What follows belongs to an exercise in optimizing a design on an open flow for small area, a short achievable clock period and few clock cycles per item; a production flow would make more cautious choices.
The RTL was checked by simulation tests, not by an equivalence proof against the original design.
Not every run is shown, and edits may drop behaviour that the tests do not exercise.

Figure 1. Signal wires on met1 (run 1).
Supply wires on this layer in gray.
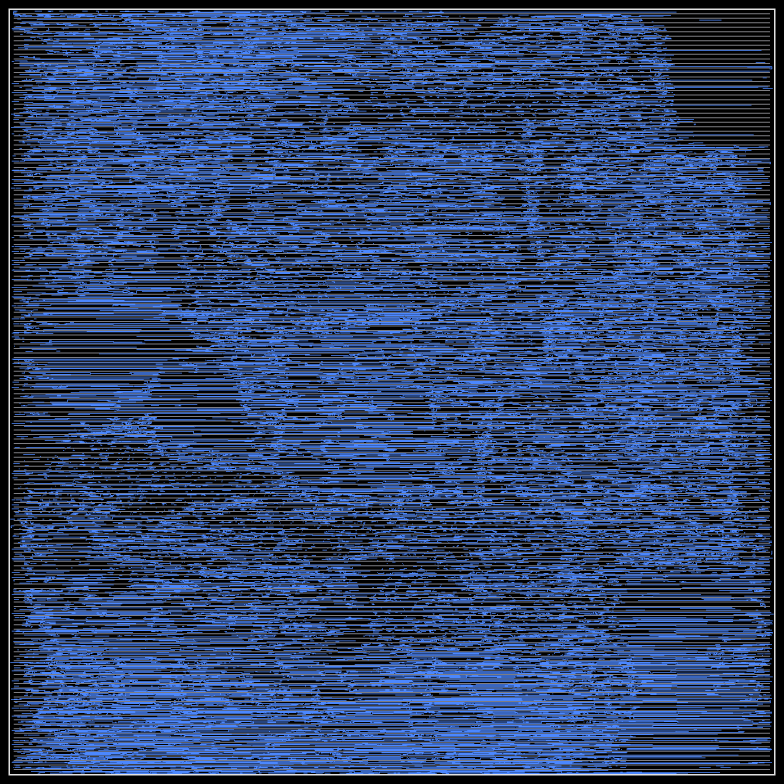
Figure 2. Signal wires on met2 (run 1).
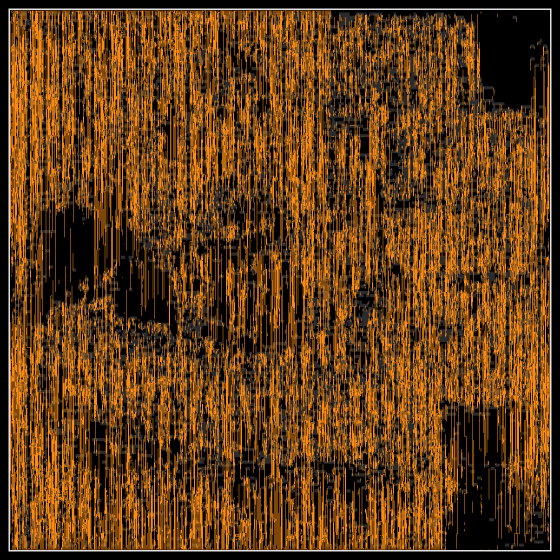
Figure 3. Metal 3 (run 1).
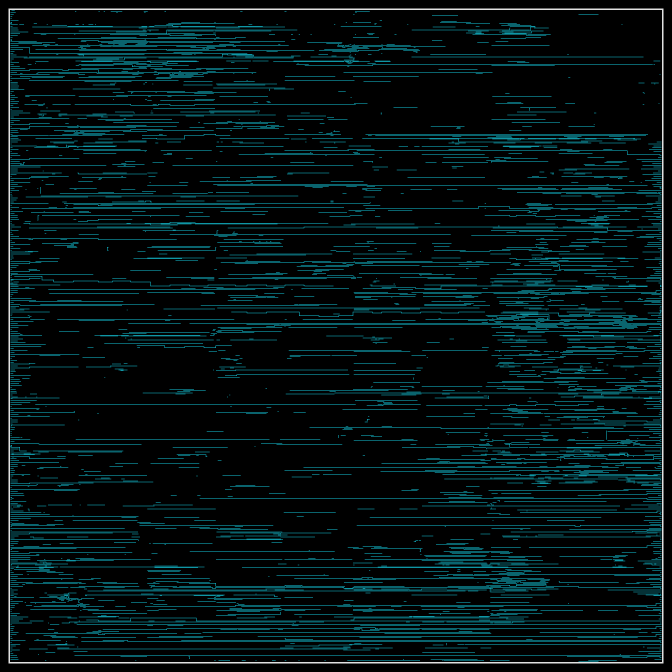
===== design/flow/config.mk =====
export PLATFORM = sky130hd
export DESIGN_NAME = l3_gan
export DESIGN_NICKNAME = l3_gan
export VERILOG_FILES = /design/flow/design.v
export SDC_FILE = /design/flow/constraint.sdc
export NUM_CORES = 4
export LEC_CHECK = 0
export CAP_MARGIN = 50
export CORE_MARGIN = 2
export CORE_UTILIZATION = 35
export SLEW_MARGIN = 50

===== design/flow/constraint.sdc =====
create_clock -name core_clock -period 12.0 [get_ports {clk}]
set_input_delay 2.4000 -clock core_clock [delete_from_list [all_inputs] [get_ports {clk}]]
set_output_delay 2.4000 -clock core_clock [all_outputs]
set_load 0.01 [all_outputs]

===== design/flow/design.v =====
module l3_neuron #(
    parameter N     = 4,
    parameter WIDTH = 16
) (
    input  signed [N*WIDTH-1:0] x,  
    input  signed [N*WIDTH-1:0] w,  
    input  signed [WIDTH-1:0]   b,  
    output signed [WIDTH-1:0]   y   
);
    localparam ACC_WIDTH   = 2*WIDTH + 1;                
    localparam MAX_16BIT_S = {1'b0, {(WIDTH-1){1'b1}}};  
    integer i;
    reg signed [ACC_WIDTH:0] sum;
    reg signed [WIDTH-1:0]   y_out;
    always @* begin
        sum = b;
        for (i = 0; i < N; i = i + 1) begin
            sum = sum + $signed(x[i*WIDTH +: WIDTH]) * $signed(w[i*WIDTH +: WIDTH]);
        end
        if (sum <= 0) begin
            y_out = 0;  
        end else if (sum > MAX_16BIT_S) begin
            y_out = MAX_16BIT_S;  
        end else begin
            y_out = sum[WIDTH-1:0];  
        end
    end
    assign y = y_out;
endmodule
module l3_gan (
    input               clk,
    input               rst,
    input               start,            
    input  signed [15:0] x1,
    input  signed [15:0] x2,
    input  signed [15:0] x3,
    input  signed [15:0] x4,
    input  signed [16*4*4-1:0] L1_w,      
    input  signed [16*4-1:0]   L1_b,
    input  signed [16*2*4-1:0] L2_w,      
    input  signed [16*2-1:0]   L2_b,
    input  signed [16*1*2-1:0] L3_w,      
    input  signed [16*1-1:0]   L3_b,
    input  signed [16*1*1-1:0] L4_w,      
    input  signed [16*1-1:0]   L4_b,
    input  signed [16*1*1-1:0] L5_w,      
    input  signed [16*1-1:0]   L5_b,
    input  signed [16*2*1-1:0] L6_w,      
    input  signed [16*2-1:0]   L6_b,
    input  signed [16*4*2-1:0] L7_w,      
    input  signed [16*4-1:0]   L7_b,
    input  signed [16*4*4-1:0] L8_w,      
    input  signed [16*4-1:0]   L8_b,
    output reg signed [15:0] out1,
    output reg signed [15:0] out2,
    output reg signed [15:0] out3,
    output reg signed [15:0] out4,
    output reg               done         
);
    reg signed [15:0] L1_1_out, L1_2_out, L1_3_out, L1_4_out;
    reg signed [15:0] L2_1_out, L2_2_out;
    reg signed [15:0] L3_1_out;
    reg signed [15:0] L4_1_out;
    reg signed [15:0] L5_1_out;
    reg signed [15:0] L6_1_out, L6_2_out;
    reg signed [15:0] L7_1_out, L7_2_out, L7_3_out, L7_4_out;
    reg signed [15:0] L8_1_out, L8_2_out, L8_3_out, L8_4_out;
    reg [5:0] state;
    localparam S_IDLE=0,
               S_L1_1=1, S_W1_1=2, S_L1_2=3, S_W1_2=4, S_L1_3=5, S_W1_3=6, S_L1_4=7, S_W1_4=8,
               S_L2_1=9, S_W2_1=10, S_L2_2=11, S_W2_2=12,
               S_L3_1=13, S_W3_1=14,
               S_L4_1=15, S_W4_1=16,
               S_L5_1=17, S_W5_1=18,
               S_L6_1=19, S_W6_1=20, S_L6_2=21, S_W6_2=22,
               S_L7_1=23, S_W7_1=24, S_L7_2=25, S_W7_2=26, S_L7_3=27, S_W7_3=28, S_L7_4=29, S_W7_4=30,
               S_L8_1=31, S_W8_1=32, S_L8_2=33, S_W8_2=34, S_L8_3=35, S_W8_3=36, S_L8_4=37, S_W8_4=38,
               S_OUT=39, S_DONE=40;
    reg  signed [63:0] neuron_x;  
    reg  signed [63:0] neuron_w;
    reg  signed [15:0] neuron_b;
    wire signed [15:0] neuron_y;
    l3_neuron #(.N(4), .WIDTH(16)) neuron_inst (
        .x(neuron_x),
        .w(neuron_w),
        .b(neuron_b),
        .y(neuron_y)
    );
    always @(posedge clk or posedge rst) begin
        if (rst) begin
            state    <= S_IDLE;
            done     <= 0;
            out1     <= 0;
            out2     <= 0;
            out3     <= 0;
            out4     <= 0;
            L1_1_out <= 0; L1_2_out <= 0; L1_3_out <= 0; L1_4_out <= 0;
            L2_1_out <= 0; L2_2_out <= 0;
            L3_1_out <= 0;
            L4_1_out <= 0;
            L5_1_out <= 0;
            L6_1_out <= 0; L6_2_out <= 0;
            L7_1_out <= 0; L7_2_out <= 0; L7_3_out <= 0; L7_4_out <= 0;
            L8_1_out <= 0; L8_2_out <= 0; L8_3_out <= 0; L8_4_out <= 0;
        end else begin
            case (state)
                S_IDLE: begin
                    done <= 0;
                    if (start) state <= S_L1_1;
                end
                S_L1_1: begin
                    neuron_x <= {x4, x3, x2, x1};
                    neuron_w <= L1_w[0*64 +: 64];
                    neuron_b <= L1_b[0*16 +: 16];
                    state    <= S_W1_1;
                end
                S_W1_1: begin
                    L1_1_out <= neuron_y;
                    state    <= S_L1_2;
                end
                S_L1_2: begin
                    neuron_x <= {x4, x3, x2, x1};
                    neuron_w <= L1_w[1*64 +: 64];
                    neuron_b <= L1_b[1*16 +: 16];
                    state    <= S_W1_2;
                end
                S_W1_2: begin
                    L1_2_out <= neuron_y;
                    state    <= S_L1_3;
                end
                S_L1_3: begin
                    neuron_x <= {x4, x3, x2, x1};
                    neuron_w <= L1_w[2*64 +: 64];
                    neuron_b <= L1_b[2*16 +: 16];
                    state    <= S_W1_3;
                end
                S_W1_3: begin
                    L1_3_out <= neuron_y;
                    state    <= S_L1_4;
                end
                S_L1_4: begin
                    neuron_x <= {x4, x3, x2, x1};
                    neuron_w <= L1_w[3*64 +: 64];
                    neuron_b <= L1_b[3*16 +: 16];
                    state    <= S_W1_4;
                end
                S_W1_4: begin
                    L1_4_out <= neuron_y;
                    state    <= S_L2_1;
                end
                S_L2_1: begin
                    neuron_x <= {L1_4_out, L1_3_out, L1_2_out, L1_1_out};
                    neuron_w <= L2_w[0*64 +: 64];
                    neuron_b <= L2_b[0*16 +: 16];
                    state    <= S_W2_1;
                end
                S_W2_1: begin
                    L2_1_out <= neuron_y;
                    state    <= S_L2_2;
                end
                S_L2_2: begin
                    neuron_x <= {L1_4_out, L1_3_out, L1_2_out, L1_1_out};
                    neuron_w <= L2_w[1*64 +: 64];
                    neuron_b <= L2_b[1*16 +: 16];
                    state    <= S_W2_2;
                end
                S_W2_2: begin
                    L2_2_out <= neuron_y;
                    state    <= S_L3_1;
                end
                S_L3_1: begin
                    neuron_x <= {32'b0, L2_2_out, L2_1_out};  
                    neuron_w <= L3_w;
                    neuron_b <= L3_b;
                    state    <= S_W3_1;
                end
                S_W3_1: begin
                    L3_1_out <= neuron_y;
                    state    <= S_L4_1;
                end
                S_L4_1: begin
                    neuron_x <= {48'b0, L3_1_out};  
                    neuron_w <= L4_w;
                    neuron_b <= L4_b;
                    state    <= S_W4_1;
                end
                S_W4_1: begin
                    L4_1_out <= neuron_y;
                    state    <= S_L5_1;
                end
                S_L5_1: begin
                    neuron_x <= {48'b0, L4_1_out};  
                    neuron_w <= L5_w;
                    neuron_b <= L5_b;
                    state    <= S_W5_1;
                end
                S_W5_1: begin
                    L5_1_out <= neuron_y;
                    state    <= S_L6_1;
                end
                S_L6_1: begin
                    neuron_x <= {48'b0, L5_1_out};  
                    neuron_w <= L6_w[0*16 +: 16];
                    neuron_b <= L6_b[0*16 +: 16];
                    state    <= S_W6_1;
                end
                S_W6_1: begin
                    L6_1_out <= neuron_y;
                    state    <= S_L6_2;
                end
                S_L6_2: begin
                    neuron_x <= {48'b0, L5_1_out};  
                    neuron_w <= L6_w[1*16 +: 16];
                    neuron_b <= L6_b[1*16 +: 16];
                    state    <= S_W6_2;
                end
                S_W6_2: begin
                    L6_2_out <= neuron_y;
                    state    <= S_L7_1;
                end
                S_L7_1: begin
                    neuron_x <= {32'b0, L6_2_out, L6_1_out};  
                    neuron_w <= L7_w[0*32 +: 32];
                    neuron_b <= L7_b[0*16 +: 16];
                    state    <= S_W7_1;
                end
                S_W7_1: begin
                    L7_1_out <= neuron_y;
                    state    <= S_L7_2;
                end
                S_L7_2: begin
                    neuron_x <= {32'b0, L6_2_out, L6_1_out};  
                    neuron_w <= L7_w[1*32 +: 32];
                    neuron_b <= L7_b[1*16 +: 16];
                    state    <= S_W7_2;
                end
                S_W7_2: begin
                    L7_2_out <= neuron_y;
                    state    <= S_L7_3;
                end
                S_L7_3: begin
                    neuron_x <= {32'b0, L6_2_out, L6_1_out};  
                    neuron_w <= L7_w[2*32 +: 32];
                    neuron_b <= L7_b[2*16 +: 16];
                    state    <= S_W7_3;
                end
                S_W7_3: begin
                    L7_3_out <= neuron_y;
                    state    <= S_L7_4;
                end
                S_L7_4: begin
                    neuron_x <= {32'b0, L6_2_out, L6_1_out};  
                    neuron_w <= L7_w[3*32 +: 32];
                    neuron_b <= L7_b[3*16 +: 16];
                    state    <= S_W7_4;
                end
                S_W7_4: begin
                    L7_4_out <= neuron_y;
                    state    <= S_L8_1;
                end
                S_L8_1: begin
                    neuron_x <= {L7_4_out, L7_3_out, L7_2_out, L7_1_out};
                    neuron_w <= L8_w[0*64 +: 64];
                    neuron_b <= L8_b[0*16 +: 16];
                    state    <= S_W8_1;
                end
                S_W8_1: begin
                    L8_1_out <= neuron_y;
                    state    <= S_L8_2;
                end
                S_L8_2: begin
                    neuron_x <= {L7_4_out, L7_3_out, L7_2_out, L7_1_out};
                    neuron_w <= L8_w[1*64 +: 64];
                    neuron_b <= L8_b[1*16 +: 16];
                    state    <= S_W8_2;
                end
                S_W8_2: begin
                    L8_2_out <= neuron_y;
                    state    <= S_L8_3;
                end
                S_L8_3: begin
                    neuron_x <= {L7_4_out, L7_3_out, L7_2_out, L7_1_out};
                    neuron_w <= L8_w[2*64 +: 64];
                    neuron_b <= L8_b[2*16 +: 16];
                    state    <= S_W8_3;
                end
                S_W8_3: begin
                    L8_3_out <= neuron_y;
                    state    <= S_L8_4;
                end
                S_L8_4: begin
                    neuron_x <= {L7_4_out, L7_3_out, L7_2_out, L7_1_out};
                    neuron_w <= L8_w[3*64 +: 64];
                    neuron_b <= L8_b[3*16 +: 16];
                    state    <= S_W8_4;
                end
                S_W8_4: begin
                    L8_4_out <= neuron_y;
                    state    <= S_OUT;
                end
                S_OUT: begin
                    out1 <= L8_1_out;
                    out2 <= L8_2_out;
                    out3 <= L8_3_out;
                    out4 <= L8_4_out;
                    done <= 1;
                    state <= S_DONE;
                end
                S_DONE: begin
                    done  <= 1;
                    if (!start)
                        state <= S_IDLE;
                end
            endcase
        end
    end
endmodule

===== design/flow/run.sh =====
#!/bin/bash
# synth_recipe.tcl (not shown) runs the flow's synth.tcl, then flattens the netlist and writes it again
# the make line also repeats each setting of config.mk as NAME=value (left out here)
make -C /OpenROAD-flow-scripts/flow DESIGN_CONFIG=/design/flow/config.mk WORK_HOME=/design/flow/orfs CLKGATE_MAP_FILE= SYNTH_SCRIPT=/design/flow/synth_recipe.tcl finish

==> summary.md, run 1 <==
| Metric | Value |
|---|---|
| Status | `no timing/DRC/antenna violations` |
| Nets | `approximately 12000` |
| Max H-tree Level | `3` |
| Detailed-route wire length per cell | `approximately 37 um` |
| Core Box Area | `206400 sq um` |
| Die Y | `around 460 um` |
| DR DRC count | `0` |
| Root Buffer | `clkbuf_16` |
| ANT nets after route | `0` |
| Effective utilization at floorplan | `between 30% and 40%` |
| Final Hold Viols | `0` |
| Post-Layout Cell Count | `about 12000` |
| Critical path depth | `38` |
| Max Freq | `~89 MHz` |
| Max-cap violations | `0` |
| CTS sink cnt | `519` |
| Layout area overhead | `27.82%` |
| Critical path type | `reg2reg` |
| Avg Inst Size Synth | `between 9 and 10 sq um` |
| Clock Skew | `0.05686 ns` |
| Sequential share of the synthesized area | `18.91%` |
| Synth Warn # | `2` |
| R2R cell count | `38` |
| GPL Wtd Cong | `between 1 and 1.5` |
| Met2 wire length | `around 180000 um` |
| X dimension of the die | `~460 um` |
| Number of buffers added for setup after CTS | `0` |
| PostCTS Resize Cnt | `0` |
| Row cnt | `around 170` |
| Largest fanout on the critical path | `42` |
| Met3 routed WL | `between 50000 and 60000 um` |
| Placed insts | `about 12000` |
| First-pass GRT wire length | `~600000 um` |
| Slowest CP cell | `fa_1` |
| Mapped Cells | `between 7000 and 8000` |
| Post-Place Worst Slack | `0.7932 ns` |
| Clock Path Buffers | `3` |
| Final clock period utilization by the worst path | `93.59%` |
| CP bufs+invs | `9` |
| Grt ovf | `0` |
| Most frequent CP cell | `fa_1` |
| Min Tclk post-route | `approximately 11 ns` |
| Hold_buf cts | `0` |
| Worst hold slack | `approximately 0.49 ns` |
| Port Buffers | `1299` |
| Asr flop ratio synth | `72.25%` |
| Fraction of layout cells with a size suffix above 1 | `6.247%` |
| Drt pass-1 iters | `7` |
| Metal1 wirelength | `~180000 um` |
| Type of element capturing the critical path | `register` |
| Min-delay worst type | `reg2reg` |
| Worst Hold Depth | `1` |
| RSZ-0062 raised after global routing | `false` |
| Uppermost layer routed | `met5` |
| Distinct cells, synth | `approximately 80` |
| Number of global-route vias before repair | `70124` |
| I/O pins | `1300` |
| Slowest cell delay on critical path | `between 0.7 and 0.8 ns` |
| Number of synthesized flops with an enable pin | `144` |
| DP HPWL | `370300 um` |
| Cell family with most CP delay | `adder cells` |
| Clock Latency Late Sink | `around 0.74 ns` |
| Setup Viol. Count Final | `0` |
| Critical path startpoint category | `register` |
| Final Max Slew Viols | `0` |
| 1st-iter DRT viols | `approximately 9400` |
| Final setup TNS | `0 ns` |
| Die area | `approximately 210000 sq um` |
| Clock buffer count from CTS | `between 60 and 70` |
| Setup WS post-layout | `slightly below 0.8 ns` |
| Largest net degree at the start of global routing | `between 150 and 200` |
| Max transition margin | `roughly 44%` |
| Measured slew at the worst slew-check pin | `0.8390 ns` |
| Clock Pin Slew Worst Setup and Hold Paths | `approximately 0.06 ns` |
| Ys flop type | `dfrtp_1` |
| FF+latch count, synth | `519` |
| CTS tree | `built` |
| Cell area after synthesis | `a little over 70000 sq um` |
| Initial antenna violation count | `174` |
| Required time of the critical path | `~13 ns` |
| GRT Overall Usage | `between 40% and 50%` |
| Number of vias per cell | `between 5 and 6` |
| Crit path DAT | `11.77 ns` |
Testbench counts for the RTL of run 1, summed over its fixed seeds: cycles 67,200, items 1,600.
Back to the opening pictures, Figure 1:
wire length on this layer: 179 mm
main direction: horizontal
longest straight run: 289 um
met1 Track Usage GR: 55.05%
DR vias: 70441
final WL: 445100 um

Back to the opening pictures, Figure 2:
longest straight run: 229 um
wire length on this layer: 183 mm
share of all routed wire: 41%
nets with wire on the layer: 10338
main direction: vertical

Back to the opening pictures, Figure 3:
nets with wire on the layer: 1688
wire length on this layer: 53.1 mm

==> run 1: worst paths after layout <==
kind / startpoint / to / slack [ns]
min in group asynchronous: rst / L6_2_out[3] / 2.41
min reg2reg: L1_3_out[15] / L1_3_out[15] / 0.49
max reg2reg: neuron_x[31] / L7_4_out[4] / 0.77
min: L1_3_out[15] / L1_3_out[15] / 0.49
max in group asynchronous: rst / L8_3_out[13] / 7.61
max: neuron_x[31] / L7_4_out[4] / 0.77
==> run 1: cell usage after synthesis (20+ instances only) <==
master,instances,share of area [%]
xor2_1,46,0.56
ha_1,364,6.3
mux2_2,58,0.90
nor3_1,246,1.7
edfxtp_1,144,6.0
a21o_1,48,0.50
buf_2,103,0.71
a22o_1,47,0.57
buf_1,26,0.13
fa_1,1137,31
a222oi_1,114,1.6
nand2b_1,58,0.50
o21ai_0,75,0.52
inv_1,1283,6.6
a22oi_1,395,4.1
a221oi_1,94,1.1
nand2_1,831,4.3
dfrtp_1,375,13
a21oi_1,183,1.3
a31oi_1,20,0.17
a211oi_1,298,3.1
nor2_1,539,2.8
o21a_1,26,0.27
nor4_1,60,0.52
and2_1,493,4.3
xnor2_1,118,1.4
clkbuf_1,349,1.8
and3_1,34,0.29
nand3_1,116,0.80
nand4_1,50,0.43
==> run 1: kinds of logic after synthesis <==
| logic type | count (synthesis) | synth area share [%] |
|---|---|---|
| adders and majority gates | 1501 | 37.67 |
| muxes | 64 | 0.9836 |
| and+or+nand+nor | 2518 | 16.60 |
| AOI/OAI and AO/OA | 1413 | 14.47 |
| DFF | 519 | 18.91 |
| xor gates and xnor gates | 164 | 1.981 |
| buffers and inverters | 1771 | 9.389 |
==> run 1: worst register-to-register path: cells and delay by family (launching register included) <==
family                     cells  cell delay [ns]
buffers and inverters          9             1.22
and+or+nand+nor                6             1.64
AOI/OAI and AO/OA             12             2.28
adders and majority gates     10             5.00
DFF                            1             0.69
xor gates and xnor gates       1             0.20
==> run 1: layout make-up <==
cell class,count,area (sq um)
well taps,2704,3383
clock buffers,93,1941
multi-input cells,5660,52700
inverters,1284,4823
clock inverters,29,319.1
fillers,20183,113800
flip-flops and latches,519,13710
diodes,104,260.3
repair buffers,1572,15540
==> run 1: layout by cell type, fill, tap and decap left out, drive strengths merged, types with 20 or more instances in the layout <==
cell / netlist / layout
clkbuf: 350 / 100
o21ai: 78 / 78
ha: 364 / 364
a221oi: 94 / 94
diode: 0 / 104
buf: 137 / 266
xnor2: 118 / 118
a21oi: 183 / 183
edfxtp: 144 / 144
and2: 493 / 493
nor3: 265 / 265
a211oi: 298 / 298
nor2: 539 / 539
a22oi: 395 / 395
a31oi: 20 / 20
mux2: 58 / 58
nand2: 831 / 831
inv: 1283 / 1293
a22o: 47 / 47
a21o: 48 / 48
a222oi: 114 / 114
nor4: 62 / 62
and3: 34 / 34
nand4: 50 / 50
xor2: 46 / 46
o21a: 26 / 26
fa: 1137 / 1137
dfrtp: 375 / 375
nand3: 116 / 116
clkdlybuf4s50: 0 / 1295
nand2b: 58 / 58
==> run 1: layer usage <==
metal	global-route usage (%)	vias up
met3	14.65	809
met1	55.05	36512
li1	-	28816
met5	0	-
met2	58.76	4230
met4	23.98	74
==> run 1: metrics by stage <==
stage	instance area (sq um)	utilization, %
detailed placement	89720	43.46
floorplan	72510	-
global placement	88600	42.92
finish	92680	44.89
CTS	91980	44.55
global route	92540	44.82
--- run 2 (diff from run 1) ---
==> design/flow/design.v (replaced) <==
module l3_neuron (
    input  signed [63:0] x,   
    input  signed [63:0] w,   
    input  signed [15:0] b,   
    output        [14:0] y    
);
    wire signed [34:0] sum = b
        + $signed(x[15:0])  * $signed(w[15:0])
        + $signed(x[31:16]) * $signed(w[31:16])
        + $signed(x[47:32]) * $signed(w[47:32])
        + $signed(x[63:48]) * $signed(w[63:48]);
    assign y = sum[34] ? 15'd0 : (|sum[33:15]) ? 15'h7fff : sum[14:0];
endmodule
module l3_gan (
    input               clk,
    input               rst,
    input               start,
    input  signed [15:0] x1,
    input  signed [15:0] x2,
    input  signed [15:0] x3,
    input  signed [15:0] x4,
    input  signed [16*4*4-1:0] L1_w,
    input  signed [16*4-1:0]   L1_b,
    input  signed [16*2*4-1:0] L2_w,
    input  signed [16*2-1:0]   L2_b,
    input  signed [16*1*2-1:0] L3_w,
    input  signed [16*1-1:0]   L3_b,
    input  signed [16*1*1-1:0] L4_w,
    input  signed [16*1-1:0]   L4_b,
    input  signed [16*1*1-1:0] L5_w,
    input  signed [16*1-1:0]   L5_b,
    input  signed [16*2*1-1:0] L6_w,
    input  signed [16*2-1:0]   L6_b,
    input  signed [16*4*2-1:0] L7_w,
    input  signed [16*4-1:0]   L7_b,
    input  signed [16*4*4-1:0] L8_w,
    input  signed [16*4-1:0]   L8_b,
    output signed [15:0] out1,
    output signed [15:0] out2,
    output signed [15:0] out3,
    output signed [15:0] out4,
    output reg           done
);
    reg        busy;
    reg  [4:0] step;           
    reg  [63:0] wr;
    reg  [15:0] br;
    reg  [63:0] xr;
    reg  [14:0] o0, o1, o2, o3;
    wire [14:0] y;
    l3_neuron neuron_inst (.x(xr), .w(wr), .b(br), .y(y));
    function [79:0] wsel;
        input [4:0] s;
        begin
            case (s)
                5'd0:  wsel = {L1_b[0*16 +: 16], L1_w[0*64 +: 64]};
                5'd1:  wsel = {L1_b[1*16 +: 16], L1_w[1*64 +: 64]};
                5'd2:  wsel = {L1_b[2*16 +: 16], L1_w[2*64 +: 64]};
                5'd3:  wsel = {L1_b[3*16 +: 16], L1_w[3*64 +: 64]};
                5'd4:  wsel = {L2_b[0*16 +: 16], L2_w[0*64 +: 64]};
                5'd5:  wsel = {L2_b[1*16 +: 16], L2_w[1*64 +: 64]};
                5'd6:  wsel = {L3_b, L3_w, 32'd0};
                5'd7:  wsel = {L4_b, L4_w, 48'd0};
                5'd8:  wsel = {L5_b, L5_w, 48'd0};
                5'd9:  wsel = {L6_b[0*16 +: 16], L6_w[0*16 +: 16], 48'd0};
                5'd10: wsel = {L6_b[1*16 +: 16], L6_w[1*16 +: 16], 48'd0};
                5'd11: wsel = {L7_b[0*16 +: 16], L7_w[0*32 +: 32], 32'd0};
                5'd12: wsel = {L7_b[1*16 +: 16], L7_w[1*32 +: 32], 32'd0};
                5'd13: wsel = {L7_b[2*16 +: 16], L7_w[2*32 +: 32], 32'd0};
                5'd14: wsel = {L7_b[3*16 +: 16], L7_w[3*32 +: 32], 32'd0};
                5'd15: wsel = {L8_b[0*16 +: 16], L8_w[0*64 +: 64]};
                5'd16: wsel = {L8_b[1*16 +: 16], L8_w[1*64 +: 64]};
                5'd17: wsel = {L8_b[2*16 +: 16], L8_w[2*64 +: 64]};
                default: wsel = {L8_b[3*16 +: 16], L8_w[3*64 +: 64]};
            endcase
        end
    endfunction
    wire layer_end = (step == 5'd3) | (step == 5'd5) | (step == 5'd6) |
                     (step == 5'd7) | (step == 5'd8) | (step == 5'd10) |
                     (step == 5'd14);
    wire [4:0] step_nx = busy ? step + 5'd1 : 5'd0;
    always @(posedge clk or posedge rst) begin
        if (rst) begin
            busy <= 1'b0;
            done <= 1'b0;
            step <= 5'd0;
        end else if (busy) begin
            step <= step_nx;
            if (step == 5'd18) begin
                busy <= 1'b0;
                done <= 1'b1;
            end
        end else if (done) begin
            if (!start) done <= 1'b0;
        end else if (start) begin
            busy <= 1'b1;
            step <= 5'd0;
        end
    end
    always @(posedge clk) begin
        if (!busy) begin
            {br, wr} <= wsel(5'd0);
            xr <= {x4, x3, x2, x1};
        end else begin
            {br, wr} <= wsel(step_nx);
            {o3, o2, o1, o0} <= {y, o3, o2, o1};
            if (layer_end) xr <= {1'b0, y, 1'b0, o3, 1'b0, o2, 1'b0, o1};
        end
    end
    assign out1 = {1'b0, o0};
    assign out2 = {1'b0, o1};
    assign out3 = {1'b0, o2};
    assign out4 = {1'b0, o3};
endmodule
Figure 4. Signal wires on met1 (run 2).
Supply wires on this layer in gray.
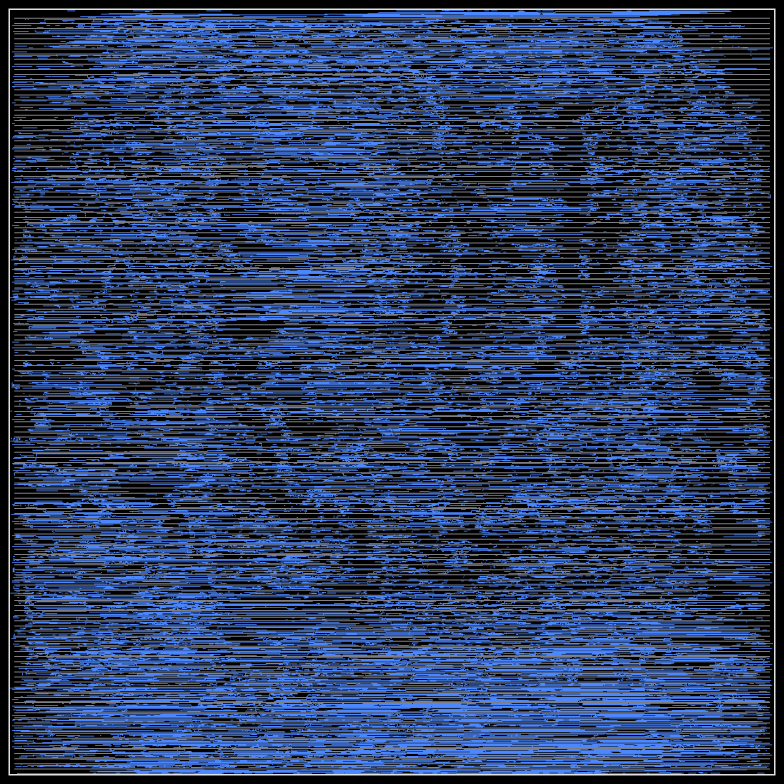
main direction: horizontal
longest straight run: 240 um
wire length on this layer: 137 mm
nets with wire on the layer: 9392

Figure 5. Signal wires on met4 (run 2).
Scale bar: 100 um. Supply wires on this layer in gray.
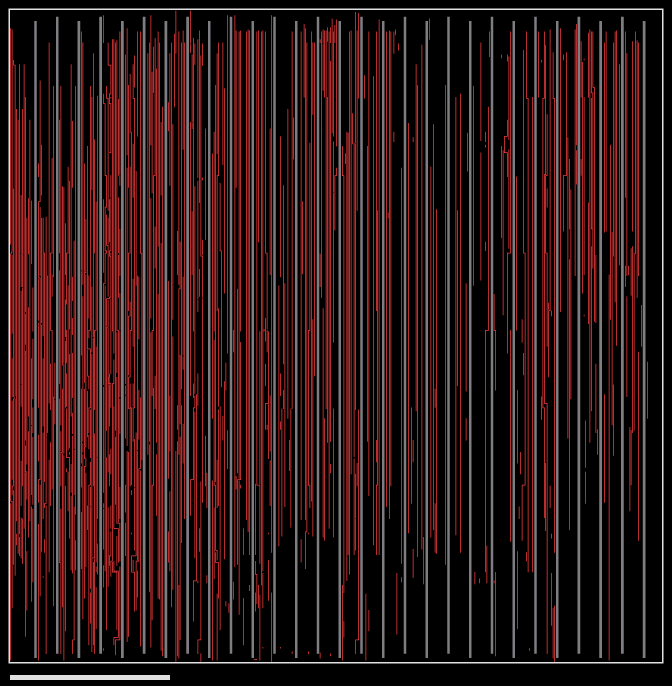
main direction: vertical
wire length on this layer: 55.4 mm
DR vias: 56044
final WL: 412300 um

Figure 6. Metal 3 (run 2).
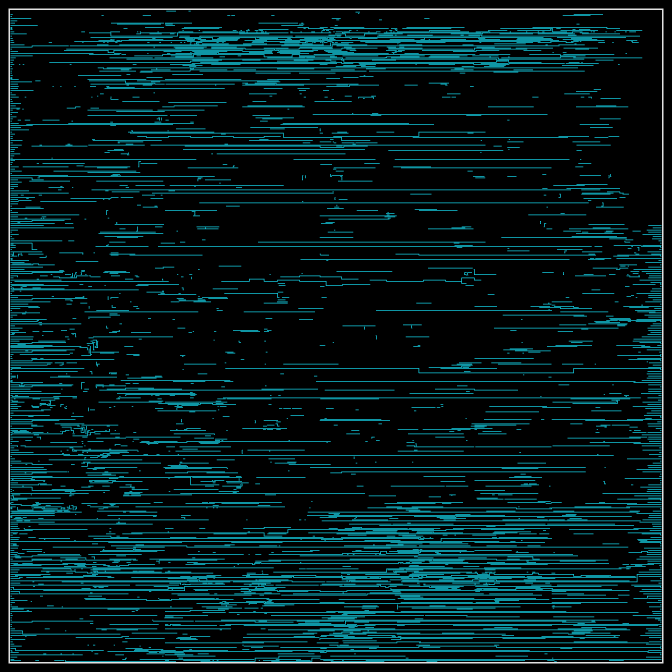
nets with wire on the layer: 1577
wire length on this layer: 47.0 mm
main direction: horizontal
GR Util met3: 21.93%

==> summary.md, run 2 <==
| Metric | Value |
|---|---|
| Min-delay worst type | `reg2reg` |
| Mapped Cells | `between 6000 and 7000` |
| Clock buffer count from CTS | `35` |
| Min Tclk post-route | `~12 ns` |
| Port Buffers | `about 1300` |
| R2R Path Start | `xr[53]` |
| Number of synthesized flops with an enable pin | `between 100 and 150` |
| Clock Path Buffers | `3` |
| Required time of the critical path | `12.37 ns` |
| R2R cell count | `between 40 and 50` |
| Most frequent cell after synthesis | `inv_1` |
| Root Buffer | `clkbuf_16` |
| Max-cap violations | `0` |
| Die area | `between 150000 and 200000 sq um` |
| Worst Hold Depth | `0` |
| Slowest CP cell | `edfxtp_1` |
| GPL Wtd Cong | `roughly 1.2` |
| Core Box Area | `approximately 160000 sq um` |
| Fraction of layout cells with a size suffix above 1 | `~6.4%` |
| Max transition margin | `between 30% and 40%` |
| Number of global-route vias before repair | `about 56000` |
| Yosys top cell area share | `about 40%` |
| Measured slew at the worst slew-check pin | `0.9460 ns` |
| Crit path DAT | `approximately 12 ns` |
| Worst hold path endpoint | `o1[1]` |
| I/O pins | `1300` |
| Sequential share of the synthesized area | `between 9 and 10%` |
| Nets | `a little over 10000` |
| Final clock period utilization by the worst path | `between 90% and 100%` |
| Cell area after synthesis | `between 50000 and 60000 sq um` |
| Largest net degree at the start of global routing | `70` |
| Critical path type | `reg2reg` |
| Final setup TNS | `0 ns` |
| Synth Warn # | `1` |
| Distinct cells, synth | `slightly above 70` |
| Max H-tree Level | `2` |
| Critical path startpoint category | `register` |
| Most frequent cells in the layout | `1343 x inv_1, 1285 x clkdlybuf4s50_1, 1146 x fa_1` |
| Largest fanout on the critical path | `15` |
| Initial antenna violation count | `around 220` |
| Number of vias per cell | `approximately 5.8` |
| Setup slack, reg-to-reg | `between 0.4 and 0.5 ns` |
| Effective utilization at floorplan | `35.32%` |
| Drt pass-1 iters | `13` |
| Status | `no timing/DRC/antenna violations` |
| GRT Overall Usage | `49.89%` |
| Layout area overhead | `32.54%` |
| Setup Viol. Count Final | `0` |
| Ys flop type | `edfxtp_1` |
| Asr flop ratio synth | `under 10%` |
| Max Freq | `between 80 and 90 MHz` |
| Type of element capturing the critical path | `register` |
| DP HPWL | `360600 um` |
| Most common cell after layout, fill and taps aside | `inv_1` |
| CTS tree | `built` |
| Clock Latency Late Sink | `roughly 0.63 ns` |
| Util after Layout | `a little under half` |
| 1st-iter DRT viols | `~6900` |
| ANT nets after route | `0` |
| Commonest cells in the netlist | `1343 x inv_1, 1146 x fa_1, 629 x and2_1, 491 x nand2_1, 367 x ha_1` |
| Worst r2r dst | `xr[61]` |
| FF+latch count, synth | `approximately 210` |
| Grt ovf | `0` |
| Slowest cell delay on critical path | `between 0.6 and 0.7 ns` |
| First-pass GRT wire length | `between 500000 and 600000 um` |
| Avg Inst Size Synth | `9.317 sq um` |
| Final Hold Viols | `0` |
| X dimension of the die | `407.0 um` |
| Synth area leader | `fa_1` |
| RSZ-0062 raised after global routing | `false` |
| Row cnt | `147` |
| CTS sink cnt | `between 200 and 250` |
| Most frequent CP cell | `fa_1` |
Testbench counts for the RTL of run 2, summed over its fixed seeds: cycles 33,600, items 1,600.
==> run 2: cell types whose count changed after synthesis, sizes merged, moves of 246 or more <==
cell / delta
dfrtp: -368
nor3: -246
nand2: -340
a211oi: -277
a22oi: -248
nor2: -402
==> run 2: cell type report <==
cell class / count / area [sq um]
Fill cell: 15695 / 85600
Multi-Input combinational cell: 4264 / 45660
Timing Repair Buffer: 1532 / 14840
Sequential cell: 211 / 5534
Inverter: 1344 / 5045
Tap cell: 2160 / 2703
Clock buffer: 40 / 894.6
Antenna cell: 157 / 392.9
Clock inverter: 23 / 269.0
==> run 2: worst max-delay path: cells and delay by family (launching register included) <==
family / cells / cell delay, ns
AOI/OAI and AO/OA: 12 / 2.60
xor gates and xnor gates: 2 / 0.31
adders and majority gates: 11 / 4.90
buffers and inverters: 9 / 1.36
DFF: 1 / 0.67
muxes: 1 / 0.33
and+or+nand+nor: 6 / 1.09
==> run 2: kinds of logic after synthesis <==
group,Yosys count,synth area share [%]
AND/OR/NAND/NOR,1547,14.05
buffers and inverters,1629,10.81
AO/OA/AOI/OAI,926,12.38
multiplexers,97,1.908
adder cells (fa/ha/maj),1513,48.44
other,1,0.006597
flip-flops,211,9.677
XOR/XNOR,177,2.727
==> run 2: metal layers <==
layer | track usage [%] | vias up | routed length [um]
met2 | 71.28 | 3877 | 172900
li1 | - | 22266 | -
met5 | 0.4460 | - | 369
met3 | 21.93 | 1252 | 46970
met4 | 55.63 | 58 | 55420
met1 | 51.75 | 28591 | 136600
==> run 2: how the worst max path moves through the flow <==
stage | slack, ns | cells after the start | start | end
floorplan | 1.56 | 40 | xr[39] | xr[51]
global placement | 0.51 | 41 | wr[49] | xr[61]
detailed placement | 0.44 | 39 | wr[49] | xr[61]
CTS | 0.39 | 39 | wr[49] | xr[61]
global route | 0.06 | 42 | xr[53] | xr[61]
finish | 0.42 | 41 | xr[53] | xr[61]
==> run 2: what timing repair did <==
item	in CTS	in global routing
gates resized for setup	0	1
endpoints found under the setup margin	0	1
buffers inserted	0	2
hold buffers	0	0
==> run 2: through the flow <==
stage	area, sq um	setup WS, ns	hold slack [ns]	instances
final	75340	0.4156	0.4822	9731
after CTS	74860	0.3875	0.4805	9567
after detailed placement	73700	0.4394	0.4679	9504
after global placement	73080	0.5086	0.4508	9466
after floorplan	56850	1.557	0.5150	6104
after global routing	75170	0.05952	0.4957	9663
Figure 7. Signal wires on met2 (run 2).
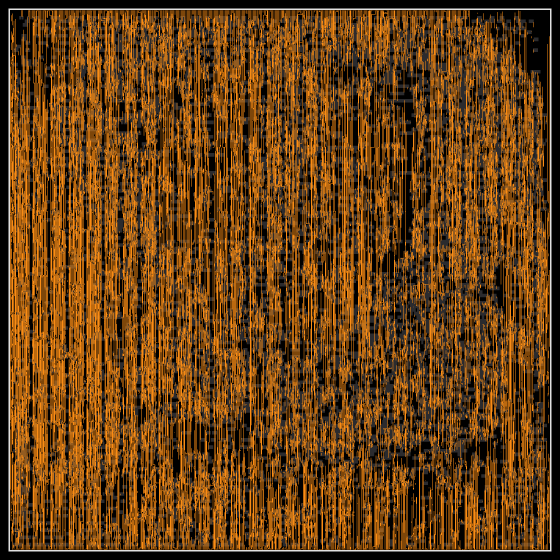

--- run 3: outline of the changes from run 2 ---
design/flow/design.v: 114 -> 5412 lines; modules unchanged: 0
  l3_neuron: edited, 13 -> 5290 lines
  l3_fa: new, 4 lines
  l3_ha: new, 4 lines
  l3_hn: new, 4 lines
  l3_gan: edited, 101 -> 110 lines
==> module l3_fa as of run 3 <==
module l3_fa (input a, input b, input c, output s, output co);
    assign s  = a ^ b ^ c;
    assign co = (a & b) | (a & c) | (b & c);
endmodule
==> module l3_ha as of run 3 <==
module l3_ha (input a, input b, output s, output co);
    assign s  = a ^ b;
    assign co = a & b;
endmodule
==> module l3_gan as of run 3 <==
module l3_gan (
    input               clk,
    input               rst,
    input               start,
    input  signed [15:0] x1,
    input  signed [15:0] x2,
    input  signed [15:0] x3,
    input  signed [15:0] x4,
    input  signed [16*4*4-1:0] L1_w,
    input  signed [16*4-1:0]   L1_b,
    input  signed [16*2*4-1:0] L2_w,
    input  signed [16*2-1:0]   L2_b,
    input  signed [16*1*2-1:0] L3_w,
    input  signed [16*1-1:0]   L3_b,
    input  signed [16*1*1-1:0] L4_w,
    input  signed [16*1-1:0]   L4_b,
    input  signed [16*1*1-1:0] L5_w,
    input  signed [16*1-1:0]   L5_b,
    input  signed [16*2*1-1:0] L6_w,
    input  signed [16*2-1:0]   L6_b,
    input  signed [16*4*2-1:0] L7_w,
    input  signed [16*4-1:0]   L7_b,
    input  signed [16*4*4-1:0] L8_w,
    input  signed [16*4-1:0]   L8_b,
    output signed [15:0] out1,
    output signed [15:0] out2,
    output signed [15:0] out3,
    output signed [15:0] out4,
    output reg           done
);
    reg        busy;
    reg  [3:0] step;           
    reg        dual;           
    reg  [63:0] wr;
    reg  [15:0] bar, bbr;      
    reg  [63:0] xr;
    reg  [14:0] o0, o1, o2, o3;
    wire [14:0] y1, y2;
    l3_neuron neuron_inst (.x(xr), .w(wr), .ba(bar), .bb(bbr), .dual(dual),
                           .y1(y1), .y2(y2));
    function [95:0] wsel;
        input [3:0] s;
        begin
            case (s)
                4'd0:  wsel = {16'd0, L1_b[0*16 +: 16], L1_w[0*64 +: 64]};
                4'd1:  wsel = {16'd0, L1_b[1*16 +: 16], L1_w[1*64 +: 64]};
                4'd2:  wsel = {16'd0, L1_b[2*16 +: 16], L1_w[2*64 +: 64]};
                4'd3:  wsel = {16'd0, L1_b[3*16 +: 16], L1_w[3*64 +: 64]};
                4'd4:  wsel = {16'd0, L2_b[0*16 +: 16], L2_w[0*64 +: 64]};
                4'd5:  wsel = {16'd0, L2_b[1*16 +: 16], L2_w[1*64 +: 64]};
                4'd6:  wsel = {16'd0, L3_b, L3_w, 32'd0};
                4'd7:  wsel = {16'd0, L4_b, L4_w, 48'd0};
                4'd8:  wsel = {16'd0, L5_b, L5_w, 48'd0};
                4'd9:  wsel = {L6_b[1*16 +: 16], L6_b[0*16 +: 16],
                               L6_w[1*16 +: 16], 16'd0, L6_w[0*16 +: 16], 16'd0};
                4'd10: wsel = {L7_b[1*16 +: 16], L7_b[0*16 +: 16], L7_w[0*64 +: 64]};
                4'd11: wsel = {L7_b[3*16 +: 16], L7_b[2*16 +: 16], L7_w[1*64 +: 64]};
                4'd12: wsel = {16'd0, L8_b[0*16 +: 16], L8_w[0*64 +: 64]};
                4'd13: wsel = {16'd0, L8_b[1*16 +: 16], L8_w[1*64 +: 64]};
                4'd14: wsel = {16'd0, L8_b[2*16 +: 16], L8_w[2*64 +: 64]};
                default: wsel = {16'd0, L8_b[3*16 +: 16], L8_w[3*64 +: 64]};
            endcase
        end
    endfunction
    wire layer_end = (step == 4'd3) | (step == 4'd5) | (step == 4'd6) |
                     (step == 4'd7) | (step == 4'd8) | (step == 4'd9) |
                     (step == 4'd11);
    wire dup = (step == 4'd8) | (step == 4'd9);
    wire [3:0] step_nx = busy ? step + 4'd1 : 4'd0;
    wire [59:0] o_nx = dual ? {y2, y1, o3, o2} : {y1, o3, o2, o1};
    always @(posedge clk or posedge rst) begin
        if (rst) begin
            busy <= 1'b0;
            done <= 1'b0;
            step <= 4'd0;
            dual <= 1'b0;
        end else if (busy) begin
            step <= step_nx;
            dual <= (step_nx == 4'd9) | (step_nx == 4'd10) | (step_nx == 4'd11);
            if (step == 4'd15) begin
                busy <= 1'b0;
                done <= 1'b1;
            end
        end else if (done) begin
            if (!start) done <= 1'b0;
        end else if (start) begin
            busy <= 1'b1;
            step <= 4'd0;
            dual <= 1'b0;
        end
    end
    always @(posedge clk) begin
        if (!busy) begin
            {bbr, bar, wr} <= wsel(4'd0) ^ {16'h7fff, 16'h7fff, 64'd0};
            xr <= {x4, x3, x2, x1};
        end else begin
            {bbr, bar, wr} <= wsel(step_nx) ^ {16'h7fff, 16'h7fff, 64'd0};
            {o3, o2, o1, o0} <= o_nx;
            if (layer_end) begin
                xr[63:32] <= {1'b0, o_nx[59:45], 1'b0, o_nx[44:30]};
                xr[31:0]  <= dup ? {1'b0, o_nx[59:45], 1'b0, o_nx[44:30]}
                                 : {1'b0, o_nx[29:15], 1'b0, o_nx[14:0]};
            end
        end
    end
    assign out1 = {1'b0, o0};
    assign out2 = {1'b0, o1};
    assign out3 = {1'b0, o2};
    assign out4 = {1'b0, o3};
endmodule
==> module l3_hn as of run 3 <==
module l3_hn (input a, input b, output s, output co);
    assign s  = ~(a ^ b);
    assign co = a | b;
endmodule
--- a/design/flow/config.mk
+++ b/design/flow/config.mk
@@ -10,2 +10,4 @@
 export CORE_UTILIZATION = 35
 export SLEW_MARGIN = 50
+export SYNTH_HIERARCHICAL = 1
+export SYNTH_MINIMUM_KEEP_SIZE = 0
Figure 8. Signal wires on met2 (run 3).
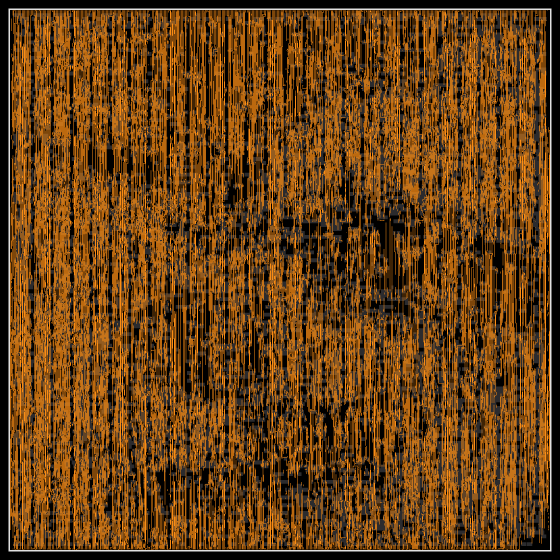
main direction: vertical
nets with wire on the layer: 7956
longest straight run: 189 um

Figure 9. Metal 3 (run 3).
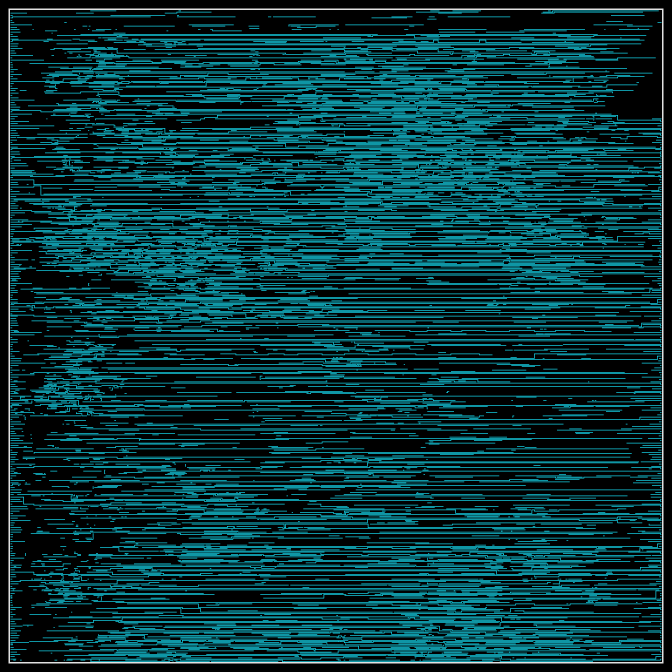
share of all routed wire: 21%
nets with wire on the layer: 1992

==> summary.md, run 3 <==
| Metric | Value |
|---|---|
| Min-delay worst type | `reg2reg` |
| ANT nets after route | `0` |
| Worst Hold Depth | `2` |
| Max transition margin | `about two fifths` |
| Critical path type | `reg2reg` |
| Max Freq | `90.18 MHz` |
| CTS sink cnt | `between 200 and 250` |
| Area of the multi-input gates | `40750 sq um` |
| 1st-iter DRT viols | `10880` |
| Avg Inst Size Synth | `9.251 sq um` |
| Number of buffers added for setup after CTS | `0` |
| Type of element capturing the critical path | `register` |
| Final Hold Viols | `0` |
| Setup Viol. Count Final | `0` |
| Slowest CP cell | `edfxtp_1` |
| Largest net degree at the start of global routing | `65` |
| Fill cells | `13287` |
| Setup WS post-layout | `a little over 0.9 ns` |
| Worst hold slack | `0.5924 ns` |
| Critical path startpoint category | `register` |
| First-pass GRT wire length | `about 550000 um` |
| Cell area after placement | `approximately 65000 sq um` |
| Port Buffers | `about 1300` |
| Die Y | `377.6 um` |
| PostCTS Resize Cnt | `0` |
| R2R cell count | `27` |
| Required time of the critical path | `around 12 ns` |
| Detailed-route wire length per cell | `slightly above 50 um` |
| Min Tclk post-route | `between 10 and 15 ns` |
| Synth Warn # | `7` |
| Initial antenna violation count | `approximately 290` |
| Nets | `around 8900` |
| Layout area overhead | `37.58%` |
| DR vias | `roughly 60000` |
| Number of global-route vias before repair | `54628` |
| Slowest cell delay on critical path | `between 0.8 and 0.9 ns` |
| CTS tree | `built` |
| X dimension of the die | `~380 um` |
| Worst hold path endpoint | `done` |
| Number of vias per cell | `6.803` |
| Row cnt | `approximately 140` |
| Fraction of layout cells with a size suffix above 1 | `10.28%` |
| Drt pass-1 iters | `10` |
| Root Buffer | `clkbuf_16` |
| Clock Skew | `0.06308 ns` |
| Max H-tree Level | `2` |
| CP bufs+invs | `2` |
| Hold_buf cts | `0` |
| DR DRC count | `0` |
| I/O pins | `between 1000 and 1500` |
| Most frequent cells in the layout | `1291 x clkdlybuf4s50_1, 1142 x nand2_1, 992 x fa_1` |
| Status | `no timing/DRC/antenna violations` |
| Max-cap violations | `0` |
| Final Max Slew Viols | `0` |
| Setup slack, reg-to-reg | `between 0.9 and 1 ns` |
| Core Box Area | `about 140000 sq um` |
| HP Start | `done` |
| Post-Place Worst Slack | `between 1 and 1.5 ns` |
| Final WL | `approximately 440000 um` |
| Register area | `about 5900 sq um` |
| DP HPWL | `between 300000 and 400000 um` |
| Crit path DAT | `~11 ns` |
| Fin area | `67200 sq um` |
| Final setup TNS | `0 ns` |
| GPL Wtd Cong | `1.178` |
| Clock Path Buffers | `3` |
| Cell family with most CP delay | `adder cells` |
| Clock buffer count from CTS | `35` |
| GRT Overall Usage | `59.78%` |
| Grt ovf | `0` |
| Largest fanout on the critical path | `15` |
| Most frequent CP cell | `fa_1` |
| Clock Pin Slew Worst Setup and Hold Paths | `0.06 ns` |
| Clock Latency Late Sink | `approximately 0.67 ns` |
| Final clock period utilization by the worst path | `between 90 and 100%` |
| Measured slew at the worst slew-check pin | `just under 0.9 ns` |
| Die area | `roughly 140000 sq um` |
| Mapped Cells | `around 5300` |
| R2R Path Start | `xr[40]` |
| Cell area after synthesis | `slightly below 50000 sq um` |
| Worst r2r dst | `xr[23]` |
| Most common cell after layout, fill and taps aside | `clkdlybuf4s50_1` |
| RSZ-0062 raised after global routing | `false` |
| Effective utilization at floorplan | `about a third` |
Testbench counts for the RTL of run 3, summed over its fixed seeds: cycles 28,800, items 1,600.
Figure 10. Signal wires on met4 (run 3).
Scale bar: 100 um. Supply wires on this layer in gray.
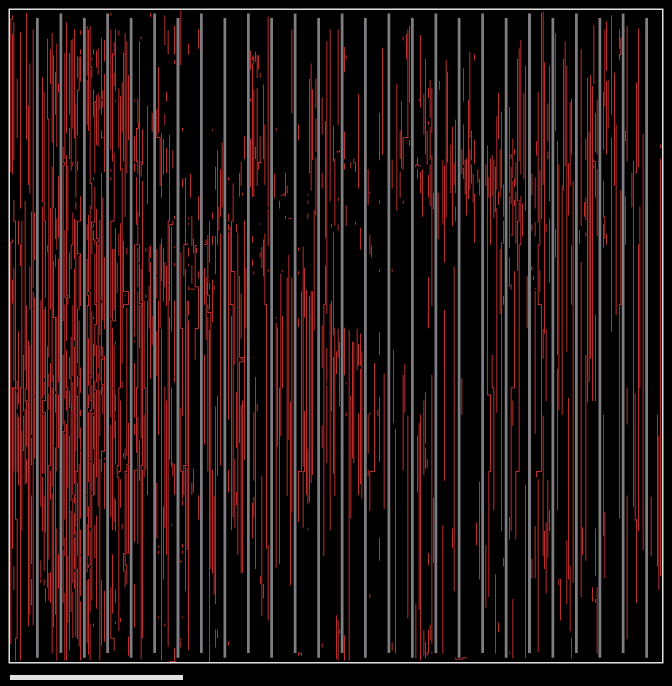
longest straight run: 241 um
share of all routed wire: 8.6%
nets with wire on the layer: 621

run 3: worst min-delay path: stages, from the launching register on:
cell	delay [ns]
dfrtp_1	0.39
o21ai_0	0.10
o21ai_0	0.07
run 3: worst max-delay path by stage:
| stage | slack [ns] | start | endpoint | cells after the start |
|---|---|---|---|---|
| after global routing | 0.64 | wr[46] | xr[10] | 27 |
| after CTS | 1.04 | xr[34] | xr[23] | 27 |
| after floorplan | 2.43 | xr[41] | xr[3] | 29 |
| final | 0.91 | xr[40] | xr[23] | 27 |
| after detailed placement | 1.12 | xr[34] | xr[23] | 27 |
| after global placement | 1.04 | xr[35] | xr[7] | 27 |
run 3: area by class of cell:
class                           instances  area share, %
Multi-Input combinational cell       4351          60.64
Timing Repair Buffer                 1584          22.67
Sequential cell                       227          8.734
Tap cell                             1876          3.493
Inverter                              340          1.899
Clock buffer                           42          1.450
Antenna cell                          186         0.6926
Clock inverter                         22         0.4152
run 3: layer usage:
layer  track usage, %  vias up  wire length [um]
met5            10.53        -              1953
met4            40.85      166             37770
met3            50.36     1784             90180
met2            72.86     6441            157400
met1            66.32    29417            149300
li1                 -    20888                 -
run 3: stage by stage:
step,cells,utilization [%]
floorplan,5283,-
global placement,8313,46.40
detailed placement,8364,46.97
CTS,8428,47.87
global route,8546,48.19
finish,8628,48.34
Figure 11. Clock routing (run 3).
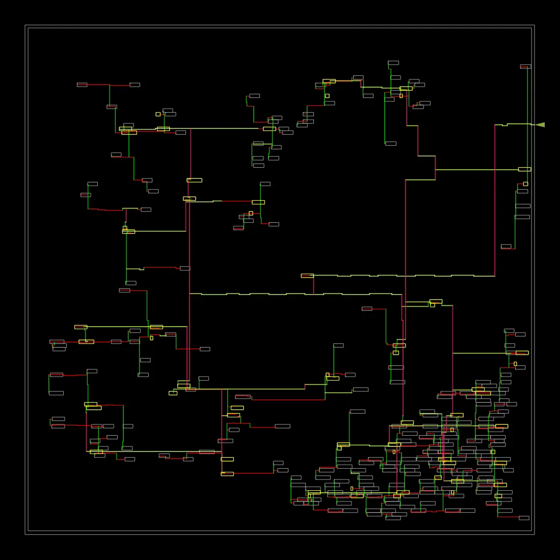

==> run 4: too many edits to list; what changed since run 3 <==
design/flow/design.v: 5412 -> 6378 lines; modules unchanged: 3
  l3_neuron: edited, 5290 -> 5283 lines
  l3_wmux: new, 981 lines
  l3_aoi222: new, 3 lines
  l3_gan: edited, 110 -> 99 lines
==> module l3_aoi222 as of run 4 <==
module l3_aoi222 (input a1, input a2, input b1, input b2, input c1, input c2, output y);
    assign y = ~((a1 & a2) | (b1 & b2) | (c1 & c2));
endmodule
==> module l3_gan as of run 4 <==
module l3_gan (
    input               clk,
    input               rst,
    input               start,
    input  signed [15:0] x1,
    input  signed [15:0] x2,
    input  signed [15:0] x3,
    input  signed [15:0] x4,
    input  signed [16*4*4-1:0] L1_w,
    input  signed [16*4-1:0]   L1_b,
    input  signed [16*2*4-1:0] L2_w,
    input  signed [16*2-1:0]   L2_b,
    input  signed [16*1*2-1:0] L3_w,
    input  signed [16*1-1:0]   L3_b,
    input  signed [16*1*1-1:0] L4_w,
    input  signed [16*1-1:0]   L4_b,
    input  signed [16*1*1-1:0] L5_w,
    input  signed [16*1-1:0]   L5_b,
    input  signed [16*2*1-1:0] L6_w,
    input  signed [16*2-1:0]   L6_b,
    input  signed [16*4*2-1:0] L7_w,
    input  signed [16*4-1:0]   L7_b,
    input  signed [16*4*4-1:0] L8_w,
    input  signed [16*4-1:0]   L8_b,
    output signed [15:0] out1,
    output signed [15:0] out2,
    output signed [15:0] out3,
    output signed [15:0] out4,
    output reg           done
);
    reg        busy;
    reg  [3:0] step;           
    reg        dual;           
    reg  [63:0] wr;
    reg  [15:0] bar, bbr;      
    reg  [63:0] xr;
    reg  [14:0] o1, o2, o3;
    wire [14:0] y1, y2;
    l3_neuron neuron_inst (.x(xr), .w(wr), .ba(bar), .bb(bbr), .dual(dual),
                           .y1(y1), .y2(y2));
    wire [15:0] sel;
    wire [95:0] wsel;
    l3_wmux wmux_inst (
        .L1_w(L1_w), .L1_b(L1_b), .L2_w(L2_w), .L2_b(L2_b),
        .L3_w(L3_w), .L3_b(L3_b), .L4_w(L4_w), .L4_b(L4_b),
        .L5_w(L5_w), .L5_b(L5_b), .L6_w(L6_w), .L6_b(L6_b),
        .L7_w(L7_w), .L7_b(L7_b), .L8_w(L8_w), .L8_b(L8_b),
        .e(sel), .y(wsel));
    wire layer_end = (step == 4'd3) | (step == 4'd5) | (step == 4'd6) |
                     (step == 4'd7) | (step == 4'd8) | (step == 4'd9) |
                     (step == 4'd11) | (step == 4'd15);
    wire dup = (step == 4'd8) | (step == 4'd9);
    wire [3:0] step_nx = busy ? step + 4'd1 : 4'd0;
    genvar k;
    generate
        for (k = 0; k < 16; k = k + 1) begin : g_sel
            assign sel[k] = (step_nx == k);
        end
    endgenerate
    wire [59:0] o_nx = dual ? {y1, y2, o3, o2} : {y1, o3, o2, o1};
    always @(posedge clk or posedge rst) begin
        if (rst) begin
            busy <= 1'b0;
            done <= 1'b0;
            step <= 4'd0;
            dual <= 1'b0;
        end else if (busy) begin
            step <= step_nx;
            dual <= (step_nx == 4'd9) | (step_nx == 4'd10) | (step_nx == 4'd11);
            if (step == 4'd15) begin
                busy <= 1'b0;
                done <= 1'b1;
            end
        end else if (done) begin
            if (!start) done <= 1'b0;
        end else if (start) begin
            busy <= 1'b1;
            step <= 4'd0;
            dual <= 1'b0;
        end
    end
    always @(posedge clk) begin
        {bbr, bar, wr} <= wsel;
        if (!busy) begin
            if (!done) xr <= {x4, x3, x2, x1};
        end else begin
            {o3, o2, o1} <= o_nx[59:15];
            if (layer_end) begin
                xr[63:32] <= {1'b0, o_nx[59:45], 1'b0, o_nx[44:30]};
                xr[31:0]  <= dup ? {1'b0, o_nx[59:45], 1'b0, o_nx[44:30]}
                                 : {1'b0, o_nx[29:15], 1'b0, o_nx[14:0]};
            end
        end
    end
    assign out1 = xr[15:0];
    assign out2 = xr[31:16];
    assign out3 = xr[47:32];
    assign out4 = xr[63:48];
endmodule
--- a/design/flow/config.mk
+++ b/design/flow/config.mk
@@ -7,6 +7,7 @@
 export LEC_CHECK = 0
 export CAP_MARGIN = 50
-export CORE_MARGIN = 2
-export CORE_UTILIZATION = 35
+export CORE_AREA = 5 5 465 465
+export DIE_AREA = 0 0 470 470
+export SETUP_SLACK_MARGIN = 3.5
 export SLEW_MARGIN = 50
 export SYNTH_HIERARCHICAL = 1
Figure 12. Clock routing (run 4).
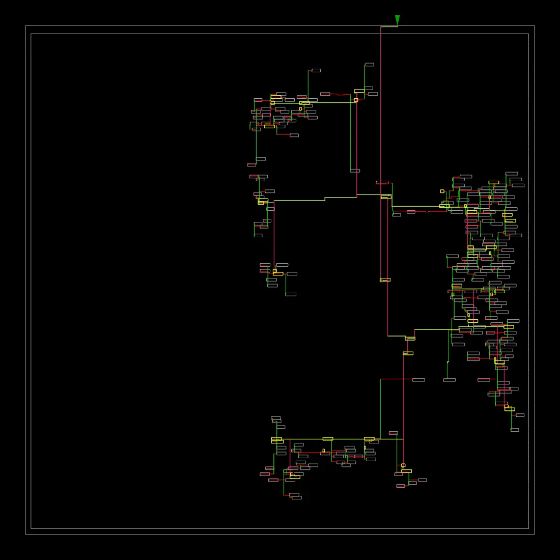
CTS sink cnt: 212
Clock Latency Late Sink: 0.62 ns
Clock Skew: 0.05057 ns
# clk buffers: 37
clock buffer count from CTS: 26

Figure 13. Metal 3 (run 4).
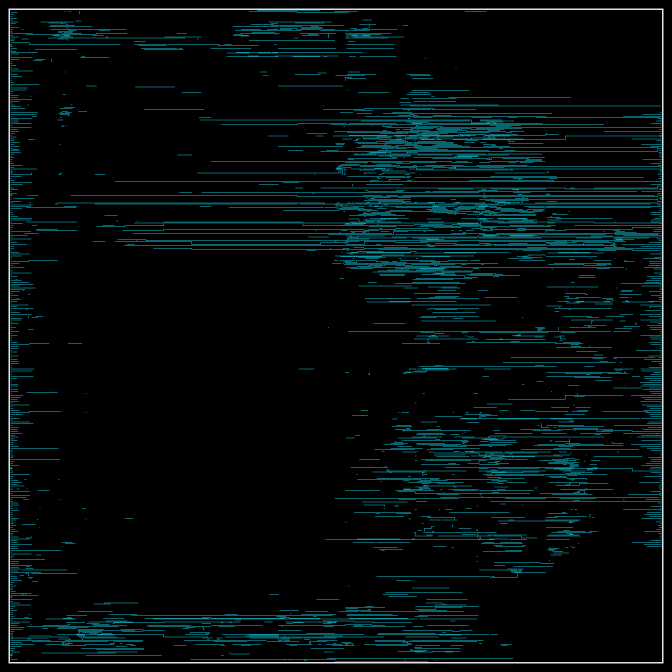
wire length on this layer: 37.3 mm
share of all routed wire: 13%
longest straight run: 393 um
nets with wire on the layer: 1356
main direction: horizontal
final WL: 295200 um
GR Util met3: 8.637%

Figure 14. Signal wires on met1 (run 4).
Supply wires on this layer in gray.
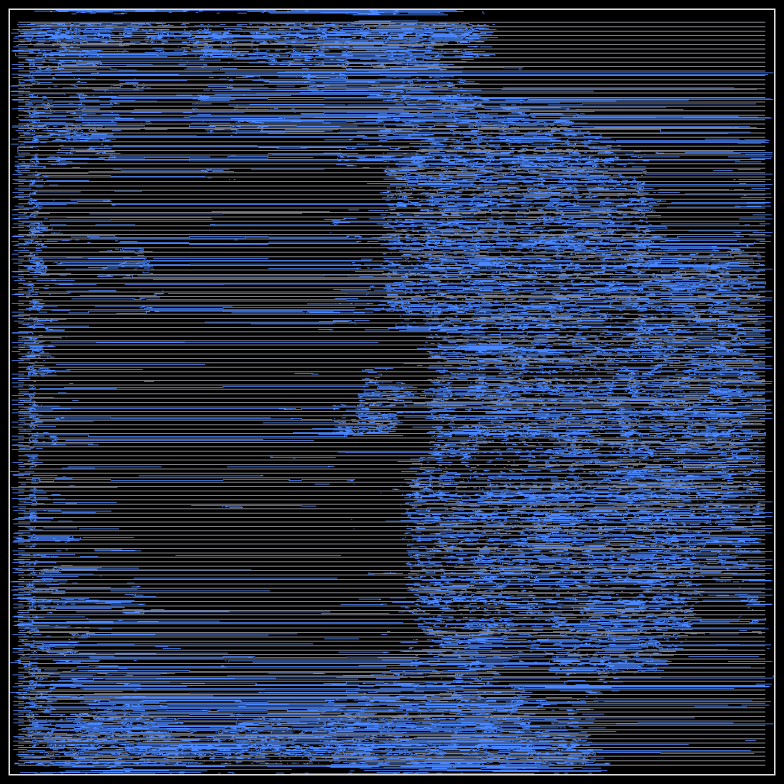
longest straight run: 337 um
wire length on this layer: 117 mm
main direction: horizontal
DR vias: 43696
met1 Track Usage GR: 34.00%

==> summary.md, run 4 <==
| Metric | Value |
|---|---|
| Row cnt | `roughly 170` |
| Setup Viol. Count Final | `0` |
| DR DRC count | `0` |
| Die Y | `about 470 um` |
| Ys flop type | `edfxtp_1` |
| Drt pass-1 iters | `13` |
| FF+latch count, synth | `~210` |
| Final Max Slew Viols | `0` |
| Min-delay worst type | `reg2reg` |
| Sequential share of the synthesized area | `between 10 and 15%` |
| Commonest cells in the netlist | `994 x nand2_1, 992 x fa_1, 368 x a222oi_1, 264 x inv_1, 150 x clkbuf_1` |
| Most frequent CP cell | `fa_1` |
| Final Hold Viols | `0` |
| R2R cell count | `28` |
| Critical Path Sink | `xr[23]` |
| Number of vias per cell | `roughly 5.2` |
| Number of synthesized flops with an enable pin | `109` |
| Max Freq | `about 120 MHz` |
| GRT Overall Usage | `between 20% and 30%` |
| Max transition margin | `between 40% and 50%` |
| Most frequent cell after synthesis | `nand2_1` |
| Setup slack, reg-to-reg | `about 3.5 ns` |
| Largest net degree at the start of global routing | `just over 80` |
| Layout area overhead | `48.32%` |
| Placed insts | `between 8000 and 9000` |
| Root Buffer | `clkbuf_16` |
| Cell area after placement | `59920 sq um` |
| Cell area after synthesis | `about 42000 sq um` |
| Final clock period utilization by the worst path | `70.52%` |
| Most common cell after layout, fill and taps aside | `clkdlybuf4s50_1` |
| Port Buffers | `around 1300` |
| Status | `no timing/DRC/antenna violations` |
| Fraction of layout cells with a size suffix above 1 | `~13%` |
| CTS tree | `built` |
| Worst r2r dst | `xr[23]` |
| Critical path startpoint category | `register` |
| Required time of the critical path | `12.38 ns` |
| Final setup TNS | `0 ns` |
| Synth Warn # | `7` |
| Effective utilization at floorplan | `approximately 20%` |
| Mapped Cells | `just over 4000` |
| Slowest cell delay on critical path | `just over 0.6 ns` |
| Critical path type | `reg2reg` |
| Type of element capturing the critical path | `register` |
| Number of global-route vias before repair | `between 40000 and 50000` |
| Synth area leader | `fa_1` |
| Main area contributors after synthesis | `fa_1 47%, nand2_1 8.9%, a222oi_1 8.7%` |
| DP HPWL | `between 200000 and 250000 um` |
| Fin area | `approximately 62000 sq um` |
| Slowest CP cell | `fa_1` |
| Largest fanout on the critical path | `7` |
| First-pass GRT wire length | `394400 um` |
| X dimension of the die | `470 um` |
| 1st-iter DRT viols | `approximately 6600` |
| Measured slew at the worst slew-check pin | `between 0.8 and 0.9 ns` |
| Avg Inst Size Synth | `10.45 sq um` |
| ANT nets after route | `0` |
| Hold_buf cts | `0` |
| Initial antenna violation count | `between 80 and 90` |
| Post-Layout Cell Count | `roughly 8400` |
| Clock Path Buffers | `3` |
| Core Box Area | `210000 sq um` |
| Most frequent cells in the layout | `1299 x clkdlybuf4s50_1, 992 x nand2_1, 925 x fa_1` |
| Grt ovf | `0` |
| R2R Path Start | `xr[1]` |
| Max H-tree Level | `1` |
| Post-Place Worst Slack | `between 2 and 3 ns` |
| Nets | `slightly below 8000` |
| Setup WS post-layout | `about 3.5 ns` |
| Distinct cells, synth | `about 70` |
| RSZ-0062 raised after global routing | `false` |
Testbench counts for the RTL of run 4, summed over its fixed seeds: cycles 28,800, items 1,600.
==> run 4: area by class of cell <==
cell class                      count  area (sq um)
Clock buffer                       37         755.7
Antenna cell                       55         137.6
Multi-Input combinational cell   3350         35440
Timing Repair Buffer             1639         15940
Fill cell                       21811        147600
Inverter                          264         991.0
Tap cell                         2805          3510
Sequential cell                   212          5570
Clock inverter                     11         100.1
==> run 4: metal layers <==
layer	GRT usage [%]	part of all wire [%]	vias to the layer above
met5	0	0.14	-
met4	6.447	3.1	55
met3	8.637	13	580
met2	39.81	44	3459
met1	34.00	40	22530
li1	-	-	17072
==> run 4: logic make-up after synthesis <==
kind of cell / after synthesis / synth area share, %
mux: 49 / 1.314
buf+inv: 467 / 4.562
compound gates: 629 / 13.26
flops: 212 / 12.76
fa+ha+maj: 1133 / 51.36
simple gates: 1479 / 15.51
xor+xnor: 59 / 1.227
==> run 4: repair_timing <==
action / in CTS / in global routing
gates cloned: 1 / 0
setup buffers: 40 / 42
setup endpoints to repair: 48 / 50
gates resized for setup: 40 / 180
pin swaps: 6 / 43
==> run 4: through the flow <==
stage	hold WS, ns
after floorplan	0.5640
after detailed placement	0.5910
after global routing	0.6277
after CTS	0.5981
final	0.6017
after global placement	0.5812
==> run 4: how the worst min path moves through the flow <==
stage	start	to	slack (ns)	depth (start not counted)
2_1_floorplan	o3[0]	o1[0]	0.56	1
5_1_grt	o3[2]	o1[2]	0.63	1
3_3_place_gp	o3[2]	o1[2]	0.58	1
3_5_place_dp	o3[2]	o1[2]	0.59	1
6_report	o3[5]	o1[5]	0.60	1
4_1_cts	o3[5]	o1[5]	0.60	1
==> run 4: per-module statistics from Yosys, one instance, submodules excluded <==
module,flip-flops and latches,area [sq um]
l3_wmux,0,1316
l3_ha,0,12.51
l3_hn,0,27.53
l3_aoi222,0,10.01
l3_gan,212,7516
l3_neuron,0,8835
l3_fa,0,20.02
==> run 4: worst max-delay path: cells and delay by family, from the launching register on <==
| kind | cells | cell delay [ns] |
|---|---|---|
| adder cells (fa/ha/maj) | 11 | 4.98 |
| AO/OA/AOI/OAI | 7 | 1.38 |
| buffers and inverters | 6 | 0.70 |
| AND/OR/NAND/NOR | 4 | 0.59 |
| flip-flops | 1 | 0.53 |
--- run 5 (diff from run 4) ---
--- a/design/flow/config.mk
+++ b/design/flow/config.mk
@@ -6,8 +6,8 @@
 export NUM_CORES = 4
 export LEC_CHECK = 0
 export CAP_MARGIN = 50
-export CORE_AREA = 5 5 465 465
-export DIE_AREA = 0 0 470 470
+export CORE_MARGIN = 2
+export CORE_UTILIZATION = 35
 export SETUP_SLACK_MARGIN = 3.5
 export SLEW_MARGIN = 50
 export SYNTH_HIERARCHICAL = 1
==> summary.md, run 5 <==
| Metric | Value |
|---|---|
| Status | `aborted with a tool error` |
| Most frequent cell after synthesis | `nand2_1` |
| Avg Inst Size Synth | `roughly 10 sq um` |
| Yosys top cell area share | `between 40% and 50%` |
| Ys flop type | `edfxtp_1` |
| Sequential share of the synthesized area | `between 10 and 15%` |
| Die Y | `about 350 um` |
| Cell area after synthesis | `between 40000 and 50000 sq um` |
| Row cnt | `between 100 and 150` |
| Number of synthesized flops with an enable pin | `~110` |
| Commonest cells in the netlist | `994 x nand2_1, 992 x fa_1, 368 x a222oi_1, 264 x inv_1, 150 x clkbuf_1` |
| Synth Warn # | `7` |
| Failing step | `3_2_place_iop` |
| Effective utilization at floorplan | `a little over a third` |
| Distinct cells, synth | `slightly below 70` |
| Synth area leader | `fa_1` |
| Mapped Cells | `slightly above 4000` |
| Asr flop ratio synth | `under 10%` |
| First error | `[ERROR PPL-0024] Number of IO pins (1300) exceeds maximum number of available positions (1266). Increase the die perimeter from 1403.26um to 1768.00um.` |
| Main area contributors after synthesis | `fa_1 47%, nand2_1 8.9%, a222oi_1 8.7%` |
| FF+latch count, synth | `between 200 and 250` |
| X dimension of the die | `approximately 350 um` |
## run 5: cell counts after synthesis
Identical to the previous run, type by type.
## run 5: cell families after synthesis
| kind of cell | count (synthesis) | synth area share (%) |
|---|---|---|
| flip-flops | 212 | 12.76 |
| AND/OR/NAND/NOR | 1479 | 15.51 |
| adder cells (fa/ha/maj) | 1133 | 51.36 |
| AO/OA/AOI/OAI | 629 | 13.26 |
| XOR/XNOR | 59 | 1.227 |
| buffers and inverters | 467 | 4.562 |
| multiplexers | 49 | 1.314 |
## run 5: Yosys stat by module, one instance, submodules excluded
module	flops+latches	cells inside	copies in the design	area [sq um]
l3_neuron	0	1760	1	8835
l3_gan	212	550	1	7516
l3_wmux	0	199	1	1316
l3_hn	0	5	31	27.53
l3_fa	0	1	990	20.02
l3_ha	0	1	6	12.51
l3_aoi222	0	1	368	10.01

==> port drivers added, routing unchanged <==
The results above use ideal ports. As a check the final layouts listed here were re-extracted and re-timed, cells and wires unchanged.
Step 1, drivers: a clkbuf_16 drives clk and a buf_2 each remaining input, both assumed.
Step 2 also shifts input and output timing later by t, the mid clock arrival at the registers, as if the neighbouring blocks saw the same clock.
a / b / c = ideal ports / drivers / drivers and shift; a / b = the first two.
| run | shift t [ns] | setup WS [ns] | hold slack, ns | worst register clock-pin slew, ns | cell pins on the clock port's net |
|---|---|---|---|---|---|
| run 1 | 0.817 | 0.769 / 0.769 / 0.769 | 0.489 / 0.489 / 0.489 | 0.07 / 0.07 | 1 |
| run 2 | 0.699 | 0.416 / 0.416 / 0.416 | 0.482 / 0.482 / 0.482 | 0.07 / 0.07 | 1 |
| run 3 | 0.721 | 0.910 / 0.910 / 0.910 | 0.592 / 0.592 / 0.592 | 0.07 / 0.07 | 1 |
| run 4 | 0.661 | 3.538 / 3.538 / 3.538 | 0.602 / 0.602 / 0.602 | 0.08 / 0.08 | 1 |
After both steps setup and hold are still met in every run listed.
